Source: an optimization exercise on an open RTL-to-GDS flow (aim: small area, a short achievable clock period and few clock cycles per item). Production flows keep margins and buffers that such runs may drop. At most, simulation tests tie the RTL to the original design; equivalence was not proved. Not every run is shown, and edits may drop behaviour that the tests do not exercise. For runs 8 to 14, only the layout was checked, not whether the RTL still works.

Fig. 1: run 1, met1 routing
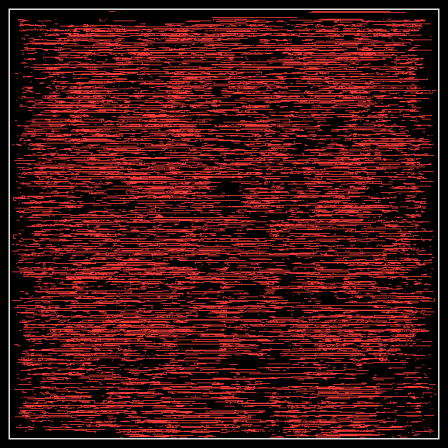
Fig. 2: run 1, met3 routing
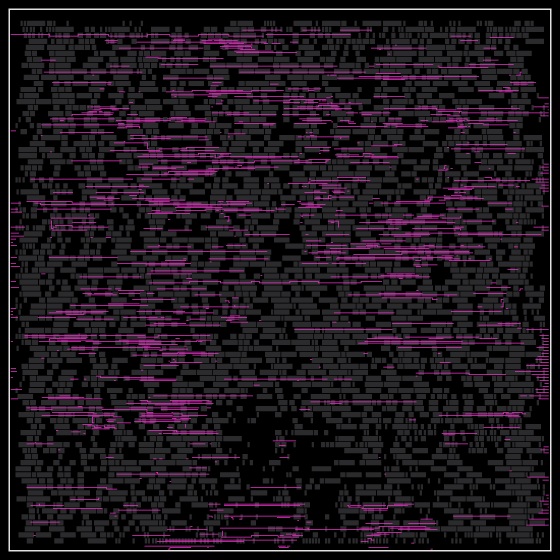
Fig. 3: run 1, M2 wires
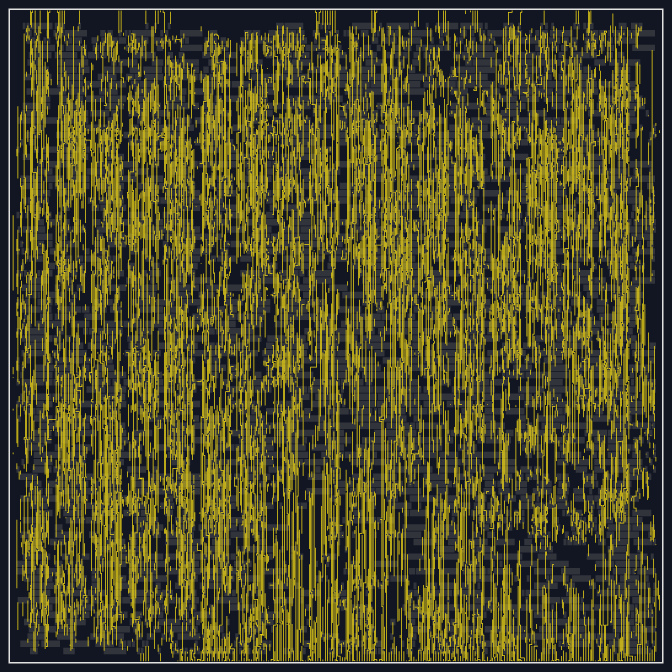
Fig. 4: run 1, track usage over the die
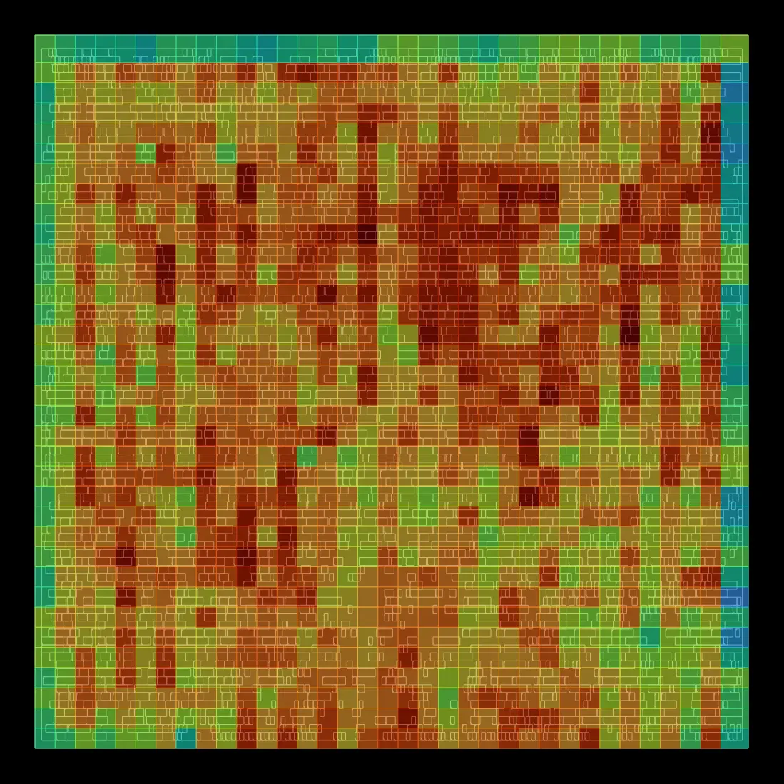
--- flow/design.v: outline only ---
// module Raptor64Mult: 2369 lines
// module pgc: 6 lines
// module gpn: 6 lines
// module gn: 5 lines
// module digq: 10 lines
// module bmx: 5 lines
// module bx: 5 lines
// module bxn: 5 lines
// module fa3: 6 lines
// module ha2: 6 lines
// module fa1c: 6 lines
module Raptor64Mult(rst, clk, ld, sgn, isMuli, a, b, imm, o, done);
  // ...
==> flow/flow/run.sh <==
#!/bin/bash
set -euo pipefail
MARGIN=$(cat flow/margin.txt)
export BUFFER_PORTS_ARGS="-buffer_cell $(cat flow/bufcell.txt)"
sed -e "s/SETUP_SLACK_MARGIN=[-0-9.]*/SETUP_SLACK_MARGIN=${MARGIN}/" standard.sh > standard_margin.sh
grep -q "SETUP_SLACK_MARGIN=${MARGIN}" standard_margin.sh
bash standard_margin.sh > standard_margin.log 2>&1
==> flow/flow/bufcell.txt <==
sky130_fd_sc_hd__buf_1
==> flow/flow/margin.txt <==
6.7
==> flow/standard.sh <==
#!/bin/bash
# synth_recipe.tcl (not shown) runs the flow's synth.tcl, then flattens the netlist and writes it again
# the make line also repeats each setting of config.mk as NAME=value (left out here)
make -C /OpenROAD-flow-scripts/flow DESIGN_CONFIG=/design/flow/config.mk WORK_HOME=/design/flow/orfs CLKGATE_MAP_FILE= SYNTH_SCRIPT=/design/flow/synth_recipe.tcl "${@:-finish}"
==> flow/config.mk <==
export PLATFORM = sky130hd
export DESIGN_NAME = Raptor64Mult
export DESIGN_NICKNAME = Raptor64Mult
export VERILOG_FILES = /design/flow/design.v
export SDC_FILE = /design/flow/constraint.sdc
export NUM_CORES = 4
export LEC_CHECK = 0
export ABC_CLOCK_PERIOD_IN_PS = 3000
export CAP_MARGIN = 50
export CORE_MARGIN = 2
export CORE_UTILIZATION = 55
export SETUP_SLACK_MARGIN = 5
export SLEW_MARGIN = 70
export SYNTH_HIERARCHICAL = 1
export SYNTH_MINIMUM_KEEP_SIZE = 0
==> flow/constraint.sdc <==
create_clock -name core_clock -period 10.0 [get_ports {clk}]
set_input_delay 2.0000 -clock core_clock [delete_from_list [all_inputs] [get_ports {clk}]]
set_output_delay 2.0000 -clock core_clock [all_outputs]
set_load 0.01 [all_outputs]
==> run notes, run 1 <==
final hold vios 0; Mapped Area roughly 32000 sq um; most frequent cells in the layout a22o_1, xor2_1, fa_1; n_diodes 0; total clock sinks roughly 360; Tcrit/Tclk final 32.84%; final layout net count 3899; cells on worst reg2reg path 7; total gr overflow 0; area of the core between 50000 and 60000 sq um; Placement Rows 87; Final Non-Filler Cells 3924; Post-synth EDFFs 0; via density per instance 6.370; Finished Cell Area between 30000 and 40000 sq um; first-pass GRT wire length 165300 microns; max_cap viols 0; post-synthesis cell type count 56; IO Port Bufs 325; Critical Path, Cell by Cell buf_2; outcome complete, no violations; post-synthesis sequential area ratio 23.00%; critical path depth in cells 1; reg-to-reg slack, setup 6.77 ns; DR DRC count 0; Cell Area, Placed 34270 sq um; later-pin clock latency in the skew report 0.62 ns; CTS tree yes; vias in the first global route 26570; endpoints failing setup 0; hold_buf cts 0; Area Growth Syn to Fin 15.66%; CP Data Arrival Time 1.28 ns; layout cell share with drive strength beyond 1 approximately a tenth; largest net degree at the start of global routing 70; DRT Pass-1 Iters 6; top cell type's share of synthesized area between 20% and 30%; root buffer cell clkbuf_16; Fin Setup TNS 0 ns; Clock Skew 0.02954 ns; H-tree depth 2; Worst Hold Depth 0; io pins 326; Final min period approximately 3.3 ns; Max stage delay cell, worst path dfxtp_4; Hold Crit Class flop to flop; Setup crit end kind primary output; Final WS setup between 6 and 7 ns; number of flip-flops in the largest register 70; CP Max Fanout 15; Cells after DPL 3793; yosys warns 8; DP Worst Slack 6.122 ns
Testbench counts for the RTL of run 1, summed over its fixed seeds: cycles 19,200, items 2,400.
Back to the opening pictures, Fig. 1:
longest straight run: 67.6 microns
wire length on this layer: 43.6 mm
share of all routed wire: 40%
main direction: horizontal
nets with wire on the layer: 3520
vias post-DR: 24990
routed wire length: 109500 microns
routing usage on met1: 48.39%

Back to the opening pictures, Fig. 2:
wire length on this layer: 8940 microns
share of all routed wire: 8.2%
main direction: horizontal
GR Util met3: 6.047%

Back to the opening pictures, Fig. 3:
wire length on this layer: 52.5 mm
main direction: vertical
nets with wire on the layer: 3435

Back to the opening pictures, Fig. 4:
fin util: 64.61%
gr busiest metal: met2
Tot GR Track Use: 36.69%

==> run 1: cells in the mapped netlist (all sizes together) (24+ instances only) <==
cell type / instances
dfxtp: 364
a21o: 152
ha: 119
a21oi: 64
xnor2: 75
nand2: 29
clkbuf: 31
nor2b: 142
buf: 71
nor2: 76
a22oi: 24
inv: 37
a22o: 463
xor2: 452
and2: 90
fa: 452
==> run 1: per-layer routing <==
metal | wire length (microns) | vias up | track usage, %
met2 | 52470 | 1389 | 60.78
met5 | 0 | - | 0
met1 | 43570 | 12800 | 48.39
met3 | 8943 | 300 | 6.047
met4 | 4489 | 0 | 14.01
li1 | - | 10500 | -
==> run 1: final cells by class <==
| type | count | area (sq um) | share of cell area, % |
|---|---|---|---|
| clock buffer | 52 | 1182 | 3.227 |
| clock inverter | 32 | 513.0 | 1.400 |
| inverter | 37 | 141.4 | 0.3858 |
| multi-input combinational | 2254 | 23630 | 64.49 |
| sequential | 364 | 7689 | 20.98 |
| tap | 756 | 945.9 | 2.581 |
| timing repair buffer | 429 | 2542 | 6.938 |
==> run 1: cells by family after synthesis <==
logic type	Yosys count	share of synthesized area, %
compound gates	781	20.10
xor+xnor	527	14.57
fa+ha+maj	571	33.26
buf+inv	139	2.500
flops	364	23.00
mux	2	0.07108
other cells	1	0.01184
simple gates	371	6.492
==> run 1: timing repair <==
item                                    in CTS  in global routing
endpoints found under the setup margin     105                 51
resized for setup                           59                  7
cloned                                       0                  2
setup buffers                               23                 18
==> run 1 -> run 2 <==
--- a/flow/config.mk
+++ b/flow/config.mk
@@ -9,5 +9,8 @@
 export CAP_MARGIN = 50
 export CORE_MARGIN = 2
-export CORE_UTILIZATION = 55
+export CORE_UTILIZATION = 68
+export CTS_BUF_LIST = sky130_fd_sc_hd__clkbuf_16
+export CTS_CLUSTER_DIAMETER = 100
+export CTS_CLUSTER_SIZE = 24
 export SETUP_SLACK_MARGIN = 5
 export SLEW_MARGIN = 70
Fig. 5: run 2, M2 wires
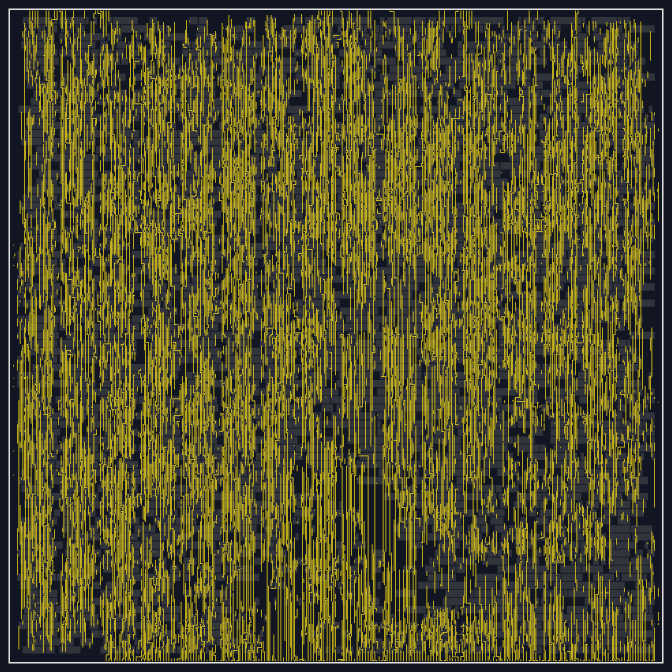
longest straight run: 66.3 microns
nets with wire on the layer: 3423
routed wire length: 103800 microns
met2 Use GR: 67.66%
vias post-DR: 25210

Fig. 6: run 2, met3 routing
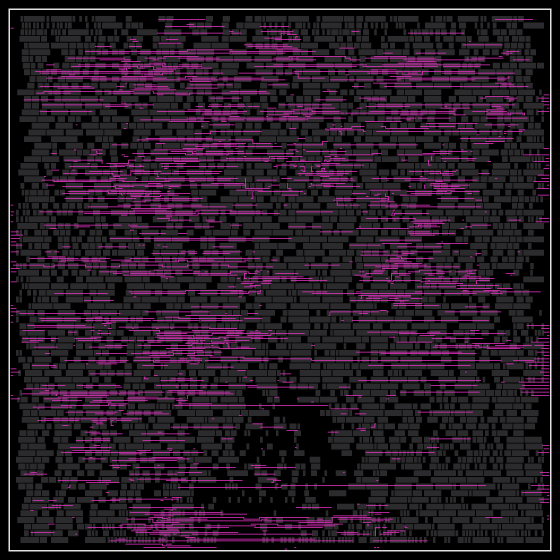
wire length on this layer: 12200 microns
longest straight run: 98.9 microns
nets with wire on the layer: 525
main direction: horizontal
share of all routed wire: 12%

Fig. 7: run 2, track usage over the die
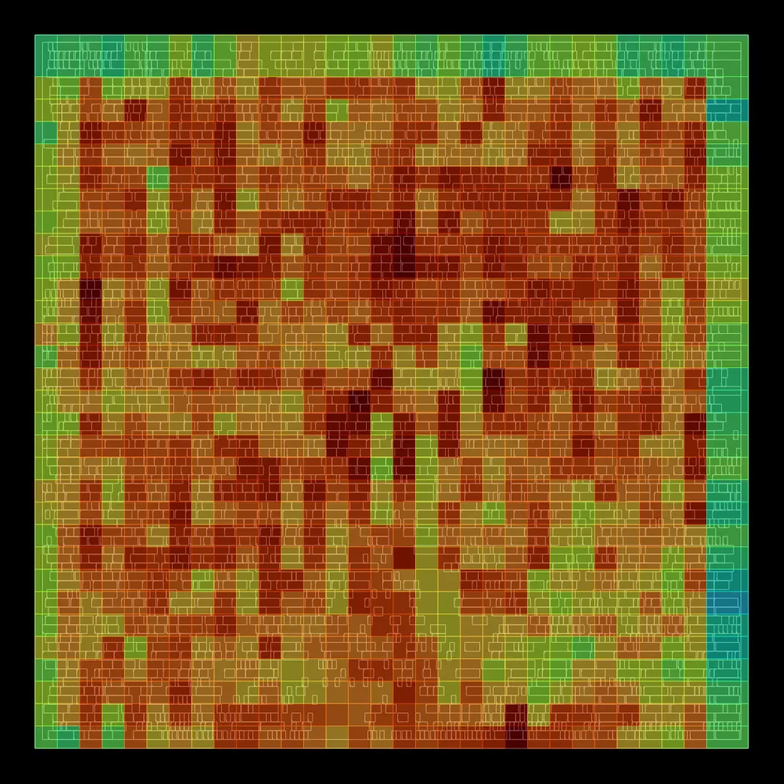
GR Util met3: 10.34%
Avg WL per Cell: 28.06 microns
routing usage on met1: 57.63%
Tot GR Track Use: 43.39%
fin util: 75.71%

==> run 2 against run 1 <==
  * Still clean
  * Die area decreased by 19%
  * Utilization increased by 11 points
  * Critical path depth is the same
  * Flip-flop and latch count is the same
==> run notes, run 2 <==
Worst Hold Depth 0 (unchanged); Synth top cells by count a22o_1, fa_1, xor2_1 (unchanged); IO Port Bufs 325 (unchanged); DRT Pass-1 Iters 9 (was 6); total clock sinks 364 (unchanged); CP Max Fanout 3 (was 15); Placement Rows 79 (was 87); first-pass GRT wire length 157200 microns (was 165300 microns); outcome complete, no violations (unchanged); max_cap viols 0 (unchanged); Final Non-Filler Cells 3700 (was 3924); Critical Path, Cell by Cell buf_1 (was buf_2); post-synthesis sequential area ratio 23.00% (unchanged); largest net degree at the start of global routing 70 (unchanged); Hold Crit Class flop to flop (unchanged); Clock Skew 0.02663 ns (was 0.02954 ns); final layout net count 3843 (was 3899); cells on worst reg2reg path 6 (was 7); H-tree depth 1 (was 2); routed wl met2 47930 microns (was 52470 microns); io pins 326 (unchanged); Cells after DPL 3633 (was 3793); Post-Route M1 WL 38280 microns (was 43570 microns); Max stage delay cell, worst path dfxtp_1 (was dfxtp_4); Routed met3 length 12170 microns (was 8943 microns); layout cell share with drive strength beyond 1 7.448% (was 9.501%); Fin Setup TNS 0 ns (unchanged); hold_buf cts 0 (unchanged); root buffer cell clkbuf_16 (unchanged); number of flip-flops in the largest register 70 (unchanged); DR DRC count 0 (unchanged); Tcrit/Tclk final 33.04% (was 32.84%); Setup crit end kind primary output (unchanged); CP Data Arrival Time 1.30 ns (was 1.28 ns); reg-to-reg slack, setup 6.80 ns (was 6.77 ns); most frequent cells in the layout a22o_1, xor2_1, fa_1 (unchanged); Top Metal Used met5 (was met4); endpoints failing setup 0 (unchanged); top cell type's share of synthesized area 28.56% (unchanged); later-pin clock latency in the skew report 0.59 ns (was 0.62 ns); post-synthesis cell type count 56 (unchanged); CTS tree yes (unchanged); area of the core 46260 sq um (was 56710 sq um); Area Growth Syn to Fin 10.55% (was 15.66%)
run 2: cell counts after synthesis:
Identical to the previous run, type by type.
run 2: cell type report:
cell class,count,area [sq um]
antenna,5,12.51
clock buffer,21,525.5
clock inverter,15,161.4
fill,3180,11230
inverter,37,138.9
multi-input combinational,2254,23650
sequential,364,7699
tap,607,759.5
timing repair buffer,397,2078
run 2: cell families after synthesis:
group / after synthesis / synth area share, %
XOR/XNOR: 527 / 14.57
buffers and inverters: 139 / 2.500
adder cells (fa/ha/maj): 571 / 33.26
flip-flops: 364 / 23.00
other: 1 / 0.01184
AO/OA/AOI/OAI: 781 / 20.10
AND/OR/NAND/NOR: 371 / 6.492
multiplexers: 2 / 0.07108
run 2: what timing repair did:
action                                  in CTS  in global routing
hold endpoints to repair                     0                  0
endpoints found under the setup margin      58                 51
resized for setup                           57                  3
pin swaps                                    0                  0
buffers inserted                             2                 21
run 2: through the flow:
step	instance area [sq um]	setup slack (ns)
after global routing	35020	6.700
after floorplan	31690	6.698
after detailed placement	33870	6.106
after global placement	33210	5.872
after CTS	34710	6.648
final	35020	6.696
run 2: layer usage:
metal,up-vias,global-route usage [%]
met4,2,19.91
met3,402,10.34
met5,-,0
li1,10380,-
met1,12600,57.63
met2,1836,67.66
==> run 2 -> run 3 <==
--- a/flow/config.mk
+++ b/flow/config.mk
@@ -9,5 +9,5 @@
 export CAP_MARGIN = 50
 export CORE_MARGIN = 2
-export CORE_UTILIZATION = 68
+export CORE_UTILIZATION = 62
 export CTS_BUF_LIST = sky130_fd_sc_hd__clkbuf_16
 export CTS_CLUSTER_DIAMETER = 100
Fig. 8: run 3, met1 routing
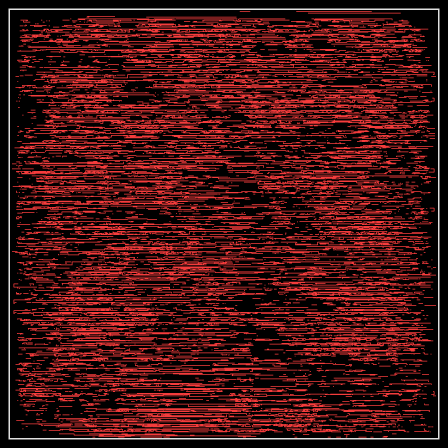
nets with wire on the layer: 3473
share of all routed wire: 39%
main direction: horizontal
longest straight run: 73.1 microns
vias post-DR: 24680
routing usage on met1: 52.41%

Fig. 9: run 3, metal 4
The bar under the picture is 50 microns long.
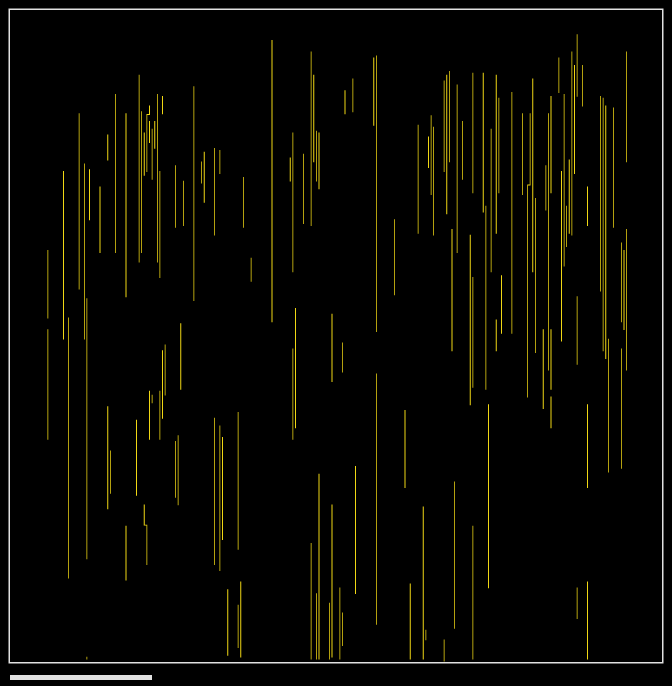
wire length on this layer: 5100 microns
longest straight run: 99.3 microns
routed wire length: 104500 microns

Fig. 10: run 3, M2 wires
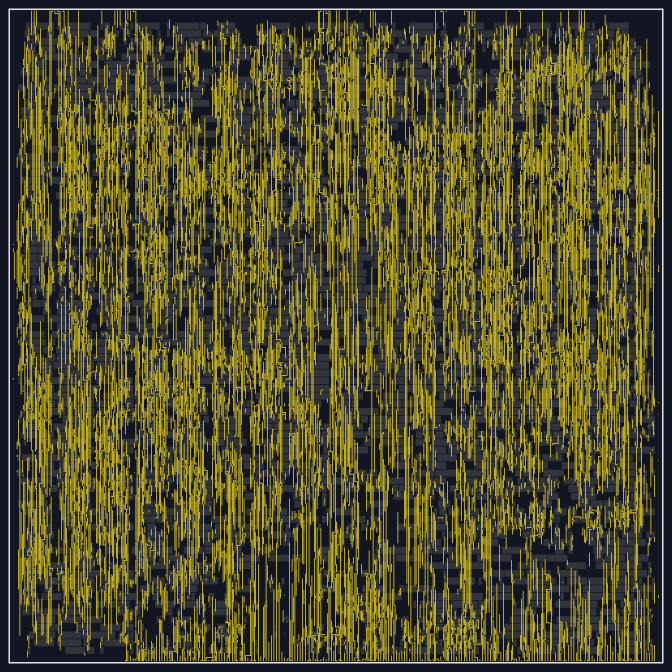
met2 Use GR: 63.05%

==> run 3 against run 2 <==
  * Clock skew increased by 0.0048 ns
  * Largest cell class unchanged
  * Synthesized cell count unchanged
  * Cell count increased by 1.7%
  * Setup slack gained 0.017 ns
  * Sequential share of layout area down 0.14 points
  * First-iteration DRC count is 2.7% lower
  * Via count decreased by 2.1%
  * Wire length grew 0.64%
  * Non-clock buffer count fell by 1
  * Synthesized area is the same
==> run notes, run 3 <==
cells on worst reg2reg path 8 (was 6); most frequent cells in the layout a22o_1, fa_1, xor2_1 (was a22o_1, xor2_1, fa_1); number of flip-flops in the largest register 70 (unchanged); CP Data Arrival Time 1.29 ns (was 1.30 ns); via density per instance 6.558 (was 6.814); root buffer cell clkbuf_16 (unchanged); CP Max Fanout 15 (was 3); Fin Setup TNS 0 ns (unchanged); Setup crit end kind primary output (unchanged); DP Worst Slack 6.067 ns (was 6.106 ns); endpoints failing setup 0 (unchanged); outcome complete, no violations (unchanged); Critical Path, Cell by Cell buf_1 (unchanged); Worst Hold Depth 0 (unchanged); Area Growth Syn to Fin 11.38% (was 10.55%); total clock sinks 364 (unchanged); yosys warns 8 (unchanged); later-pin clock latency in the skew report 0.59 ns (about the same); Max stage delay cell, worst path dfxtp_4 (was dfxtp_1); Final min period 3.287 ns (was 3.304 ns); final hold vios 0 (unchanged); Mapped Area 31680 sq um (unchanged); Hold Crit Class flop to flop (unchanged); Tot GR Track Use 39.47% (was 43.39%); max_cap viols 0 (unchanged); first-pass GRT wire length 158400 microns (was 157200 microns); DRT Pass-1 Iters 5 (was 9)
## run 3: cell families after synthesis
logic type | share of synthesized area (%)
other | 0.01184
buffers and inverters | 2.500
DFF | 23.00
muxes | 0.07108
AOI/OAI and AO/OA | 20.10
xor gates and xnor gates | 14.57
adders and majority gates | 33.26
and+or+nand+nor | 6.492
## run 3: layout make-up
cell class | instances | area [sq um] | area share (%)
clock inverter | 16 | 122.6 | 0.3475
sequential | 364 | 7707 | 21.84
antenna | 3 | 7.507 | 0.02127
clock buffer | 21 | 525.5 | 1.489
timing repair buffer | 396 | 2243 | 6.357
tap | 672 | 840.8 | 2.383
multi-input combinational | 2254 | 23700 | 67.16
inverter | 37 | 140.1 | 0.3971
## run 3: metal layers
| metal | track usage (%) | share of wire, % | up-vias |
|---|---|---|---|
| li1 | - | - | 10370 |
| met1 | 52.41 | 39 | 12470 |
| met2 | 63.05 | 46 | 1530 |
| met3 | 8.259 | 9.9 | 305 |
| met4 | 16.65 | 4.9 | 2 |
| met5 | 0 | 0.012 | - |
## run 3: what timing repair did
| item | CTS | global route |
|---|---|---|
| gates resized for setup | 62 | 10 |
| endpoints found under the setup margin | 105 | 60 |
| setup buffers | 7 | 14 |
| pin swaps | 0 | 1 |
| hold buffers | 0 | 0 |
| cloned | 0 | 1 |
## run 3: per-stage QoR
step | utilization [%] | std cells | cell area, sq um
after detailed placement | 67.74 | 3693 | 34060
final | 70.19 | 3763 | 35290
after global routing | 70.19 | 3763 | 35290
after CTS | 69.46 | 3737 | 34920
after global placement | 66.21 | 3675 | 33290
after floorplan | - | 2757 | 31690
==> run 3 -> run 4 <==
--- a/flow/config.mk
+++ b/flow/config.mk
@@ -6,5 +6,5 @@
 export NUM_CORES = 4
 export LEC_CHECK = 0
-export ABC_CLOCK_PERIOD_IN_PS = 3000
+export ABC_CLOCK_PERIOD_IN_PS = 5000
 export CAP_MARGIN = 50
 export CORE_MARGIN = 2
Fig. 11: run 4, track usage over the die
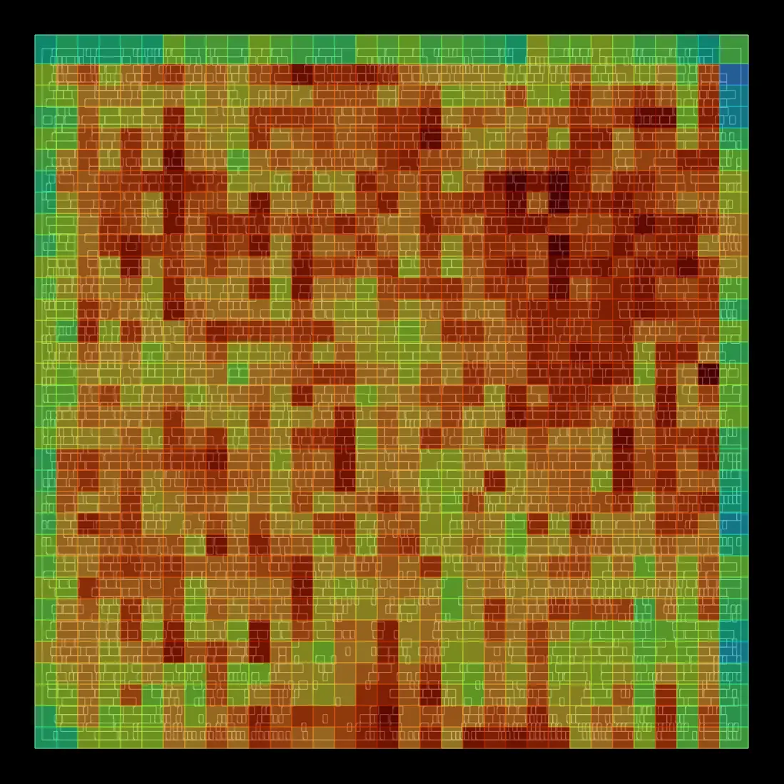
Tot GR Track Use: 39.47%
fin util: 70.19%
Avg WL per Cell: 27.77 microns

Fig. 12: run 4, met3 routing
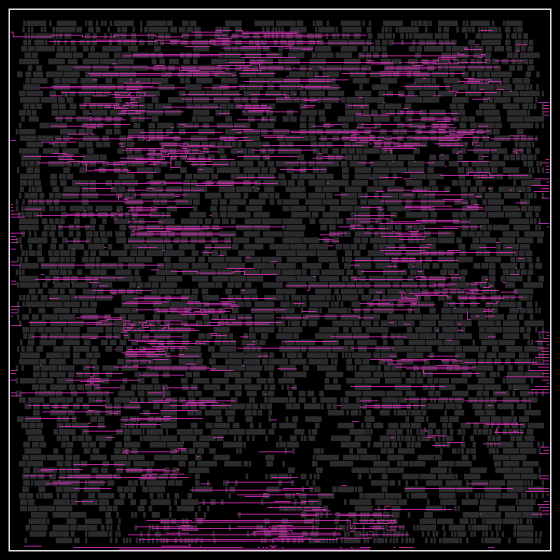
GR Util met3: 8.259%

==> run 4 against run 3 <==
  * Still clean on timing, DRC and antenna
  * Die area unchanged
  * Sequential share of layout area unchanged
  * Maximum frequency unchanged
  * Cell area unchanged
  * First-iteration DRC count unchanged
  * Wire length unchanged
==> run notes, run 4 <==
routed wire length 104500 microns (unchanged); die area 52930 sq um (unchanged); post-synthesis sequential area ratio 23.00% (unchanged); endpoints failing setup 0 (unchanged); io pins 326 (unchanged); area of the core 50270 sq um (unchanged); CTS tree yes (unchanged); Area contributors post-synth fa_1, dfxtp_1, a22o_1 (unchanged); CP Data Arrival Time 1.29 ns (about the same); layout cell share with drive strength beyond 1 7.934% (unchanged); hold_buf cts 0 (unchanged); total clock sinks 364 (unchanged); top cell type's share of synthesized area 28.56% (unchanged); largest net degree at the start of global routing 70 (unchanged); initial antenna violation count 4 (unchanged); CP Max Fanout 15 (unchanged); post-synthesis cell type count 56 (unchanged); via density per instance 6.558 (unchanged); Clock Skew 0.03144 ns (unchanged); Tcrit/Tclk final 32.87% (unchanged); Final min period 3.287 ns (unchanged); outcome complete, no violations (unchanged); cells on worst reg2reg path 8 (unchanged); Mapped Area 31680 sq um (unchanged); Synth top cells by count a22o_1, fa_1, xor2_1 (unchanged); Max stage delay cell, worst path dfxtp_4 (unchanged); Hold Crit Class flop to flop (unchanged); Placement Rows 82 (unchanged); Post-synth EDFFs 0 (unchanged); H-tree depth 1 (unchanged); final hold vios 0 (unchanged); vias post-DR 24680 (unchanged); reg-to-reg slack, setup 6.76 ns (about the same); DRT Pass-1 Iters 5 (unchanged); Fin Setup TNS 0 ns (unchanged); count leader, synth a22o_1 (unchanged); max_cap viols 0 (unchanged); Area Growth Syn to Fin 11.38% (unchanged); Critical Path, Cell by Cell buf_1 (unchanged); IO Port Bufs 325 (unchanged); root buffer cell clkbuf_16 (unchanged); yosys warns 8 (unchanged); final layout net count 3842 (unchanged); number of flip-flops in the largest register 70 (unchanged); Slew Viols, Final 0 (unchanged); total gr overflow 0 (unchanged); Worst Hold Depth 0 (unchanged); later-pin clock latency in the skew report 0.59 ns (about the same); first-pass GRT wire length 158400 microns (unchanged)
run 4: metal layers:
metal  track usage [%]  vias to the layer above  wire (microns)
li1                  -                    10370               -
met1             52.41                    12470           40410
met2             63.05                     1530           48580
met3             8.259                      305           10400
met4             16.65                        2            5100
met5                 0                        -              13
run 4: through the flow:
stage / setup WS [ns] / std cells / cell area [sq um]
3_5_place_dp: 6.067 / 3693 / 34060
6_report: 6.713 / 3763 / 35290
5_1_grt: 6.692 / 3763 / 35290
3_3_place_gp: 5.725 / 3675 / 33290
4_1_cts: 6.704 / 3737 / 34920
2_1_floorplan: 6.698 / 2757 / 31690
run 4: what timing repair did:
item | in CTS | in global routing
pin swaps | 0 | 1
buffers inserted | 7 | 14
endpoints found under the setup margin | 105 | 60
cloned | 0 | 1
resized for setup | 62 | 10
run 4: area by class of cell:
class                      count  area [sq um]
multi-input combinational   2254         23700
fill                        3788         14990
sequential                   364          7707
timing repair buffer         396          2243
tap                          672         840.8
clock buffer                  21         525.5
inverter                      37         140.1
clock inverter                16         122.6
antenna                        3         7.507
run 4: logic make-up (layout without fill, tap and decap cells):
group | after synthesis | in the layout | share of synthesized area (%)
multiplexers | 2 | 2 | 0.07108
XOR/XNOR | 527 | 527 | 14.57
buffers and inverters | 139 | 470 | 2.500
AND/OR/NAND/NOR | 371 | 371 | 6.492
AO/OA/AOI/OAI | 781 | 781 | 20.10
other | 1 | 5 | 0.01184
flip-flops | 364 | 364 | 23.00
adder cells (fa/ha/maj) | 571 | 571 | 33.26
==> run 4 -> run 5 <==
--- a/flow/config.mk
+++ b/flow/config.mk
@@ -6,6 +6,6 @@
 export NUM_CORES = 4
 export LEC_CHECK = 0
-export ABC_CLOCK_PERIOD_IN_PS = 5000
-export CAP_MARGIN = 50
+export ABC_CLOCK_PERIOD_IN_PS = 3000
+export CAP_MARGIN = 30
 export CORE_MARGIN = 2
 export CORE_UTILIZATION = 62
@@ -14,5 +14,5 @@
 export CTS_CLUSTER_SIZE = 24
 export SETUP_SLACK_MARGIN = 5
-export SLEW_MARGIN = 70
+export SLEW_MARGIN = 40
 export SYNTH_HIERARCHICAL = 1
 export SYNTH_MINIMUM_KEEP_SIZE = 0
Fig. 13: run 5, met3 routing
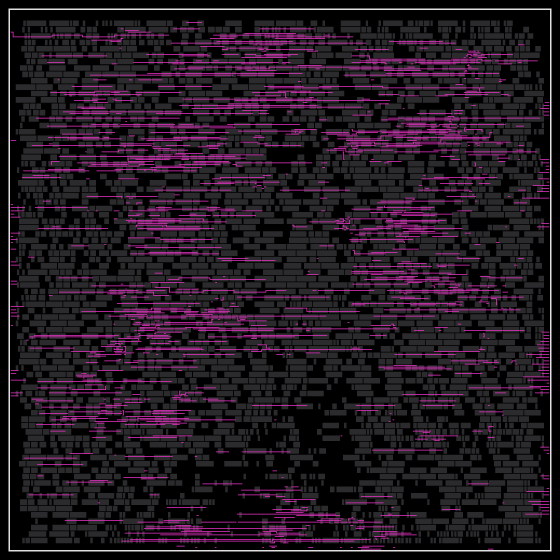
main direction: horizontal
nets with wire on the layer: 470
share of all routed wire: 9.9%
vias post-DR: 25020
routed wire length: 106300 microns
GR Util met3: 7.676%

Fig. 14: run 5, track usage over the die
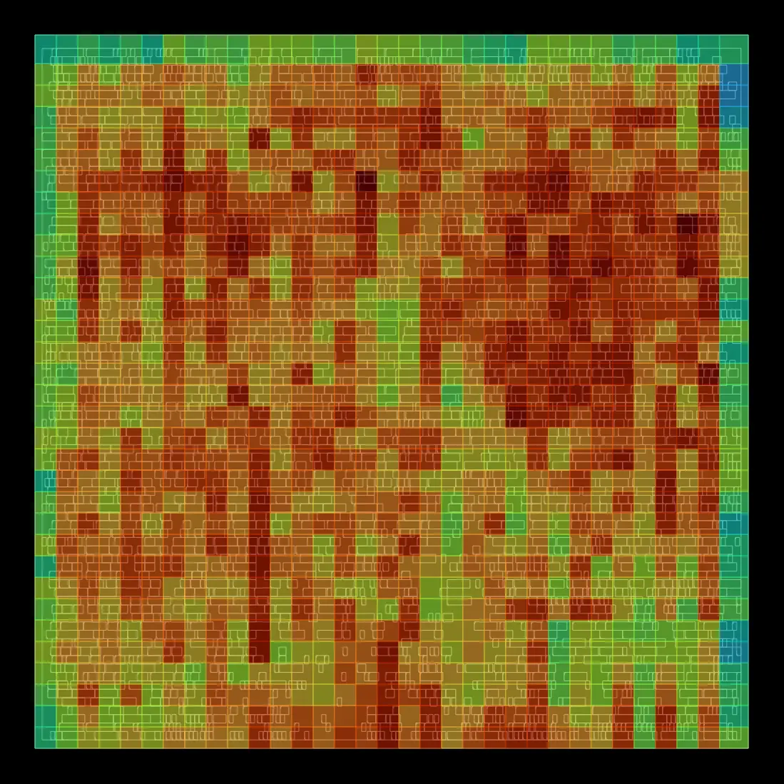
fin util: 69.58%
Avg WL per Cell: 28.21 microns
routing usage on met1: 53.37%
met2 Use GR: 63.24%

Fig. 15: run 5, met1 routing
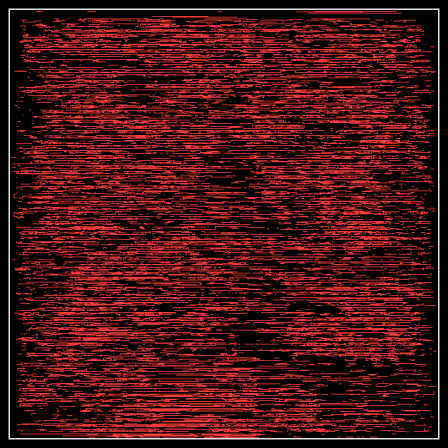
wire length on this layer: 41.2 mm
main direction: horizontal
longest straight run: 93.8 microns
nets with wire on the layer: 3496
share of all routed wire: 39%

==> run 5 against run 4 <==
  * Largest cell class unchanged
  * Wire length rose by 1.7%
  * Die area did not move
  * Synthesized area did not move
  * Hold slack barely moved
  * Clock skew rose by 0.022 ns
  * Cell area fell by 0.88%
  * Global-route usage rose by 0.23 points
  * Cell count barely moved
  * Highest routed layer is now met4
  * Critical endpoint is now o[104]
==> run notes, run 5 <==
Fin Setup TNS 0 ns (unchanged); Hold Crit Class flop to flop (unchanged); area of the core 50270 sq um (unchanged); Area contributors post-synth fa_1, dfxtp_1, a22o_1 (unchanged); Placement Rows 82 (unchanged); max_cap viols 0 (unchanged); outcome complete, no violations (unchanged); CP Max Fanout 15 (unchanged); Post-synth EDFFs 0 (unchanged); Slew Viols, Final 0 (unchanged); vias in the first global route 25730 (was 25870); Mapped Area 31680 sq um (unchanged); Worst Hold Depth 0 (unchanged); number of flip-flops in the largest register 70 (unchanged); CTS tree yes (unchanged); total clock sinks 364 (unchanged); total gr overflow 0 (unchanged); root buffer cell clkbuf_16 (unchanged); fill cell count 3852 (was 3788); most frequent cells in the layout a22o_1, xor2_1, fa_1 (was a22o_1, fa_1, xor2_1); Cells after DPL 3676 (was 3693); die area 52930 sq um (unchanged); footprint of the multi-input gates 23620 sq um (was 23700 sq um); Synth top cells by count a22o_1, fa_1, xor2_1 (unchanged); Final min period 3.282 ns (was 3.287 ns); endpoints failing setup 0 (unchanged)
## run 5: cell counts after synthesis
Identical to the previous run, type by type.
## run 5: cell type report
type | instances | share of cell area, %
diodes | 1 | 0.007154
clock buffers | 23 | 1.645
clock inverters | 16 | 0.4292
inverters | 37 | 0.3971
multi-input cells | 2254 | 67.52
flip-flops and latches | 364 | 21.95
well taps | 672 | 2.404
repair buffers | 399 | 5.645
## run 5: timing repair
action / in CTS / in global routing
gates cloned: 1 / 3
resized for setup: 127 / 54
endpoints found under the setup margin: 181 / 102
buffers inserted: 25 / 21
hold endpoints to repair: 0 / 0
## run 5: per-layer routing
metal	track usage, %	part of all wire (%)
met1	53.37	39
met2	63.24	46
met3	7.676	9.9
met4	16.57	5.1
met5	0	0
## run 5: cell families after synthesis
logic type	Yosys count	synth area share, %
compound gates	781	20.10
xor+xnor	527	14.57
fa+ha+maj	571	33.26
buf+inv	139	2.500
flops	364	23.00
mux	2	0.07108
other cells	1	0.01184
simple gates	371	6.492
## run 5: metrics by stage
step / util, % / setup WS [ns] / cell area [sq um]
after global routing: 69.58 / 6.675 / 34980
after floorplan: - / 6.698 / 31690
after detailed placement: 66.34 / 5.760 / 33350
after global placement: 66.21 / 5.725 / 33290
final: 69.58 / 6.718 / 34980
after CTS: 68.77 / 6.640 / 34570
==> run 6: too many edits to list; what changed since run 5 <==
flow/design.v: 2429 -> 2441 lines; modules unchanged: 10
  Raptor64Mult: edited, 2369 -> 2375 lines
  fstq: new, 6 lines
==> module fstq as of run 6 <==
module fstq(clk, d, q);
input clk, d;
output reg q;
always @(posedge clk)
	q <= d;
endmodule
--- a/flow/config.mk
+++ b/flow/config.mk
@@ -7,5 +7,5 @@
 export LEC_CHECK = 0
 export ABC_CLOCK_PERIOD_IN_PS = 3000
-export CAP_MARGIN = 30
+export CAP_MARGIN = 50
 export CORE_MARGIN = 2
 export CORE_UTILIZATION = 62
@@ -14,5 +14,5 @@
 export CTS_CLUSTER_SIZE = 24
 export SETUP_SLACK_MARGIN = 5
-export SLEW_MARGIN = 40
+export SLEW_MARGIN = 70
 export SYNTH_HIERARCHICAL = 1
 export SYNTH_MINIMUM_KEEP_SIZE = 0
Fig. 16: run 6, met3 routing
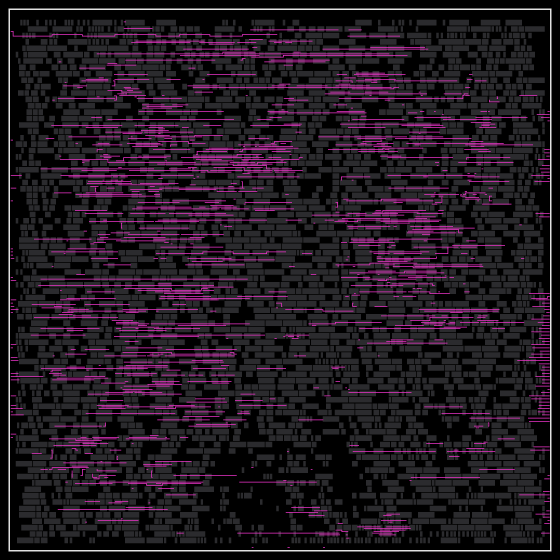
share of all routed wire: 9.2%
longest straight run: 87.9 microns
GR Util met3: 6.647%
routed wire length: 101000 microns
vias post-DR: 24530

Fig. 17: run 6, track usage over the die
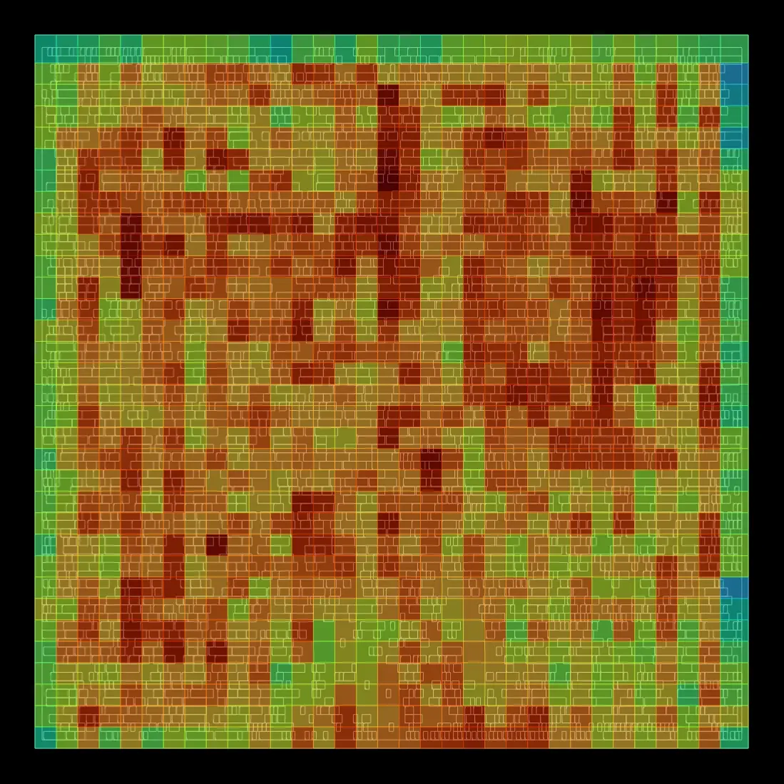
fin util: 69.61%
Avg WL per Cell: 26.96 microns
routing usage on met1: 51.50%
Tot GR Track Use: 38.26%

Fig. 18: run 6, metal 4
The bar under the picture is 50 microns long.
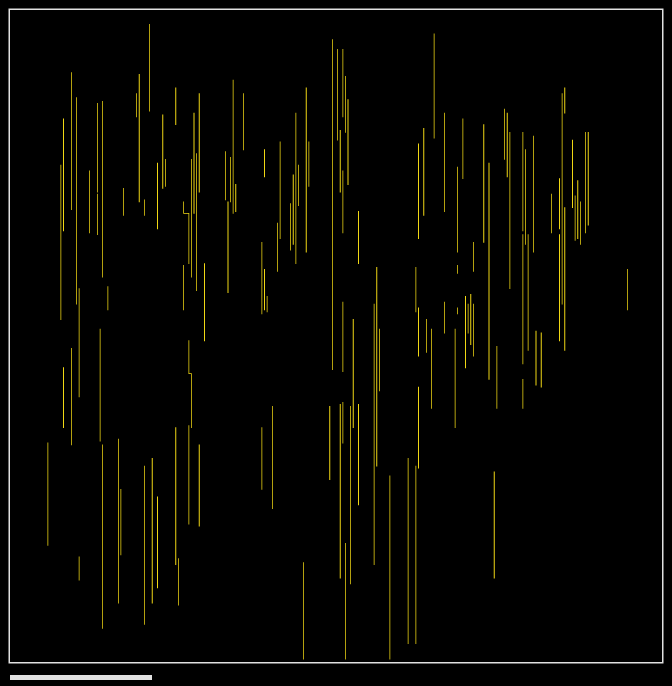

==> run 6 against run 5 <==
  * Still clean
  * Global-route usage decreased by 1.5 points
  * Clock skew decreased by 0.019 ns
  * Clock-buffer cell count decreased by 1
  * Flip-flop and latch count increased by 3
  * Critical path depth unchanged
  * Non-clock buffer count decreased by 12
  * Cell area about the same
  * Maximum frequency decreased by 0.30%
==> run notes, run 6 <==
outcome complete, no violations (unchanged); max_cap viols 0 (unchanged); number of flip-flops in the largest register 70 (unchanged); Placement Rows 82 (unchanged); layout cell share with drive strength beyond 1 7.285% (was 7.759%); largest net degree at the start of global routing 74 (was 70); Fin Setup TNS 0 ns (unchanged); Max stage delay cell, worst path dfxtp_4 (unchanged); Clock Skew 0.03414 ns (was 0.05301 ns); total clock sinks 367 (was 364); Tcrit/Tclk final 32.92% (was 32.82%); CP Max Fanout 15 (unchanged); Critical Path, Cell by Cell buf_1 (unchanged); CP Data Arrival Time 1.29 ns (was 1.28 ns); RSZ-0062 raised after global routing no (was yes); yosys warns 9 (was 8); gpl congestion 0.9113 (was 1.155); Cells after DPL 3688 (was 3676); DRT Pass-1 Iters 5 (was 6); top cell type's share of synthesized area 28.63% (was 28.56%); Max stage delay on crit path 0.52 ns (was 0.49 ns); final hold vios 0 (unchanged); die area 52800 sq um (was 52930 sq um); Final min period 3.292 ns (was 3.282 ns); Synth Flop Type dfxtp_1 (unchanged); total gr overflow 0 (unchanged); vias in the first global route 25830 (was 25730); DR DRC count 0 (unchanged); Worst Hold Depth 0 (unchanged); post-synthesis cell type count 53 (was 56); critical path depth in cells 1 (unchanged); reg-to-reg slack, setup 6.80 ns (was 6.74 ns); cells on worst reg2reg path 7 (was 5); final layout net count 3830 (was 3847); via density per instance 6.544 (was 6.644); io pins 326 (unchanged); endpoints failing setup 0 (unchanged); Area contributors post-synth fa_1, dfxtp_1, a22o_1 (unchanged); fill cell count 3923 (was 3852); Final Non-Filler Cells 3748 (was 3766); first-pass GRT wire length 155200 microns (was 159200 microns); H-tree depth 1 (unchanged); most frequent cells in the layout a22o_1, xor2_1, fa_1 (unchanged); Synth top cells by count a22o_1, fa_1, xor2_1 (unchanged); Hold Crit Class flop to flop (unchanged); Area Growth Syn to Fin 10.71% (was 10.40%)
Testbench counts for the RTL of run 6, summed over its fixed seeds: cycles 19,200, items 2,400.
-- run 6: worst register-to-register path, stage by stage, from the launching register on --
cell and delay (ns):
dfxtp_1 0.35, buf_4 0.35, a22o_1 0.24, xor2_1 0.21, fa_1 0.49, fa_1 0.46, fa_1 0.55, fa_1 0.42
-- run 6: cell type report --
type / count / area [sq um] / share of cell area [%]
multi-input combinational: 2250 / 23620 / 67.49
sequential: 367 / 7732 / 22.10
timing repair buffer: 387 / 1953 / 5.581
tap: 672 / 840.8 / 2.403
clock buffer: 22 / 550.5 / 1.573
clock inverter: 15 / 165.2 / 0.4720
inverter: 34 / 130.1 / 0.3719
antenna: 1 / 2.502 / 0.007151
-- run 6: cell families after synthesis --
family | after synthesis | synth area share (%)
AOI/OAI and AO/OA | 780 | 19.85
adders and majority gates | 571 | 33.34
xor gates and xnor gates | 530 | 14.69
DFF | 367 | 23.24
and+or+nand+nor | 364 | 6.428
buffers and inverters | 136 | 2.339
muxes | 3 | 0.1029
other | 1 | 0.01186
-- run 6: timing repair --
| action | 4_1_cts | 5_1_grt |
|---|---|---|
| gates resized for setup | 57 | 9 |
| setup buffers | 0 | 20 |
| hold buffers | 0 | 0 |
| setup endpoints to repair | 57 | 31 |
-- run 6: stage by stage --
step	setup WS (ns)	cell area, sq um	hold WS [ns]
floorplan	6.707	31620	0.3817
global placement	6.164	33320	0.3338
detailed placement	6.144	33790	0.3347
CTS	6.701	34650	0.3397
global route	6.689	34990	0.3476
finish	6.708	34990	0.3323
-- run 6: metal layers --
layer	routed length [microns]	vias up	GRT usage, %
met2	47950	1511	62.47
li1	-	10330	-
met1	39660	12400	51.50
met5	0	-	0
met4	4143	0	13.83
met3	9296	288	6.647
==> run 6 -> run 7 <==
==> flow/flow/margin.txt (replaced) <==
6.8
Fig. 19: run 7, metal 4
The bar under the picture is 50 microns long.
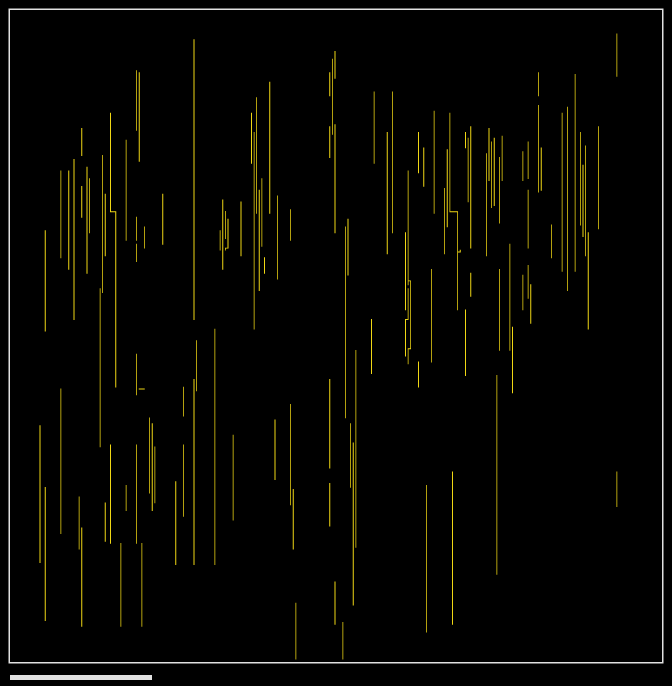
wire length on this layer: 3760 microns
nets with wire on the layer: 104

Fig. 20: run 7, met3 routing
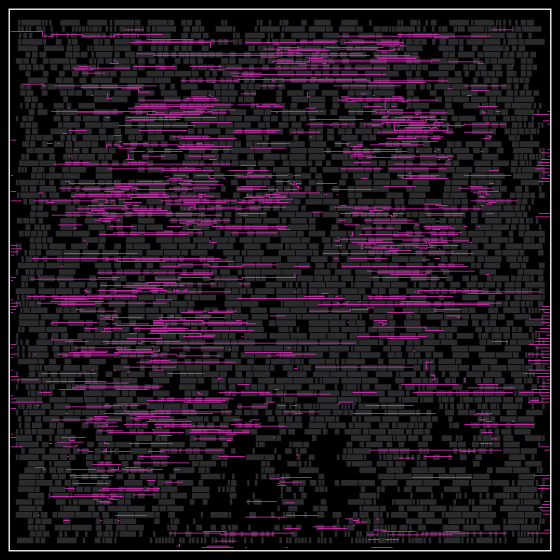
nets with wire on the layer: 471
main direction: horizontal
vias post-DR: 25020
routed wire length: 105100 microns
GR Util met3: 8.395%

Fig. 21: run 7, track usage over the die
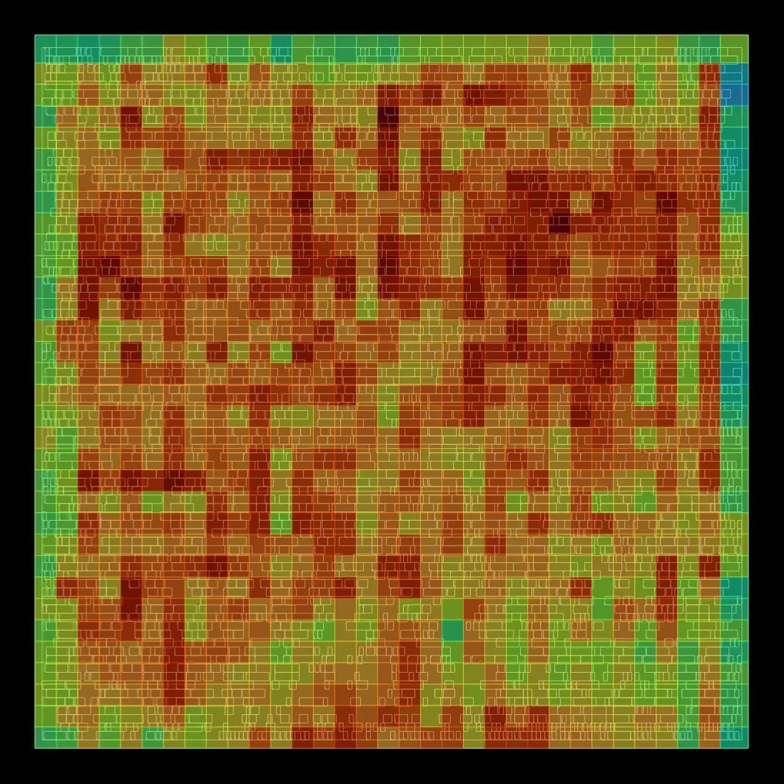
met2 Use GR: 63.46%
fin util: 71.15%
routing usage on met1: 52.99%

==> run 7 against run 6 <==
  * Still clean on timing, DRC and antenna
  * Setup slack better by 0.11 ns
  * Maximum frequency is 3.5% higher
  * Clock-buffer cell count is 1 higher
  * Synthesized cell count stayed put
  * Utilization is 1.5 points higher
  * Critical path type is now flop to flop
  * Critical endpoint is now sr[8]
  * Highest routed layer unchanged
==> run notes, run 7 <==
outcome complete, no violations (unchanged); final hold vios 0 (unchanged); n_diodes 0 (was 1); total gr overflow 0 (unchanged); Synth Flop Type dfxtp_1 (unchanged); Placement Rows 82 (unchanged); Simple-Gate Fraction of Synth Area 6.428% (unchanged); via density per instance 6.549 (was 6.544); hold_buf cts 0 (unchanged); top cell type's share of synthesized area 28.63% (unchanged); later-pin clock latency in the skew report 0.61 ns (was 0.60 ns); endpoints failing setup 0 (unchanged); Worst Hold Depth 0 (unchanged); Tcrit/Tclk final 31.80% (was 32.92%); post-synthesis sequential area ratio 23.24% (unchanged); layout cell share with drive strength beyond 1 9.816% (was 7.285%); multiplexer area fraction after synthesis 0.1029% (unchanged); max_cap viols 0 (unchanged); reg-to-reg slack, setup 6.82 ns (was 6.80 ns); Avg WL per Cell 27.51 microns (was 26.96 microns); first-pass GRT wire length 158300 microns (was 155200 microns); Fin Setup TNS 0 ns (unchanged); Final min period 3.180 ns (was 3.292 ns); CP Max Fanout 12 (was 15); Area contributors post-synth fa_1, dfxtp_1, a22o_1 (unchanged); Slew Viols, Final 0 (unchanged); gr busiest metal met2 (unchanged); xor/xnor cell area share of the yosys netlist 14.69% (unchanged); final layout net count 3903 (was 3830); cells on worst reg2reg path 7 (unchanged); Hold Crit Class flop to flop (unchanged); Area Growth Syn to Fin 13.16% (was 10.71%); CP Data Arrival Time 3.66 ns (was 1.29 ns); largest net degree at the start of global routing 74 (unchanged); DRT Pass-1 Iters 6 (was 5); Hold Slack 0.3463 ns (was 0.3323 ns); number of flip-flops in the largest register 70 (unchanged); Synth Area in Compound Gates 19.85% (unchanged); Synth top cells by count a22o_1, fa_1, xor2_1 (unchanged); DR DRC count 0 (unchanged); Finished Cell Area 35770 sq um (was 34990 sq um)
run 7: logic make-up after synthesis:
logic type,Yosys count
DFF,367
and+or+nand+nor,364
xor gates and xnor gates,530
buffers and inverters,136
other,1
muxes,3
adders and majority gates,571
AOI/OAI and AO/OA,780
run 7: layer usage:
| metal | wire length [microns] | vias to the layer above |
|---|---|---|
| met2 | 49770 | 1563 |
| met3 | 10290 | 274 |
| li1 | - | 10470 |
| met5 | 0 | - |
| met4 | 3763 | 0 |
| met1 | 41260 | 12710 |
run 7: worst max-delay path, stage by stage, from the launching register on:
cell	delay [ns]
dfxtp_4	0.44
buf_6	0.20
a22o_1	0.24
xor2_1	0.16
fa_1	0.47
fa_1	0.53
fa_1	0.58
fa_1	0.42
run 7: stage by stage:
| step | setup slack (ns) | instances |
|---|---|---|
| global placement | 5.703 | 3678 |
| CTS | 6.804 | 3793 |
| detailed placement | 5.993 | 3690 |
| global route | 6.761 | 3820 |
| floorplan | 6.763 | 2753 |
| finish | 6.820 | 3820 |
run 7: cell type report:
class / instances / area (sq um)
fillers: 3724 / 14500
clock inverters: 15 / 131.4
clock buffers: 23 / 575.6
multi-input cells: 2250 / 23650
flip-flops and latches: 367 / 7754
repair buffers: 459 / 2689
inverters: 34 / 130.1
well taps: 672 / 840.8
run 7: timing repair:
item,4_1_cts,5_1_grt
endpoints found under the setup margin,76,58
pin swaps,0,12
gates resized for setup,66,43
setup buffers,65,24
## Run 8: large edit since run 7, in outline
flow/design.v: 2441 -> 2443 lines; modules unchanged: 11
  Raptor64Mult: edited, 2375 -> 2377 lines
Fig. 22: run 8, met3 routing
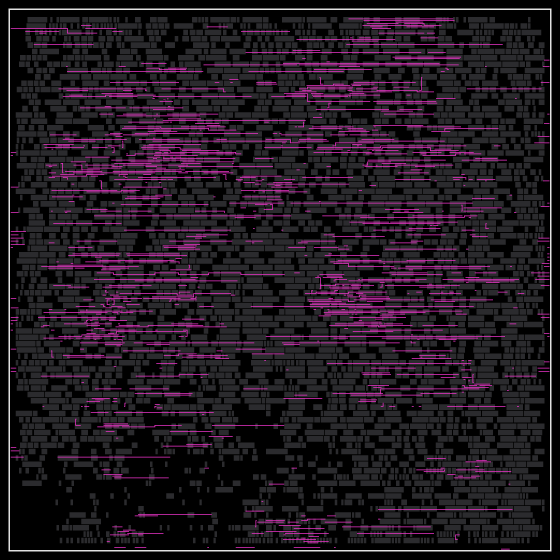
longest straight run: 102 microns
wire length on this layer: 9230 microns
nets with wire on the layer: 447
routed wire length: 102600 microns
GR Util met3: 6.718%
vias post-DR: 24670

Fig. 23: run 8, metal 4
The bar under the picture is 50 microns long.
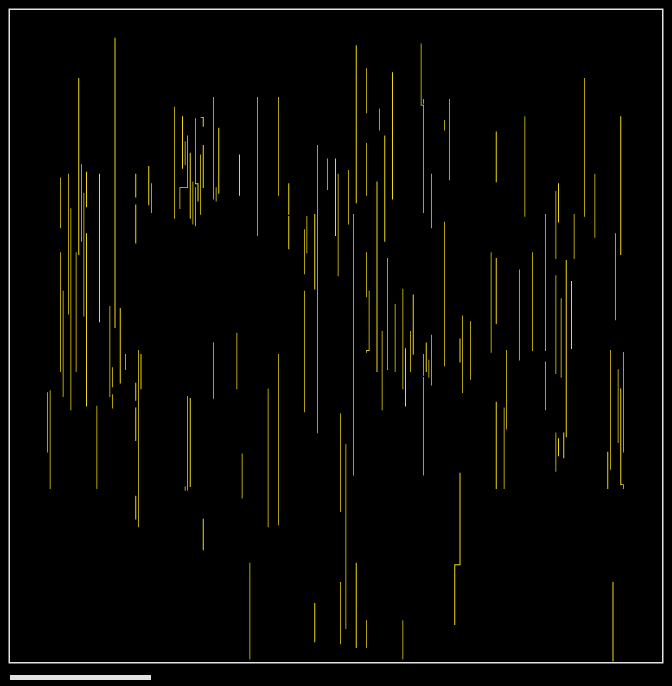

Fig. 24: run 8, track usage over the die
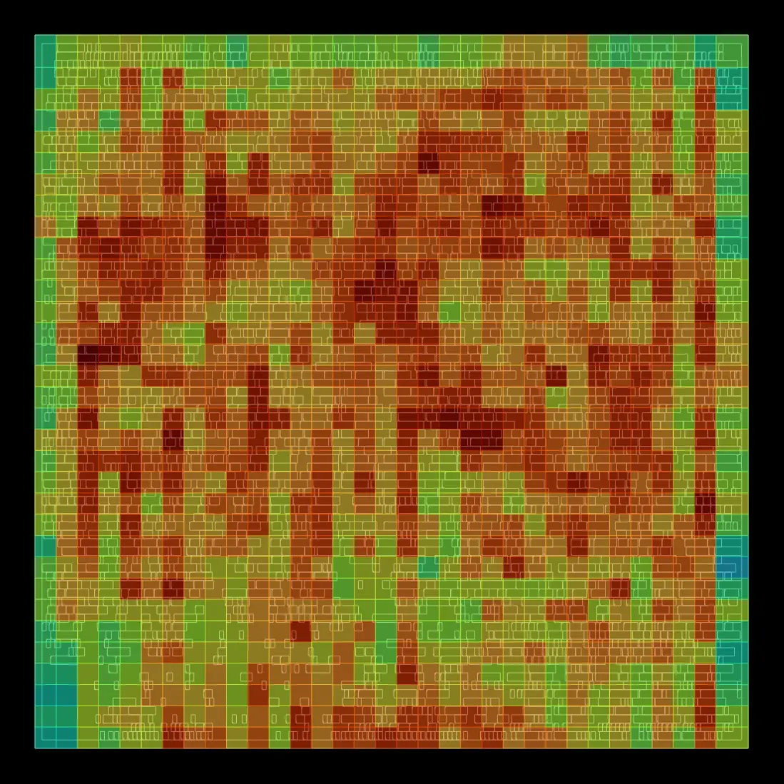
Tot GR Track Use: 38.48%
routing usage on met1: 51.27%
met2 Use GR: 63.53%
fin util: 69.78%

==> run 8 against run 7 <==
  * Clock skew down 0.0040 ns
  * Register-to-register slack better by 0.02 ns
  * Global-route usage down 0.75 points
  * Flip-flop and latch count up 21
  * Maximum frequency up 0.70%
==> run notes, run 8 <==
post-synthesis cell type count 53 (unchanged); later-pin clock latency in the skew report 0.60 ns (was 0.61 ns); via density per instance 6.467 (was 6.549); outcome complete, no violations (unchanged); total gr overflow 0 (unchanged); Final WS setup 6.842 ns (was 6.820 ns); Tcrit/Tclk final 31.58% (was 31.80%); Clock Skew 0.02109 ns (was 0.02507 ns); Hold Crit Class flop to flop (unchanged); vias in the first global route 25970 (was 26300); H-tree depth 1 (unchanged); Post-synth EDFFs 0 (unchanged); IO Port Bufs 325 (unchanged); Placement Rows 83 (was 82); Setup crit end kind primary output (was flop); first-pass GRT wire length 156100 microns (was 158300 microns); Final min period 3.158 ns (was 3.180 ns); Area contributors post-synth fa_1, dfxtp_1, a22o_1 (unchanged); DP Worst Slack 6.043 ns (was 5.993 ns); total clock sinks 388 (was 367); number of flip-flops in the largest register 70 (unchanged); Mapped Area 32030 sq um (was 31610 sq um)
==> run 8: cell count changes after synthesis, sizes merged <==
cell,previous run,this run
dfxtp,367,388
==> run 8: layer usage <==
layer | up-vias | wire length [microns] | GRT usage [%]
met2 | 1441 | 49970 | 63.53
met3 | 307 | 9234 | 6.718
li1 | 10460 | - | -
met4 | 4 | 3890 | 13.45
met1 | 12450 | 39500 | 51.27
met5 | - | 23 | 0
==> run 8: cells by family (layout without fill, tap and decap cells) <==
logic type | Yosys count | in the layout | synth area share, %
AO/OA/AOI/OAI | 780 | 780 | 19.59
adder cells (fa/ha/maj) | 571 | 571 | 32.90
other | 1 | 4 | 0.01171
flip-flops | 388 | 388 | 24.25
buffers and inverters | 136 | 494 | 2.309
AND/OR/NAND/NOR | 364 | 364 | 6.344
XOR/XNOR | 530 | 530 | 14.49
multiplexers | 3 | 3 | 0.1016
==> run 8: per-stage QoR <==
stage | instance area, sq um | utilization, % | hold WS, ns
after global routing | 35720 | 69.77 | 0.3506
after global placement | 33670 | 65.77 | 0.3339
after detailed placement | 34030 | 66.47 | 0.3347
after floorplan | 32070 | - | 0.3817
final | 35730 | 69.78 | 0.3461
after CTS | 35430 | 69.19 | 0.3469
==> run 8: final cells by class <==
| type | instances | area (sq um) |
|---|---|---|
| clock inverters | 13 | 132.6 |
| repair buffers | 425 | 2098 |
| multi-input cells | 2250 | 23700 |
| clock buffers | 22 | 550.5 |
| well taps | 680 | 850.8 |
| flip-flops and latches | 388 | 8260 |
| fillers | 3816 | 15470 |
| inverters | 34 | 130.1 |
| diodes | 2 | 5.005 |
==> run 8: worst register-to-register path, delay by kind of cell (launching register included) <==
kind	cells	cell delay, ns
AO/OA/AOI/OAI	1	0.22
XOR/XNOR	1	0.26
adder cells (fa/ha/maj)	4	1.96
buffers and inverters	1	0.24
flip-flops	1	0.36
==> run 8: what timing repair did <==
action | CTS | global route
resized for setup | 72 | 41
pin swaps | 0 | 5
hold buffers | 0 | 0
buffers inserted | 66 | 5
endpoints found under the setup margin | 77 | 47
## Run 9: large edit since run 8, in outline
flow/design.v: 2443 -> 2544 lines; modules unchanged: 10
  Raptor64Mult: edited, 2377 -> 2484 lines
  removed: fstq
==> flow/run.sh (new file) <==
#!/bin/bash
# synth_recipe.tcl (not shown) runs the flow's synth.tcl, then flattens the netlist and writes it again
# the make line also repeats each setting of config.mk as NAME=value (left out here)
make -C /OpenROAD-flow-scripts/flow DESIGN_CONFIG=/design/flow/config.mk WORK_HOME=/design/flow/orfs CLKGATE_MAP_FILE= SYNTH_SCRIPT=/design/flow/synth_recipe.tcl finish
==> flow/config.mk (replaced) <==
export PLATFORM = sky130hd
export DESIGN_NAME = Raptor64Mult
export DESIGN_NICKNAME = Raptor64Mult
export VERILOG_FILES = /design/flow/design.v
export SDC_FILE = /design/flow/constraint.sdc
export NUM_CORES = 4
export LEC_CHECK = 0
export ABC_CLOCK_PERIOD_IN_PS = 3000
export CAP_MARGIN = 20
export CORE_MARGIN = 2
export CORE_UTILIZATION = 55
export SETUP_SLACK_MARGIN = 5
export SLEW_MARGIN = 20
export SYNTH_HIERARCHICAL = 1
export SYNTH_MINIMUM_KEEP_SIZE = 0
removed: flow/flow/run.sh
removed: flow/flow/bufcell.txt
removed: flow/flow/margin.txt
removed: flow/standard.sh
Fig. 25: run 9, metal 4
The bar under the picture is 100 microns long.
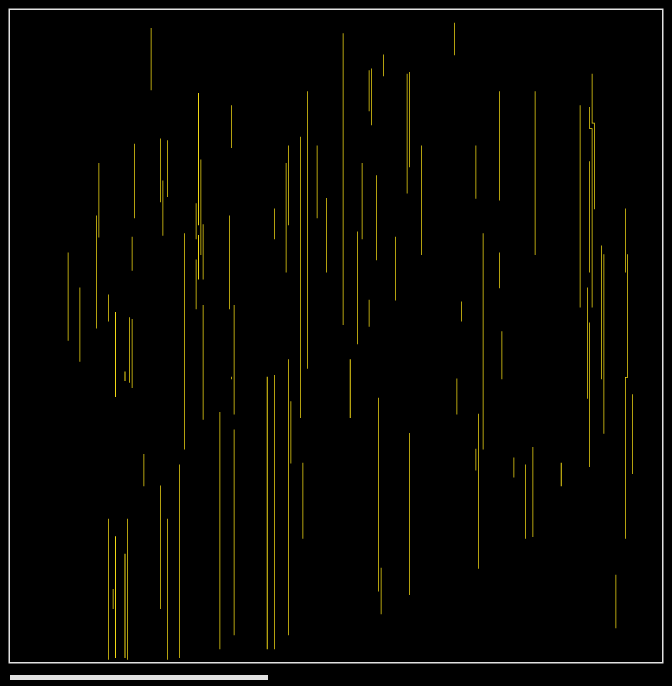
routed wire length: 104500 microns
vias post-DR: 24340

Fig. 26: run 9, met3 routing
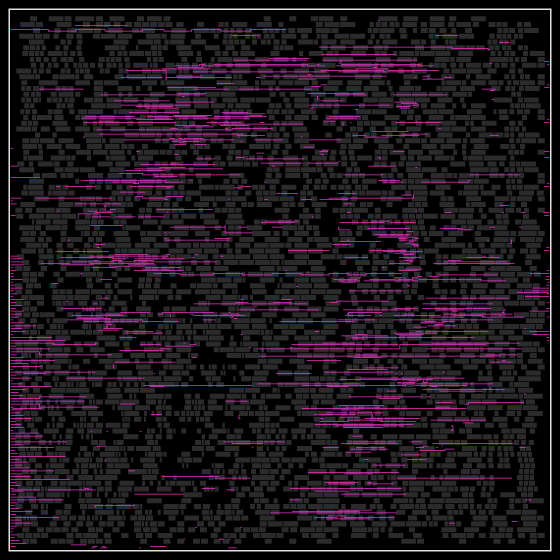
longest straight run: 113 microns
nets with wire on the layer: 442
main direction: horizontal
share of all routed wire: 8.3%
wire length on this layer: 8700 microns
GR Util met3: 6.990%

Fig. 27: run 9, met1 routing
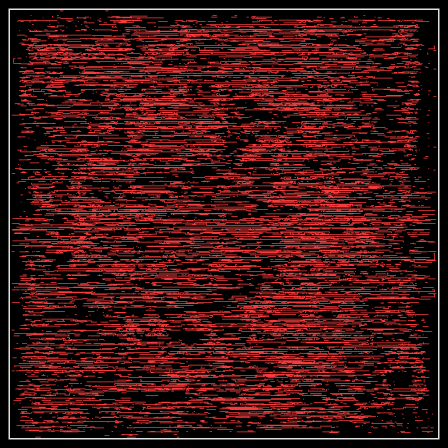
routing usage on met1: 44.41%

==> run 9 against run 8 <==
  * Critical path type is now input pin to flop
  * Sequential share of layout area increased by 0.28 points
  * Synthesized cell count up 4.7%
  * Still clean
  * Flip-flop and latch count increased by 79
  * Wire length increased by 1.8%
  * Global-route usage shrank 5.2 points
  * Clock skew grew 0.0012 ns
  * Synthesized area increased by 6.5%
==> run notes, run 9 <==
outcome complete, no violations (unchanged); Tcrit/Tclk final 37.01% (was 31.58%); Worst Path Buf+Inv 2 (was 1); Placement Rows 91 (was 83); Synth top cells by count xor2_1, dfxtp_1, a22o_1 (was a22o_1, fa_1, xor2_1); total clock sinks 467 (was 388); DP Worst Slack 5.689 ns (was 6.043 ns); Avg WL per Cell 25.66 microns (was 26.91 microns); root buffer cell clkbuf_16 (unchanged); H-tree depth 2 (was 1); yosys warns 8 (was 9); n_diodes 0 (was 2); area of the core 61480 sq um (was 51200 sq um); Hold Crit Class flop to flop (unchanged); later-pin clock latency in the skew report 0.63 ns (was 0.60 ns); Synth Flop Type dfxtp_1 (unchanged); PostCTS Resize Cnt 0 (was 72); post-synthesis cell type count 55 (was 53); RSZ-0062 raised after global routing no (was yes); final hold vios 0 (unchanged); DR DRC count 0 (unchanged); Fin Setup TNS 0 ns (unchanged); Area Growth Syn to Fin 17.28% (was 11.55%); gpl congestion 0.9005 (was 0.9602); Setup crit end kind flop (was primary output); cells on worst reg2reg path 6 (was 7); CP Max Fanout 64 (was 2); IO Port Bufs 325 (unchanged); Final min period 3.701 ns (was 3.158 ns); die area 64000 sq um (was 53500 sq um); via density per instance 5.976 (was 6.467); Area contributors post-synth dfxtp_1, fa_1, xor2_1 (was fa_1, dfxtp_1, a22o_1); post-synthesis sequential area ratio 27.42% (was 24.25%); count leader, synth xor2_1 (was a22o_1); Tot GR Track Use 33.30% (was 38.48%); io pins 326 (unchanged); hold_buf cts 0 (unchanged); reg-to-reg slack, setup 6.35 ns (was 6.84 ns); critical path depth in cells 5 (was 1); most frequent cells in the layout xor2_1, dfxtp_1, a22o_1 (was a22o_1, xor2_1, fa_1); largest net degree at the start of global routing 112 (was 74); endpoints failing setup 0 (unchanged); Worst Hold Depth 1 (was 0); DRT Pass-1 Iters 6 (unchanged); Mapped Area 34100 sq um (was 32030 sq um); Clock Skew 0.02227 ns (was 0.02109 ns); max_cap viols 0 (unchanged); CP Data Arrival Time 4.14 ns (was 1.16 ns)
==> run 9: final cells by class <==
class                           count  area (sq um)
Fill cell                        4928         21490
Clock inverter                     26         439.2
Sequential cell                   467          9359
Timing Repair Buffer              330          3288
Multi-Input combinational cell   2369         24460
Tap cell                          790         988.4
Inverter                           27         101.3
Clock buffer                       64          1354
==> run 9: metrics by stage <==
step	cell area, sq um	util [%]	instances	hold slack (ns)
after global placement	38190	62.12	3983	0.4450
after global routing	39990	65.04	4073	0.4700
after floorplan	34100	-	2905	0.3593
after CTS	39990	65.04	4073	0.4558
after detailed placement	38190	62.12	3983	0.4427
final	39990	65.04	4073	0.4562
==> run 9: cells by family (layout without fill, tap and decap cells) <==
group,Yosys count,after routing,synth area share (%)
AOI/OAI and AO/OA,770,770,18.14
adders and majority gates,571,571,30.90
xor gates and xnor gates,527,527,13.54
DFF,467,467,27.42
and+or+nand+nor,432,432,7.152
buffers and inverters,69,447,0.8587
muxes,67,67,1.981
other,1,2,0.01100
==> run 9: worst reg2reg max path, stage by stage (launching register included) <==
cell and delay, ns:
dfxtp_1 1.06, xor2_1 0.20, fa_1 0.54, fa_1 0.54
fa_1 0.61, fa_1 0.43, and2_1 0.17
==> run 9: per-layer routing <==
metal | vias to the layer above | routed length [microns] | share of wire (%) | track usage (%)
met1 | 12120 | 42570 | 41 | 44.41
met5 | - | 0 | 0 | 0
met3 | 199 | 8700 | 8.3 | 6.990
li1 | 10870 | - | - | -
met2 | 1149 | 49520 | 47 | 53.96
met4 | 0 | 3721 | 3.6 | 11.53
==> run 9 -> run 10 <==
--- a/flow/config.mk
+++ b/flow/config.mk
@@ -7,9 +7,9 @@
 export LEC_CHECK = 0
 export ABC_CLOCK_PERIOD_IN_PS = 3000
-export CAP_MARGIN = 20
+export CAP_MARGIN = 50
 export CORE_MARGIN = 2
 export CORE_UTILIZATION = 55
 export SETUP_SLACK_MARGIN = 5
-export SLEW_MARGIN = 20
+export SLEW_MARGIN = 70
 export SYNTH_HIERARCHICAL = 1
 export SYNTH_MINIMUM_KEEP_SIZE = 0
Fig. 28: run 10, M2 wires
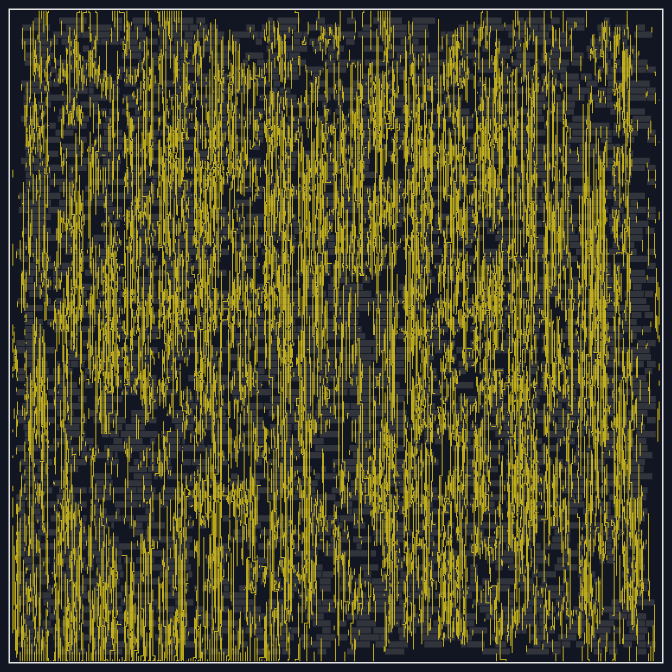
main direction: vertical
longest straight run: 82.5 microns
nets with wire on the layer: 3449
wire length on this layer: 50.4 mm
share of all routed wire: 48%

Fig. 29: run 10, metal 4
The bar under the picture is 100 microns long.
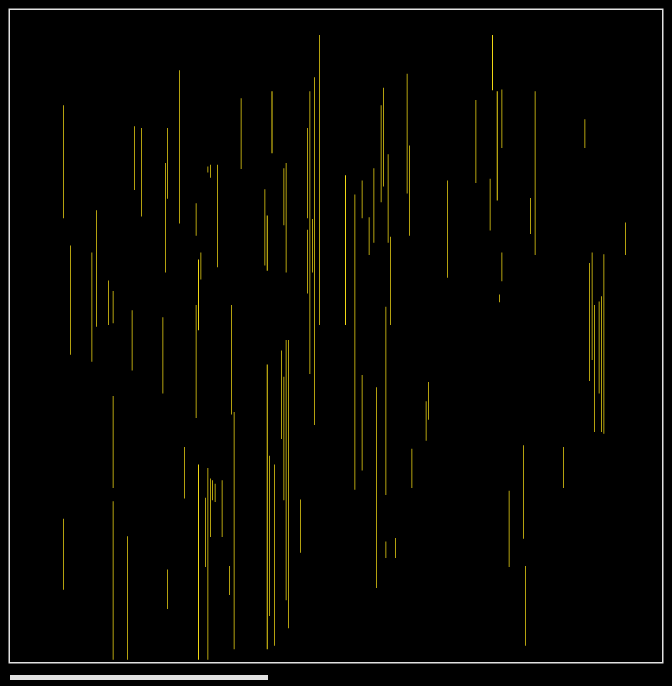
nets with wire on the layer: 77
main direction: vertical
wire length on this layer: 3710 microns
routed wire length: 105700 microns
vias post-DR: 24590

Fig. 30: run 10, track usage over the die
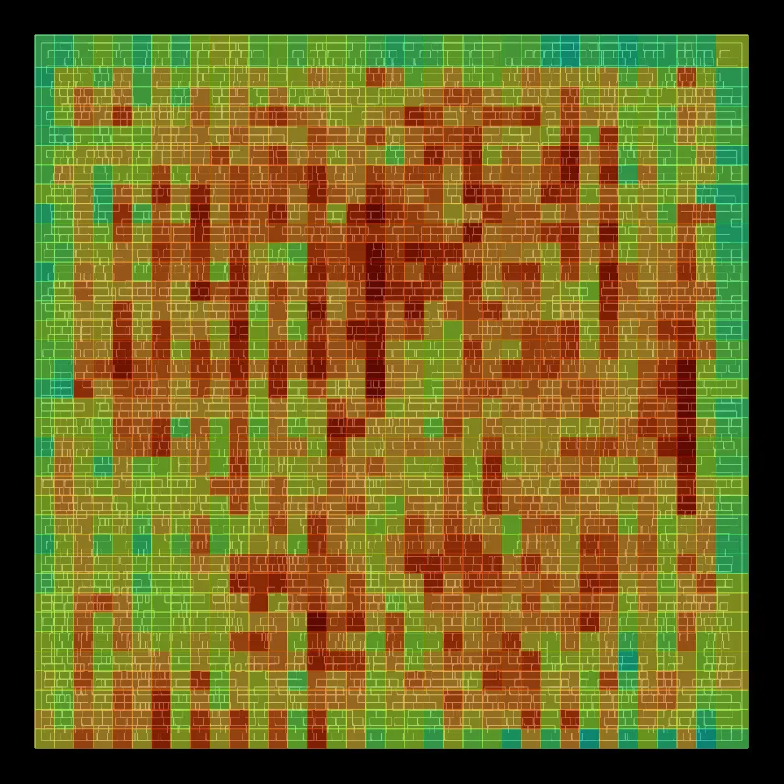
met2 Use GR: 55.56%
routing usage on met1: 44.83%

==> run 10 against run 9 <==
  * Non-clock buffer count grew 13
  * Utilization grew 1.0 points
  * Still clean
  * Synthesized cell count is the same
==> run notes, run 10 <==
total clock sinks 467 (unchanged); Area contributors post-synth dfxtp_1, fa_1, xor2_1 (unchanged); Area Growth Syn to Fin 19.16% (was 17.28%); io pins 326 (unchanged); root buffer cell clkbuf_16 (unchanged); most frequent cells in the layout xor2_1, a22o_1, fa_1 (was xor2_1, dfxtp_1, a22o_1); top cell type's share of synthesized area 27.42% (unchanged); initial antenna violation count 0 (unchanged); CTS tree yes (unchanged); Worst Path Buf+Inv 1 (was 2); Hold Crit Class flop to flop (unchanged); CP Data Arrival Time 1.71 ns (was 4.14 ns); Final Non-Filler Cells 4093 (was 4073); Cells after DPL 3995 (was 3983); Placement Rows 91 (unchanged); reg-to-reg slack, setup 6.65 ns (was 6.35 ns); post-synthesis sequential area ratio 27.42% (unchanged); post-synthesis cell type count 55 (unchanged); Worst path top cell family by delay buffers and inverters (unchanged); Max stage delay on crit path 0.67 ns (was 0.79 ns); Slew Viols, Final 0 (unchanged); Tot GR Track Use 33.69% (was 33.30%); Setup Fix Bufs, Post-CTS 0 (unchanged); Synth top cells by count xor2_1, dfxtp_1, a22o_1 (unchanged); Post-synth EDFFs 0 (unchanged); Synth Flop Type dfxtp_1 (unchanged); total gr overflow 0 (unchanged); Tcrit/Tclk final 37.07% (was 37.01%); outcome complete, no violations (unchanged); vias in the first global route 26120 (was 25880); final hold vios 0 (unchanged); first-pass GRT wire length 162100 microns (was 160800 microns)
-- run 10: cell count changes in the layout (fill, tap and decap cells not counted), sizes merged --
cell and delta:
diode +1, bufinv -2, clkbuf -6, clkinvlp +3
clkinv +8, buf +13, inv +3
-- run 10: area by class of cell --
class                      count  area [sq um]  share of cell area [%]
tap                          790         988.4                   2.433
clock buffer                  58          1343                   3.304
timing repair buffer         343          3581                   8.813
inverter                      27         101.3                  0.2494
clock inverter                38         480.5                   1.183
sequential                   467          9641                   23.73
antenna                        1         2.502                0.006159
multi-input combinational   2369         24490                   60.28
-- run 10: cells by family (layout without fill, tap and decap cells) --
kind of cell | Yosys count | after routing | share of synthesized area, %
fa+ha+maj | 571 | 571 | 30.90
buf+inv | 69 | 466 | 0.8587
simple gates | 432 | 432 | 7.152
flops | 467 | 467 | 27.42
xor+xnor | 527 | 527 | 13.54
other cells | 1 | 3 | 0.01100
mux | 67 | 67 | 1.981
compound gates | 770 | 770 | 18.14
-- run 10: per-stage QoR --
stage / cell area (sq um) / util, % / worst slack (ns)
finish: 40630 / 66.08 / 6.293
global route: 40630 / 66.08 / 6.254
CTS: 40570 / 65.98 / 6.283
detailed placement: 38740 / 63.01 / 6.245
global placement: 38190 / 62.12 / 5.798
floorplan: 34100 / - / 6.827
-- run 10: tightest hold or removal path: stages, from the launching register on --
cell and delay, ns:
dfxtp_1 0.32, nand2_1 0.05, o21ai_0 0.06
-- run 10: per-layer routing --
| layer | routed length, microns | global-route usage [%] |
|---|---|---|
| met1 | 43450 | 44.83 |
| met2 | 50410 | 55.56 |
| met3 | 8145 | 6.671 |
| met4 | 3714 | 10.55 |
| met5 | 0 | 0 |
==> run 11: too many edits to list; what changed since run 10 <==
flow/design.v: 2544 -> 2549 lines; modules unchanged: 10
  Raptor64Mult: edited, 2484 -> 2489 lines
==> flow/flow/run.sh (new file) <==
#!/bin/bash
# Own layout flow: the standard layout (standard.sh, unchanged synthesis and
# steps), run with a larger setup repair margin than config.mk accepts, so that
# repair_timing keeps working on paths until they fit in a shorter period.
# The clock, constraints and design are the standard flow's; only the repair target moves.
set -euo pipefail
MARGIN=$(cat flow/margin.txt)
sed -e "s/SETUP_SLACK_MARGIN=[-0-9.]*/SETUP_SLACK_MARGIN=${MARGIN}/" standard.sh > standard_margin.sh
grep -q "SETUP_SLACK_MARGIN=${MARGIN}" standard_margin.sh
bash standard_margin.sh > standard_margin.log 2>&1
==> flow/flow/margin.txt (new file) <==
6.6
==> flow/standard.sh (new file) <==
#!/bin/bash
# synth_recipe.tcl (not shown) runs the flow's synth.tcl, then flattens the netlist and writes it again
# the make line also repeats each setting of config.mk as NAME=value (left out here)
make -C /OpenROAD-flow-scripts/flow DESIGN_CONFIG=/design/flow/config.mk WORK_HOME=/design/flow/orfs CLKGATE_MAP_FILE= SYNTH_SCRIPT=/design/flow/synth_recipe.tcl "${@:-finish}"
--- a/flow/config.mk
+++ b/flow/config.mk
@@ -9,5 +9,5 @@
 export CAP_MARGIN = 50
 export CORE_MARGIN = 2
-export CORE_UTILIZATION = 55
+export CORE_UTILIZATION = 65
 export SETUP_SLACK_MARGIN = 5
 export SLEW_MARGIN = 70
removed: flow/run.sh
Fig. 31: run 11, track usage over the die
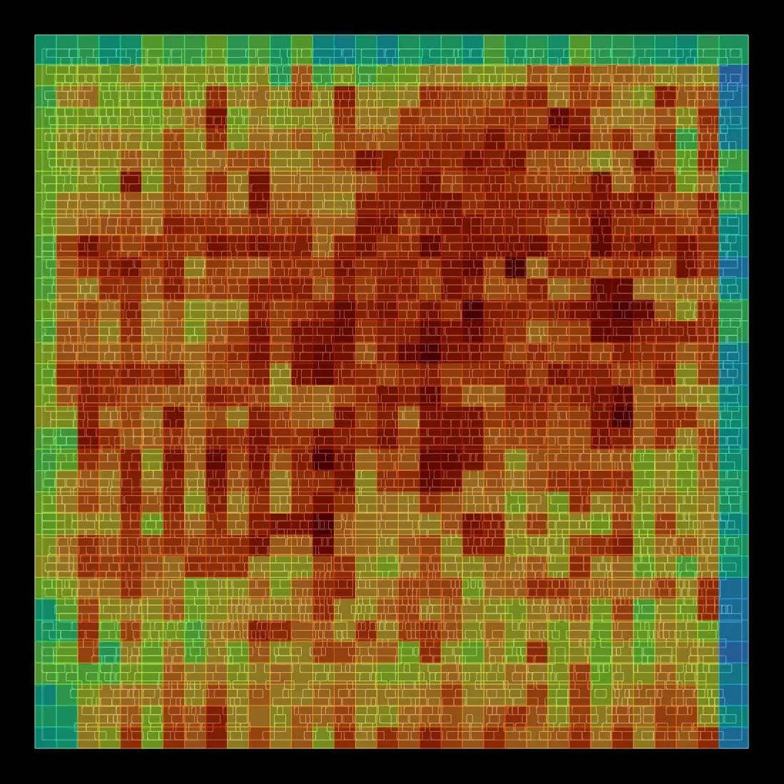
Tot GR Track Use: 41.80%
Avg WL per Cell: 27.50 microns
fin util: 79.45%

Fig. 32: run 11, metal 4
The bar under the picture is 50 microns long.
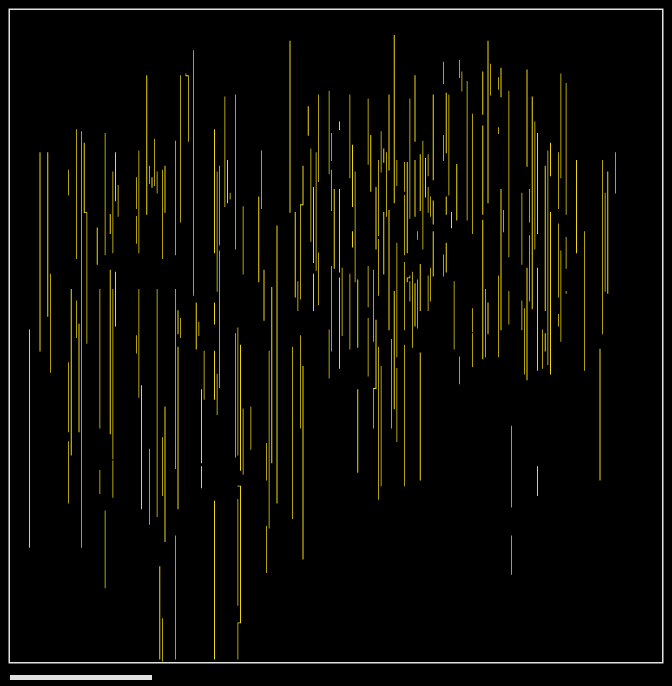
wire length on this layer: 6720 microns
nets with wire on the layer: 186
main direction: vertical
share of all routed wire: 6.1%
longest straight run: 147 microns
vias post-DR: 27170
routed wire length: 111000 microns

Fig. 33: run 11, met3 routing
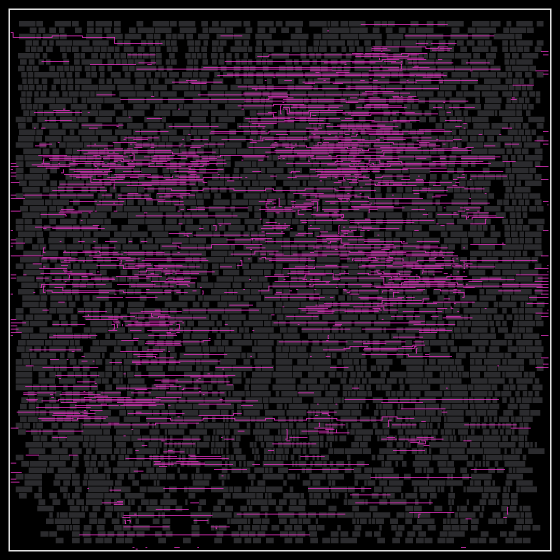
share of all routed wire: 11%
longest straight run: 98.0 microns
nets with wire on the layer: 526
main direction: horizontal
wire length on this layer: 12100 microns
GR Util met3: 10.52%

==> run 11 against run 10 <==
  * Die area decreased by 17%
  * Non-clock buffer count increased by 43
  * First-iteration DRC count increased by 60%
  * Sequential share of layout area decreased by 3.1 points
  * Cell count decreased by 1.4%
  * Cell area decreased by 1.5%
  * Clock skew decreased by 0.013 ns
  * Clock-buffer cell count increased by 9
  * Wire length increased by 5.0%
  * Critical endpoint is now o[11]
  * Largest cell class unchanged
  * Highest routed layer is now met5
==> run notes, run 11 <==
Slew Viols, Final 0 (unchanged); Synth top cells by count xor2_1, a22o_1, fa_1 (was xor2_1, dfxtp_1, a22o_1); Setup crit end kind primary output (unchanged); Max stage delay cell, worst path dfxtp_1 (was clkdlybuf4s50_1); reg-to-reg slack, setup 6.65 ns (about the same); Final min period 3.364 ns (was 3.707 ns); later-pin clock latency in the skew report 0.63 ns (was 0.65 ns); DP Worst Slack 6.361 ns (was 6.245 ns); outcome complete, no violations (unchanged); yosys warns 8 (unchanged); critical path depth in cells 1 (unchanged); endpoints failing setup 0 (unchanged); Synth Flop Type dfxtp_1 (unchanged); total clock sinks 402 (was 467); Worst Path Buf+Inv 1 (unchanged); initial antenna violation count 7 (was 0); gpl congestion 1.030 (was 0.9005); H-tree depth 2 (unchanged); Cells after DPL 3942 (was 3995); Placement Rows 82 (was 91); vias in the first global route 28700 (was 26120); Finished Cell Area 40030 sq um (was 40630 sq um); footprint of the multi-input gates 24950 sq um (was 24490 sq um); root buffer cell clkbuf_16 (unchanged); routed wl met2 51600 microns (was 50410 microns); Cell Area, Placed 38290 sq um (was 38740 sq um); die area 53030 sq um (was 64000 sq um); fill cell count 3211 (was 4834); total gr overflow 0 (unchanged); Critical Path, Cell by Cell dlygate4sd2_1 (was clkdlybuf4s50_1); Post-synth EDFFs 0 (unchanged); Tcrit/Tclk final 33.64% (was 37.07%); via density per instance 6.730 (was 6.009); post-synthesis cell type count 58 (was 55); first-pass GRT wire length 169000 microns (was 162100 microns); top cell type's share of synthesized area 27.19% (was 27.42%); Fin Setup TNS 0 ns (unchanged); DRT Pass-1 Iters 6 (unchanged); cells on worst reg2reg path 7 (unchanged); Mapped Area 33280 sq um (was 34100 sq um)
-- run 11: area by class of cell --
cell class	count	area share, %
Multi-Input combinational cell	2457	62.33
Sequential cell	402	20.58
Timing Repair Buffer	386	10.43
Clock buffer	67	3.510
Tap cell	672	2.101
Clock inverter	23	0.7659
Inverter	29	0.2813
Antenna cell	1	0.006252
-- run 11: what timing repair did --
item | CTS | global route
setup buffers | 0 | 1
resized for setup | 142 | 4
endpoints found under the setup margin | 131 | 44
-- run 11: cell families (layout without fill, tap and decap cells) --
kind of cell,count (synthesis),in the layout,synth area share (%)
buffers and inverters,77,505,0.9586
AO/OA/AOI/OAI,803,803,19.21
multiplexers,59,59,1.782
XOR/XNOR,527,527,13.87
adder cells (fa/ha/maj),583,583,32.11
AND/OR/NAND/NOR,483,483,7.883
flip-flops,402,402,24.18
other,1,3,0.01127
-- run 11: layer usage --
metal,up-vias,track usage [%]
li1,11130,-
met1,13520,53.31
met2,1992,66.63
met3,516,10.52
met4,6,20.50
met5,-,0
## Run 12: large edit since run 11, in outline
flow/design.v: 2549 -> 2427 lines; modules unchanged: 10
  Raptor64Mult: edited, 2489 -> 2367 lines
==> flow/flow/run.sh (replaced) <==
#!/bin/bash
set -euo pipefail
MARGIN=$(cat flow/margin.txt)
export BUFFER_PORTS_ARGS="-buffer_cell $(cat flow/bufcell.txt)"
sed -e "s/SETUP_SLACK_MARGIN=[-0-9.]*/SETUP_SLACK_MARGIN=${MARGIN}/" standard.sh > standard_margin.sh
grep -q "SETUP_SLACK_MARGIN=${MARGIN}" standard_margin.sh
bash standard_margin.sh > standard_margin.log 2>&1
==> flow/flow/bufcell.txt (new file) <==
sky130_fd_sc_hd__buf_1
==> flow/flow/margin.txt (replaced) <==
6.7
--- a/flow/config.mk
+++ b/flow/config.mk
@@ -9,5 +9,8 @@
 export CAP_MARGIN = 50
 export CORE_MARGIN = 2
-export CORE_UTILIZATION = 65
+export CORE_UTILIZATION = 62
+export CTS_BUF_LIST = sky130_fd_sc_hd__clkbuf_16
+export CTS_CLUSTER_DIAMETER = 100
+export CTS_CLUSTER_SIZE = 24
 export SETUP_SLACK_MARGIN = 5
 export SLEW_MARGIN = 70
Fig. 34: run 12, met1 routing
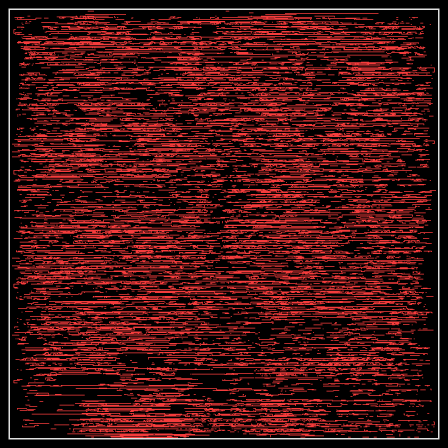
share of all routed wire: 38%
main direction: horizontal
wire length on this layer: 40.2 mm

Fig. 35: run 12, track usage over the die
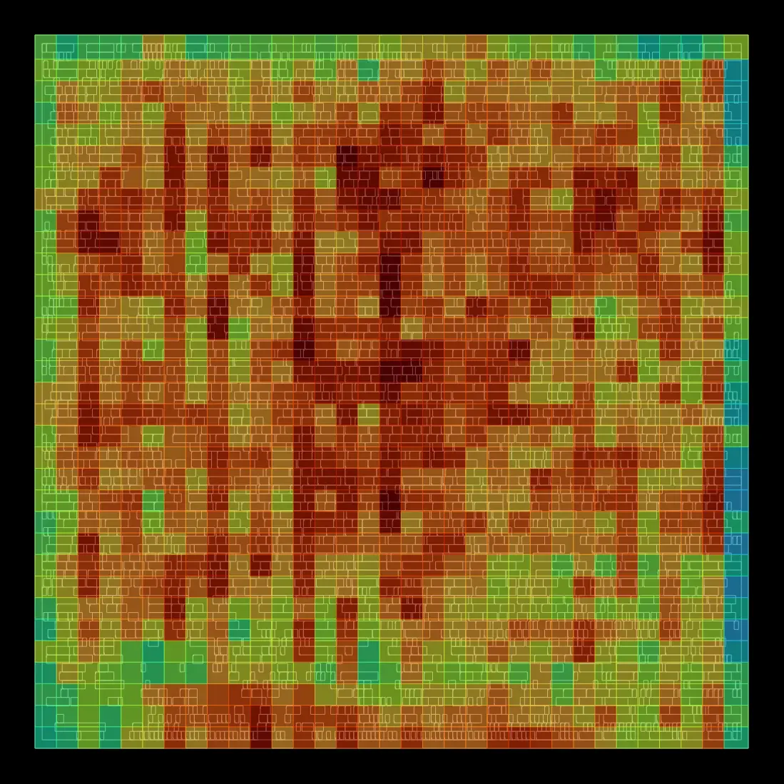
fin util: 71.98%
Tot GR Track Use: 40.10%
Avg WL per Cell: 27.94 microns
GR Util met3: 9.631%
routing usage on met1: 53.42%

Fig. 36: run 12, M2 wires
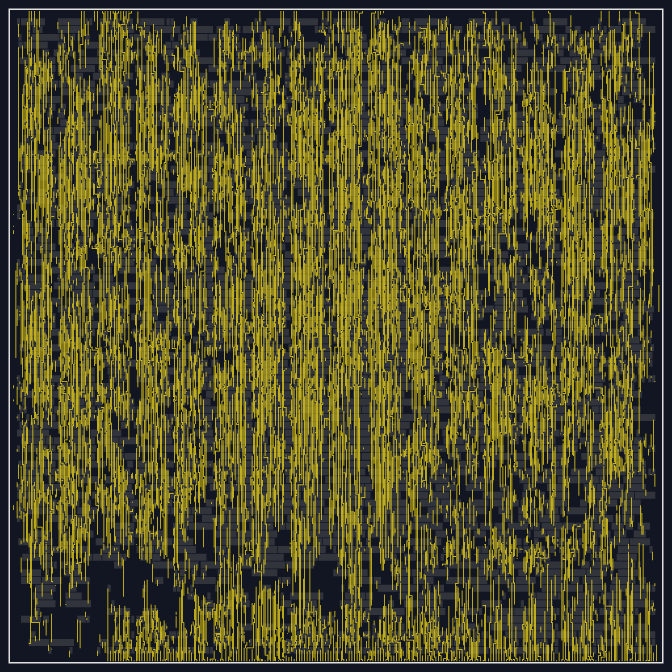
wire length on this layer: 49.0 mm
nets with wire on the layer: 3444
vias post-DR: 25170
met2 Use GR: 62.74%
routed wire length: 106000 microns

==> run 12 against run 11 <==
  * Sequential share of layout area fell by 0.49 points
  * Utilization fell by 7.5 points
  * Cell count fell by 6.0%
  * Cell area fell by 10%
  * Flip-flop and latch count fell by 59
  * Maximum frequency rose by 1.5%
  * Hold slack got worse by 0.097 ns
==> run notes, run 12 <==
final hold vios 0 (unchanged); CTS tree yes (unchanged); xor/xnor cell area share of the yosys netlist 14.76% (was 13.87%); Clock Skew 0.02527 ns (was 0.02079 ns); largest net degree at the start of global routing 59 (was 64); top cell type's share of synthesized area 28.94% (was 27.19%); Slew Viols, Final 0 (unchanged); critical path depth in cells 1 (unchanged); number of flip-flops in the largest register 70 (unchanged); Placement Rows 82 (unchanged); multiplexer area fraction after synthesis 0.07204% (was 1.782%); H-tree depth 1 (was 2); Area contributors post-synth fa_1, dfxtp_1, a22o_1 (was fa_1, dfxtp_1, xor2_1); Mapped Area 31260 sq um (was 33280 sq um); Setup crit end kind primary output (unchanged); post-synthesis sequential area ratio 21.96% (was 24.18%); final layout net count 3874 (was 4104); yosys warns 8 (unchanged); total clock sinks 343 (was 402); cells on worst reg2reg path 8 (was 7); Max stage delay cell, worst path dfxtp_4 (was dfxtp_1); Final min period 3.315 ns (was 3.364 ns); endpoints failing setup 0 (unchanged); die area 52240 sq um (was 53030 sq um); Area Growth Syn to Fin 15.04% (was 20.26%); vias in the first global route 26500 (was 28700); RSZ-0062 raised after global routing yes (was no); io pins 326 (unchanged); Synth Flop Type dfxtp_1 (unchanged); Max stage delay on crit path 0.52 ns (was 0.43 ns); outcome complete, no violations (unchanged); first-pass GRT wire length 160400 microns (was 169000 microns); largest family of logic cells by synthesized area adder cells (unchanged); Final WS setup 6.685 ns (was 6.636 ns); via density per instance 6.635 (was 6.730); Hold Crit Class flop to flop (unchanged); reg-to-reg slack, setup 6.74 ns (was 6.65 ns); total gr overflow 0 (unchanged); most frequent cells in the layout a22o_1, xor2_1, fa_1 (was xor2_1, a22o_1, fa_1); area of the core 49970 sq um (was 50380 sq um); root buffer cell clkbuf_16 (unchanged); DR DRC count 0 (unchanged); Worst path top cell family by delay flip-flops (unchanged); Critical Path, Cell by Cell buf_2 (was dlygate4sd2_1); DRT Pass-1 Iters 9 (was 6); later-pin clock latency in the skew report 0.58 ns (was 0.63 ns); count leader, synth a22o_1 (was xor2_1); Fin Setup TNS 0 ns (unchanged); Post-synth EDFFs 0 (unchanged); Worst Hold Depth 0 (was 1)
-- run 12: cell types whose count changed after synthesis, moves of 49 or more --
cell and change:
mux2i_1 -57, xor2_1 -60, o21ai_0 -80, a21oi_1 +59, buf_4 +59, xnor2_1 +60
nor2_1 +53, and2_1 -49, a21o_1 -51, dfxtp_1 -59, nand2_1 -106
-- run 12: cell type report --
| class | instances | area, sq um |
|---|---|---|
| antenna | 3 | 7.507 |
| clock buffer | 23 | 575.6 |
| clock inverter | 14 | 147.6 |
| fill | 3645 | 14000 |
| inverter | 37 | 138.9 |
| multi-input combinational | 2254 | 23800 |
| sequential | 343 | 7226 |
| tap | 672 | 840.8 |
| timing repair buffer | 448 | 3231 |
-- run 12: what timing repair did --
action / 4_1_cts / 5_1_grt
pin swaps: 0 / 12
hold buffers: 0 / 0
endpoints found under the setup margin: 122 / 44
cloned: 2 / 2
resized for setup: 71 / 36
buffers inserted: 23 / 20
-- run 12: kinds of logic (layout without fill, tap and decap cells) --
family                   Yosys count  in the layout
AO/OA/AOI/OAI                    781            781
multiplexers                       2              2
adder cells (fa/ha/maj)          571            571
buffers and inverters            139            522
XOR/XNOR                         527            527
AND/OR/NAND/NOR                  371            371
flip-flops                       343            343
other                              1              5
-- run 12: worst register-to-register path: cells and delay by family (launching register included) --
family / cells / cell delay (ns)
buf+inv: 2 / 0.38
fa+ha+maj: 4 / 1.89
xor+xnor: 1 / 0.27
compound gates: 1 / 0.21
flops: 1 / 0.42
-- run 12: per-layer routing --
layer  up-vias  wire (microns)  share of wire, %  track usage (%)
li1      10390               -                 -                -
met5         -              59             0.056                0
met4         6            4790               4.5            17.34
met3       354           11910                11            9.631
met2      1699           49030                46            62.74
met1     12720           40220                38            53.42
-- run 12: stage by stage --
stage	cell area (sq um)	instances
2_1_floorplan	31290	2736
3_3_place_gp	32900	3653
3_5_place_dp	34290	3701
4_1_cts	35430	3763
5_1_grt	35960	3793
6_report	35960	3794
==> run 12 -> run 13 <==
--- a/flow/config.mk
+++ b/flow/config.mk
@@ -12,5 +12,5 @@
 export CTS_BUF_LIST = sky130_fd_sc_hd__clkbuf_16
 export CTS_CLUSTER_DIAMETER = 100
-export CTS_CLUSTER_SIZE = 24
+export CTS_CLUSTER_SIZE = 28
 export SETUP_SLACK_MARGIN = 5
 export SLEW_MARGIN = 70
Fig. 37: run 13, metal 4
The bar under the picture is 50 microns long.
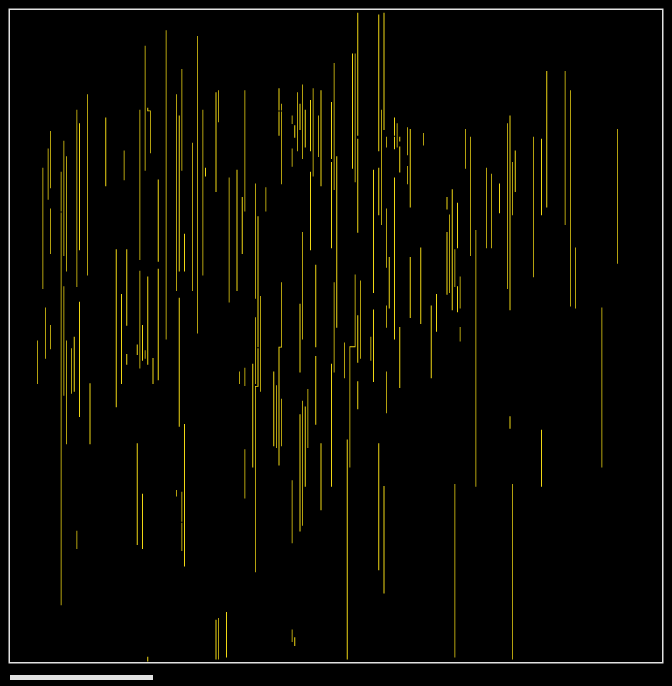
longest straight run: 137 microns
share of all routed wire: 4.9%
nets with wire on the layer: 143
wire length on this layer: 5250 microns
main direction: vertical

Fig. 38: run 13, M2 wires
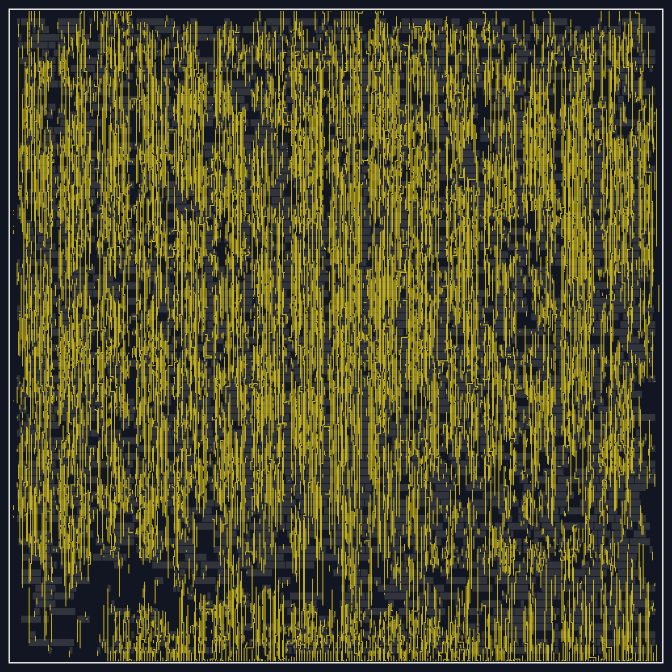
longest straight run: 65.3 microns
wire length on this layer: 48.8 mm
share of all routed wire: 46%
main direction: vertical
nets with wire on the layer: 3462

Fig. 39: run 13, met3 routing
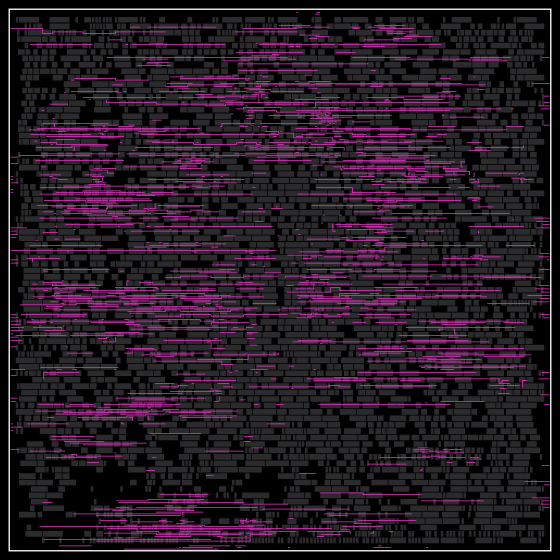
longest straight run: 112 microns
nets with wire on the layer: 519
main direction: horizontal

==> run 13 against run 12 <==
  * Still clean on timing, DRC and antenna
  * Hold slack better by 0.0057 ns
  * Utilization is 0.62 points higher
==> run notes, run 13 <==
outcome complete, no violations (unchanged); Worst path top cell family by delay flip-flops (unchanged); routed wire length 106800 microns (was 106000 microns); max_cap viols 0 (unchanged); Final min period 3.290 ns (was 3.315 ns); gr busiest metal met2 (unchanged); Area contributors post-synth fa_1, dfxtp_1, a22o_1 (unchanged); Cells after DPL 3701 (unchanged); Fin Setup TNS 0 ns (unchanged); Clock Skew 0.02346 ns (was 0.02527 ns); Synth Flop Type dfxtp_1 (unchanged); initial antenna violation count 6 (was 7); Area Growth Syn to Fin 16.02% (was 15.04%); Final Non-Filler Cells 3821 (was 3794); CTS tree yes (unchanged); post-synthesis cell type count 56 (unchanged); count leader, synth a22o_1 (unchanged); CP Max Fanout 15 (unchanged); post-synthesis sequential area ratio 21.96% (unchanged); first-pass GRT wire length 161600 microns (was 160400 microns); Setup crit end kind primary output (unchanged); CP Data Arrival Time 1.29 ns (was 1.31 ns); Synth top cells by count a22o_1, fa_1, xor2_1 (unchanged); total gr overflow 0 (unchanged); Placement Rows 82 (unchanged); area of the core 49970 sq um (unchanged); die area 52240 sq um (unchanged); DR DRC count 0 (unchanged); endpoints failing setup 0 (unchanged); Avg WL per Cell 27.96 microns (was 27.94 microns); Worst Path Buf+Inv 1 (unchanged); Max stage delay on crit path 0.50 ns (was 0.52 ns); total clock sinks 343 (unchanged); io pins 326 (unchanged); Hold Crit Class flop to flop (unchanged)
## run 13: per-stage QoR
step	utilization (%)	cell area [sq um]	hold slack, ns
after floorplan	-	31290	0.3817
final	72.59	36270	0.3554
after CTS	71.50	35720	0.3536
after global routing	72.59	36270	0.3603
after global placement	65.84	32900	0.3325
after detailed placement	68.63	34290	0.3330
## run 13: per-layer routing
layer,part of all wire [%],wire (microns)
met5,0.049,52
met4,4.9,5246
met3,12,12590
met2,46,48790
met1,38,40170
## run 13: cell families (layout without fill, tap and decap cells)
kind of cell / Yosys count / after routing / synth area share (%)
compound gates: 781 / 781 / 20.37
xor+xnor: 527 / 527 / 14.76
flops: 343 / 343 / 21.96
buf+inv: 139 / 550 / 2.533
fa+ha+maj: 571 / 571 / 33.71
simple gates: 371 / 371 / 6.580
mux: 2 / 2 / 0.07204
other cells: 1 / 4 / 0.01200
## run 13: repair_timing
| action | in CTS | in global routing |
|---|---|---|
| cloned | 2 | 2 |
| resized for setup | 71 | 40 |
| setup endpoints to repair | 122 | 51 |
| hold buffers | 0 | 0 |
| pin swaps | 0 | 10 |
| setup buffers | 44 | 26 |
## run 13: cell type report
class	count	area (sq um)	area share [%]
Inverter	37	138.9	0.3829
Antenna cell	2	5.005	0.01380
Clock buffer	22	550.5	1.518
Clock inverter	17	309.0	0.8520
Multi-Input combinational cell	2254	23800	65.62
Sequential cell	343	7226	19.92
Timing Repair Buffer	474	3401	9.376
Tap cell	672	840.8	2.318
## Run 14: large edit since run 13, in outline
flow/design.v: 2427 -> 2000 lines; modules unchanged: 6
  Raptor64Mult: edited, 2367 -> 1967 lines
  removed: pgc, gpn, gn, digq
==> flow/run.sh (new file) <==
#!/bin/bash
# synth_recipe.tcl (not shown) runs the flow's synth.tcl, then flattens the netlist and writes it again
# the make line also repeats each setting of config.mk as NAME=value (left out here)
make -C /OpenROAD-flow-scripts/flow DESIGN_CONFIG=/design/flow/config.mk WORK_HOME=/design/flow/orfs CLKGATE_MAP_FILE= SYNTH_SCRIPT=/design/flow/synth_recipe.tcl finish
==> flow/config.mk (replaced) <==
export PLATFORM = sky130hd
export DESIGN_NAME = Raptor64Mult
export DESIGN_NICKNAME = Raptor64Mult
export VERILOG_FILES = /design/flow/design.v
export SDC_FILE = /design/flow/constraint.sdc
export NUM_CORES = 4
export LEC_CHECK = 0
export ABC_CLOCK_PERIOD_IN_PS = 3000
export CAP_MARGIN = 20
export CORE_MARGIN = 2
export CORE_UTILIZATION = 55
export SETUP_SLACK_MARGIN = 5
export SLEW_MARGIN = 20
export SYNTH_HIERARCHICAL = 1
export SYNTH_MINIMUM_KEEP_SIZE = 0
removed: flow/flow/run.sh
removed: flow/flow/bufcell.txt
removed: flow/flow/margin.txt
removed: flow/standard.sh
Fig. 40: run 14, metal 4
The bar under the picture is 50 microns long.
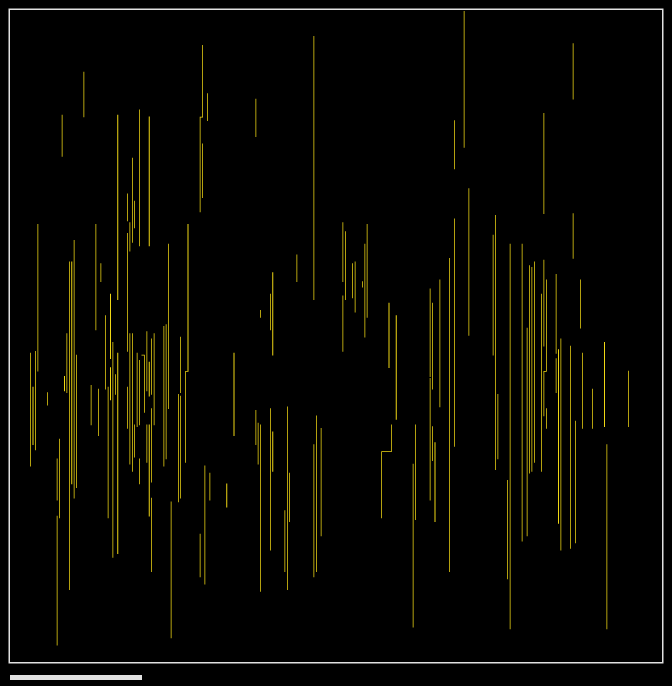
longest straight run: 146 microns
share of all routed wire: 4.7%

Fig. 41: run 14, M2 wires
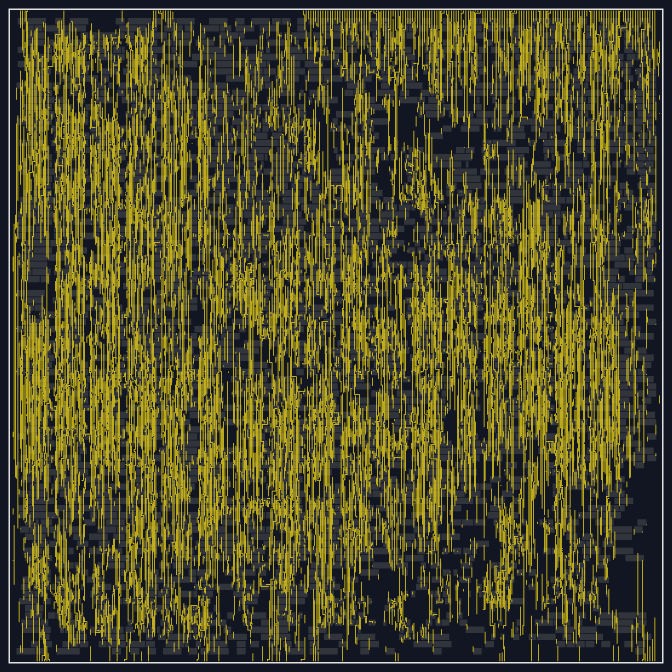
wire length on this layer: 51.1 mm
main direction: vertical

Fig. 42: run 14, met3 routing
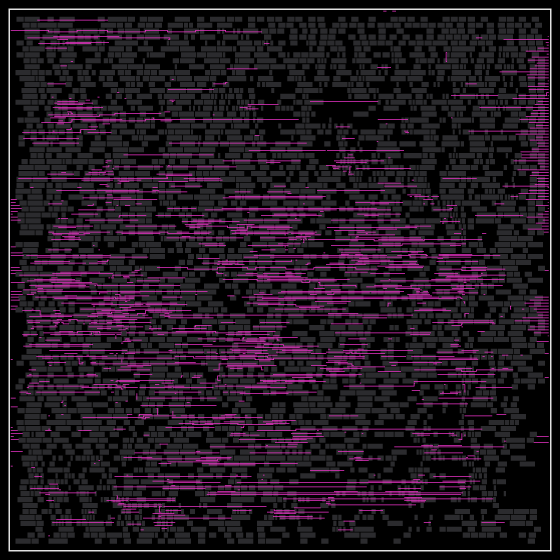
GR Util met3: 8.488%
vias post-DR: 26210
routed wire length: 113900 microns

==> run 14 against run 13 <==
  * Cell area is 6.4% higher
  * Die area is 17% higher
  * Critical path type unchanged
  * Critical path depth is 1 higher
  * Synthesized cell count is 7.2% higher
  * Hold slack better by 0.087 ns
  * Flip-flop and latch count is 42 higher
  * Largest cell class unchanged
==> run notes, run 14 <==
post-synthesis cell type count 69 (was 56); H-tree depth 2 (was 1); IO Port Bufs 325 (unchanged); final layout net count 4062 (was 3900); first-pass GRT wire length 169100 microns (was 161600 microns); largest net degree at the start of global routing 92 (was 59); final hold vios 0 (unchanged); reg-to-reg slack, setup 5.26 ns (was 6.73 ns); yosys warns 7 (was 8); Synth Flop Type dfxtp_1 (unchanged); fill cell count 4649 (was 3589); Tot GR Track Use 36.81% (was 40.45%); outcome complete, no violations (unchanged); Post-synth EDFFs 0 (unchanged); Final Non-Filler Cells 4082 (was 3821); RSZ-0062 raised after global routing no (was yes); Max stage delay cell, worst path dfxtp_4 (unchanged); total clock sinks 385 (was 343); top cell type's share of synthesized area 27.64% (was 28.94%); via density per instance 6.422 (was 6.651); Area Growth Syn to Fin 18.10% (was 16.02%); die area 61360 sq um (was 52240 sq um); Clock Skew 0.04322 ns (was 0.02346 ns); Area contributors post-synth fa_1, dfxtp_1, xor2_1 (was fa_1, dfxtp_1, a22o_1); DRT Pass-1 Iters 5 (was 14); Hold Crit Class flop to flop (unchanged); storage element area 7777 sq um (was 7226 sq um); io pins 326 (unchanged); Placement Rows 89 (was 82); cells on worst reg2reg path 13 (was 8); later-pin clock latency in the skew report 0.61 ns (was 0.62 ns); gpl congestion 0.9713 (was 1.076); area of the core 58910 sq um (was 49970 sq um); layout cell share with drive strength beyond 1 4.324% (was 11.41%); Worst Hold Depth 1 (was 0); CTS tree yes (unchanged); count leader, synth xor2_1 (was a22o_1); fin util 65.49% (was 72.59%); footprint of the multi-input gates 24540 sq um (was 23800 sq um); most frequent cells in the layout xor2_1, a22o_1, fa_1 (was a22o_1, xor2_1, fa_1); CP Max Fanout 39 (was 15); Setup crit end kind primary output (unchanged); CP Data Arrival Time 2.84 ns (was 1.29 ns); critical path depth in cells 2 (was 1)
[run 14: per-stage QoR]
step	hold WS, ns	setup WS (ns)	area (sq um)
2_1_floorplan	0.4138	5.333	32670
3_3_place_gp	0.4266	5.578	36880
3_5_place_dp	0.4295	5.508	36880
4_1_cts	0.4490	5.195	38570
5_1_grt	0.4626	5.098	38570
6_report	0.4424	5.157	38580
[run 14: cell families (layout without fill, tap and decap cells)]
logic type / count (synthesis) / after routing / share of synthesized area, %
AOI/OAI and AO/OA: 802 / 802 / 18.64
xor gates and xnor gates: 537 / 537 / 14.40
adders and majority gates: 595 / 595 / 33.16
buffers and inverters: 111 / 484 / 1.295
DFF: 385 / 385 / 23.60
muxes: 66 / 66 / 2.034
other: 1 / 4 / 0.01148
and+or+nand+nor: 436 / 436 / 6.872
[run 14: per-layer routing]
metal / track usage (%) / share of wire [%]
met1: 50.17 / 40
met2: 56.04 / 45
met3: 8.488 / 10
met4: 16.56 / 4.7
met5: 0 / 0
[run 14: layout make-up]
cell class                 instances  share of cell area, %
multi-input combinational       2438                  63.61
sequential                       385                  20.16
timing repair buffer             345                  8.809
clock buffer                      55                  3.227
tap                              773                  2.507
clock inverter                    30                  1.145
inverter                          54                 0.5254
antenna                            2                0.01297

==> notes/layouts.md <==
Pictures saved along the way, in no particular order.

M2 wires.
panel A
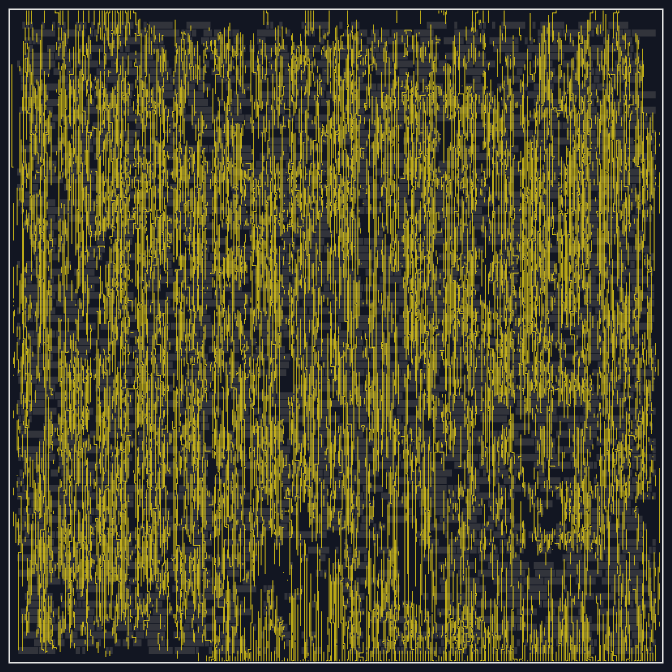
panel B
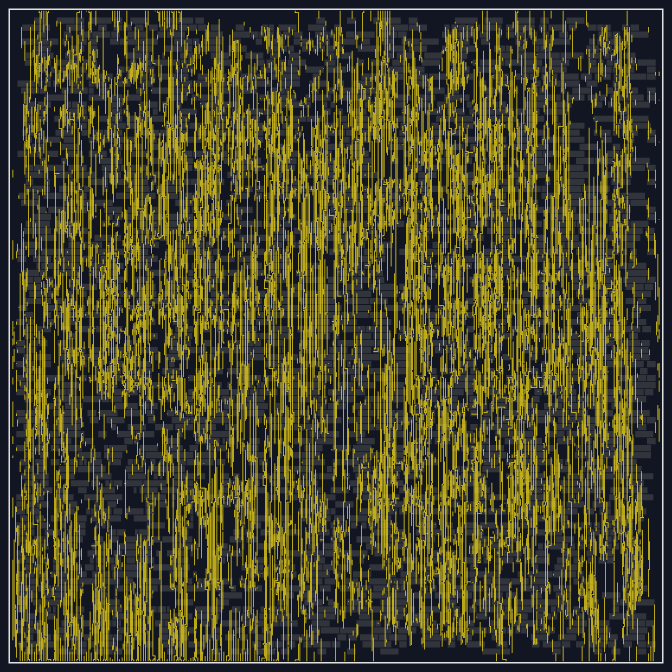
panel C
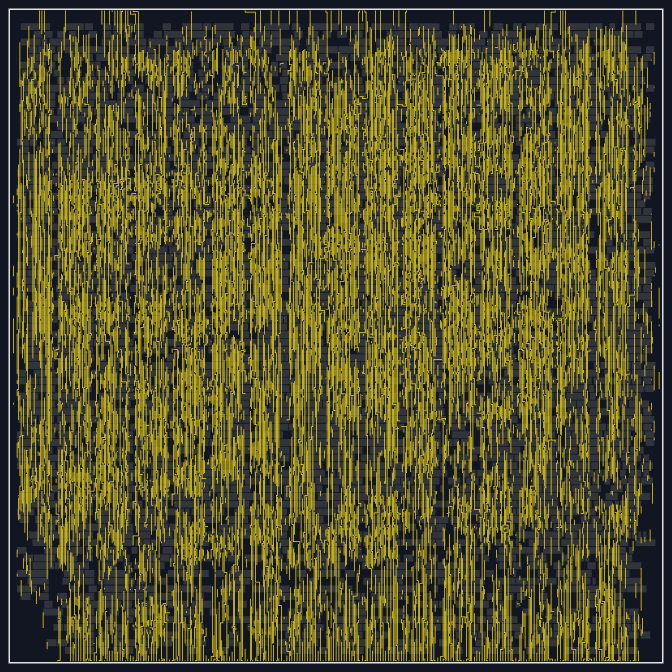
panel D
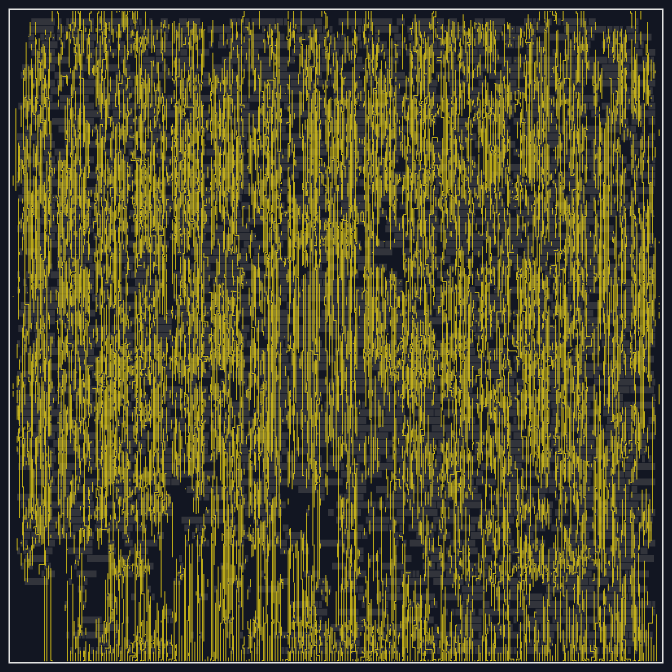
run 8 -> panel D
run 6 -> panel A
run 11 -> panel C
run 9 -> panel B


==> notes/layouts.md <==
Pictures saved along the way, in no particular order.

Met1 routing.
picture 1
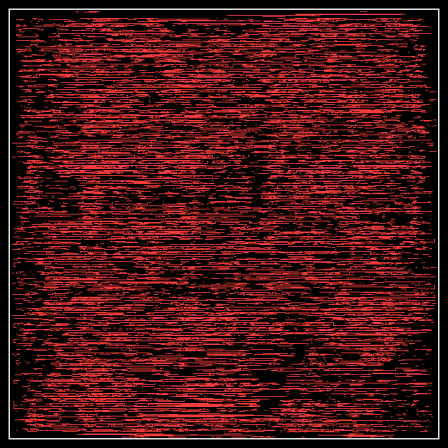
picture 2
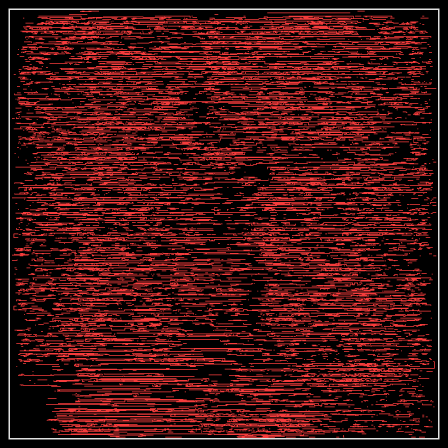
picture 3
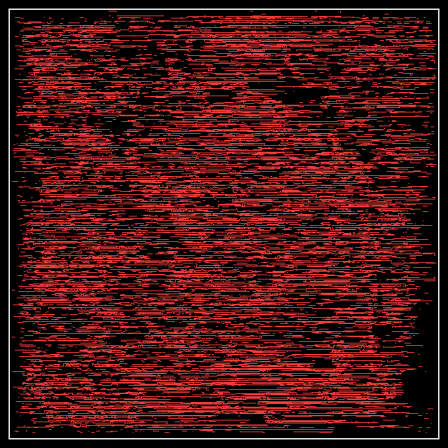
picture 4
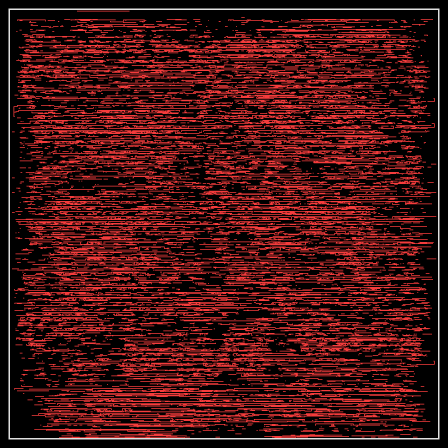
picture 5
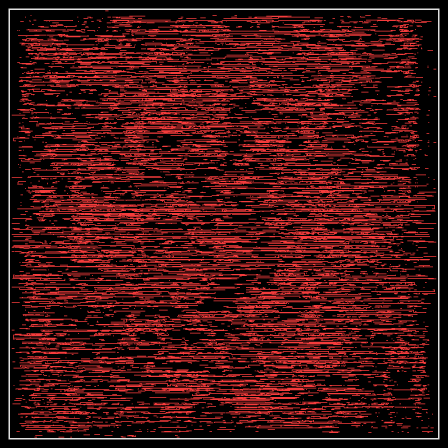
Picture 4 comes from run 11.
Picture 2 comes from run 8.
Picture 1 comes from run 7.
Picture 5 comes from run 10.
Picture 3 comes from run 14.

Key to picture 4:
share of all routed wire: 37%
wire length on this layer: 40.5 mm
nets with wire on the layer: 3779
longest straight run: 132 microns
main direction: horizontal

## port drivers added, routing unchanged
Ports are ideal in the flow. The routed layouts listed here were re-timed in OpenROAD. Step 1 (the two cells are an assumption about what drives the block):
set clk [get_ports {clk}]
set_driving_cell -lib_cell sky130_fd_sc_hd__clkbuf_16 $clk
set_driving_cell -lib_cell sky130_fd_sc_hd__buf_2 [delete_from_list [all_inputs] $clk]
Step 2 times the ports against the registers' clock, not the clock port: input delays grow and output delays shrink by t, the midpoint of the rising clock arrivals with the driver on. a / b / c = ideal ports / drivers / drivers and shift; a / b = the first two.
run	shift t [ns]	slack for setup (ns)	hold slack, ns	slew at the worst register clock pin (ns)	pins driven straight from the clock port
run 1	0.667	6.716 / 6.650 / 6.186	0.349 / 0.349 / 0.349	0.07 / 0.07	1
run 2	0.633	6.696 / 6.640 / 6.175	0.354 / 0.354 / 0.354	0.11 / 0.11	1
run 3	0.638	6.713 / 6.652 / 6.167	0.353 / 0.353 / 0.353	0.10 / 0.10	1
run 4	0.638	6.713 / 6.652 / 6.167	0.353 / 0.353 / 0.353	0.10 / 0.10	1
run 5	0.655	6.718 / 6.657 / 6.104	0.353 / 0.353 / 0.353	0.10 / 0.10	1
run 6	0.651	6.708 / 6.641 / 6.200	0.332 / 0.332 / 0.332	0.12 / 0.12	1
run 7	0.657	6.820 / 6.795 / 6.224	0.346 / 0.346 / 0.346	0.11 / 0.11	1
run 8	0.651	6.842 / 6.777 / 6.249	0.346 / 0.346 / 0.346	0.10 / 0.10	1
run 9	0.680	6.299 / 6.252 / 5.650	0.456 / 0.456 / 0.456	0.07 / 0.07	1
run 10	0.696	6.293 / 6.230 / 6.174	0.465 / 0.465 / 0.465	0.07 / 0.07	1
run 11	0.677	6.636 / 6.577 / 6.380	0.447 / 0.447 / 0.447	0.07 / 0.07	1
run 12	0.635	6.685 / 6.622 / 6.233	0.350 / 0.350 / 0.350	0.10 / 0.10	1
run 13	0.668	6.710 / 6.645 / 6.200	0.355 / 0.355 / 0.355	0.12 / 0.12	1
run 14	0.658	5.157 / 5.093 / 5.259	0.442 / 0.442 / 0.442	0.07 / 0.07	1
After both steps setup and hold are still met in every run listed. The setup slack of run 9, which loses most, moves by -0.047 ns with the drivers and by -0.649 ns with both steps.
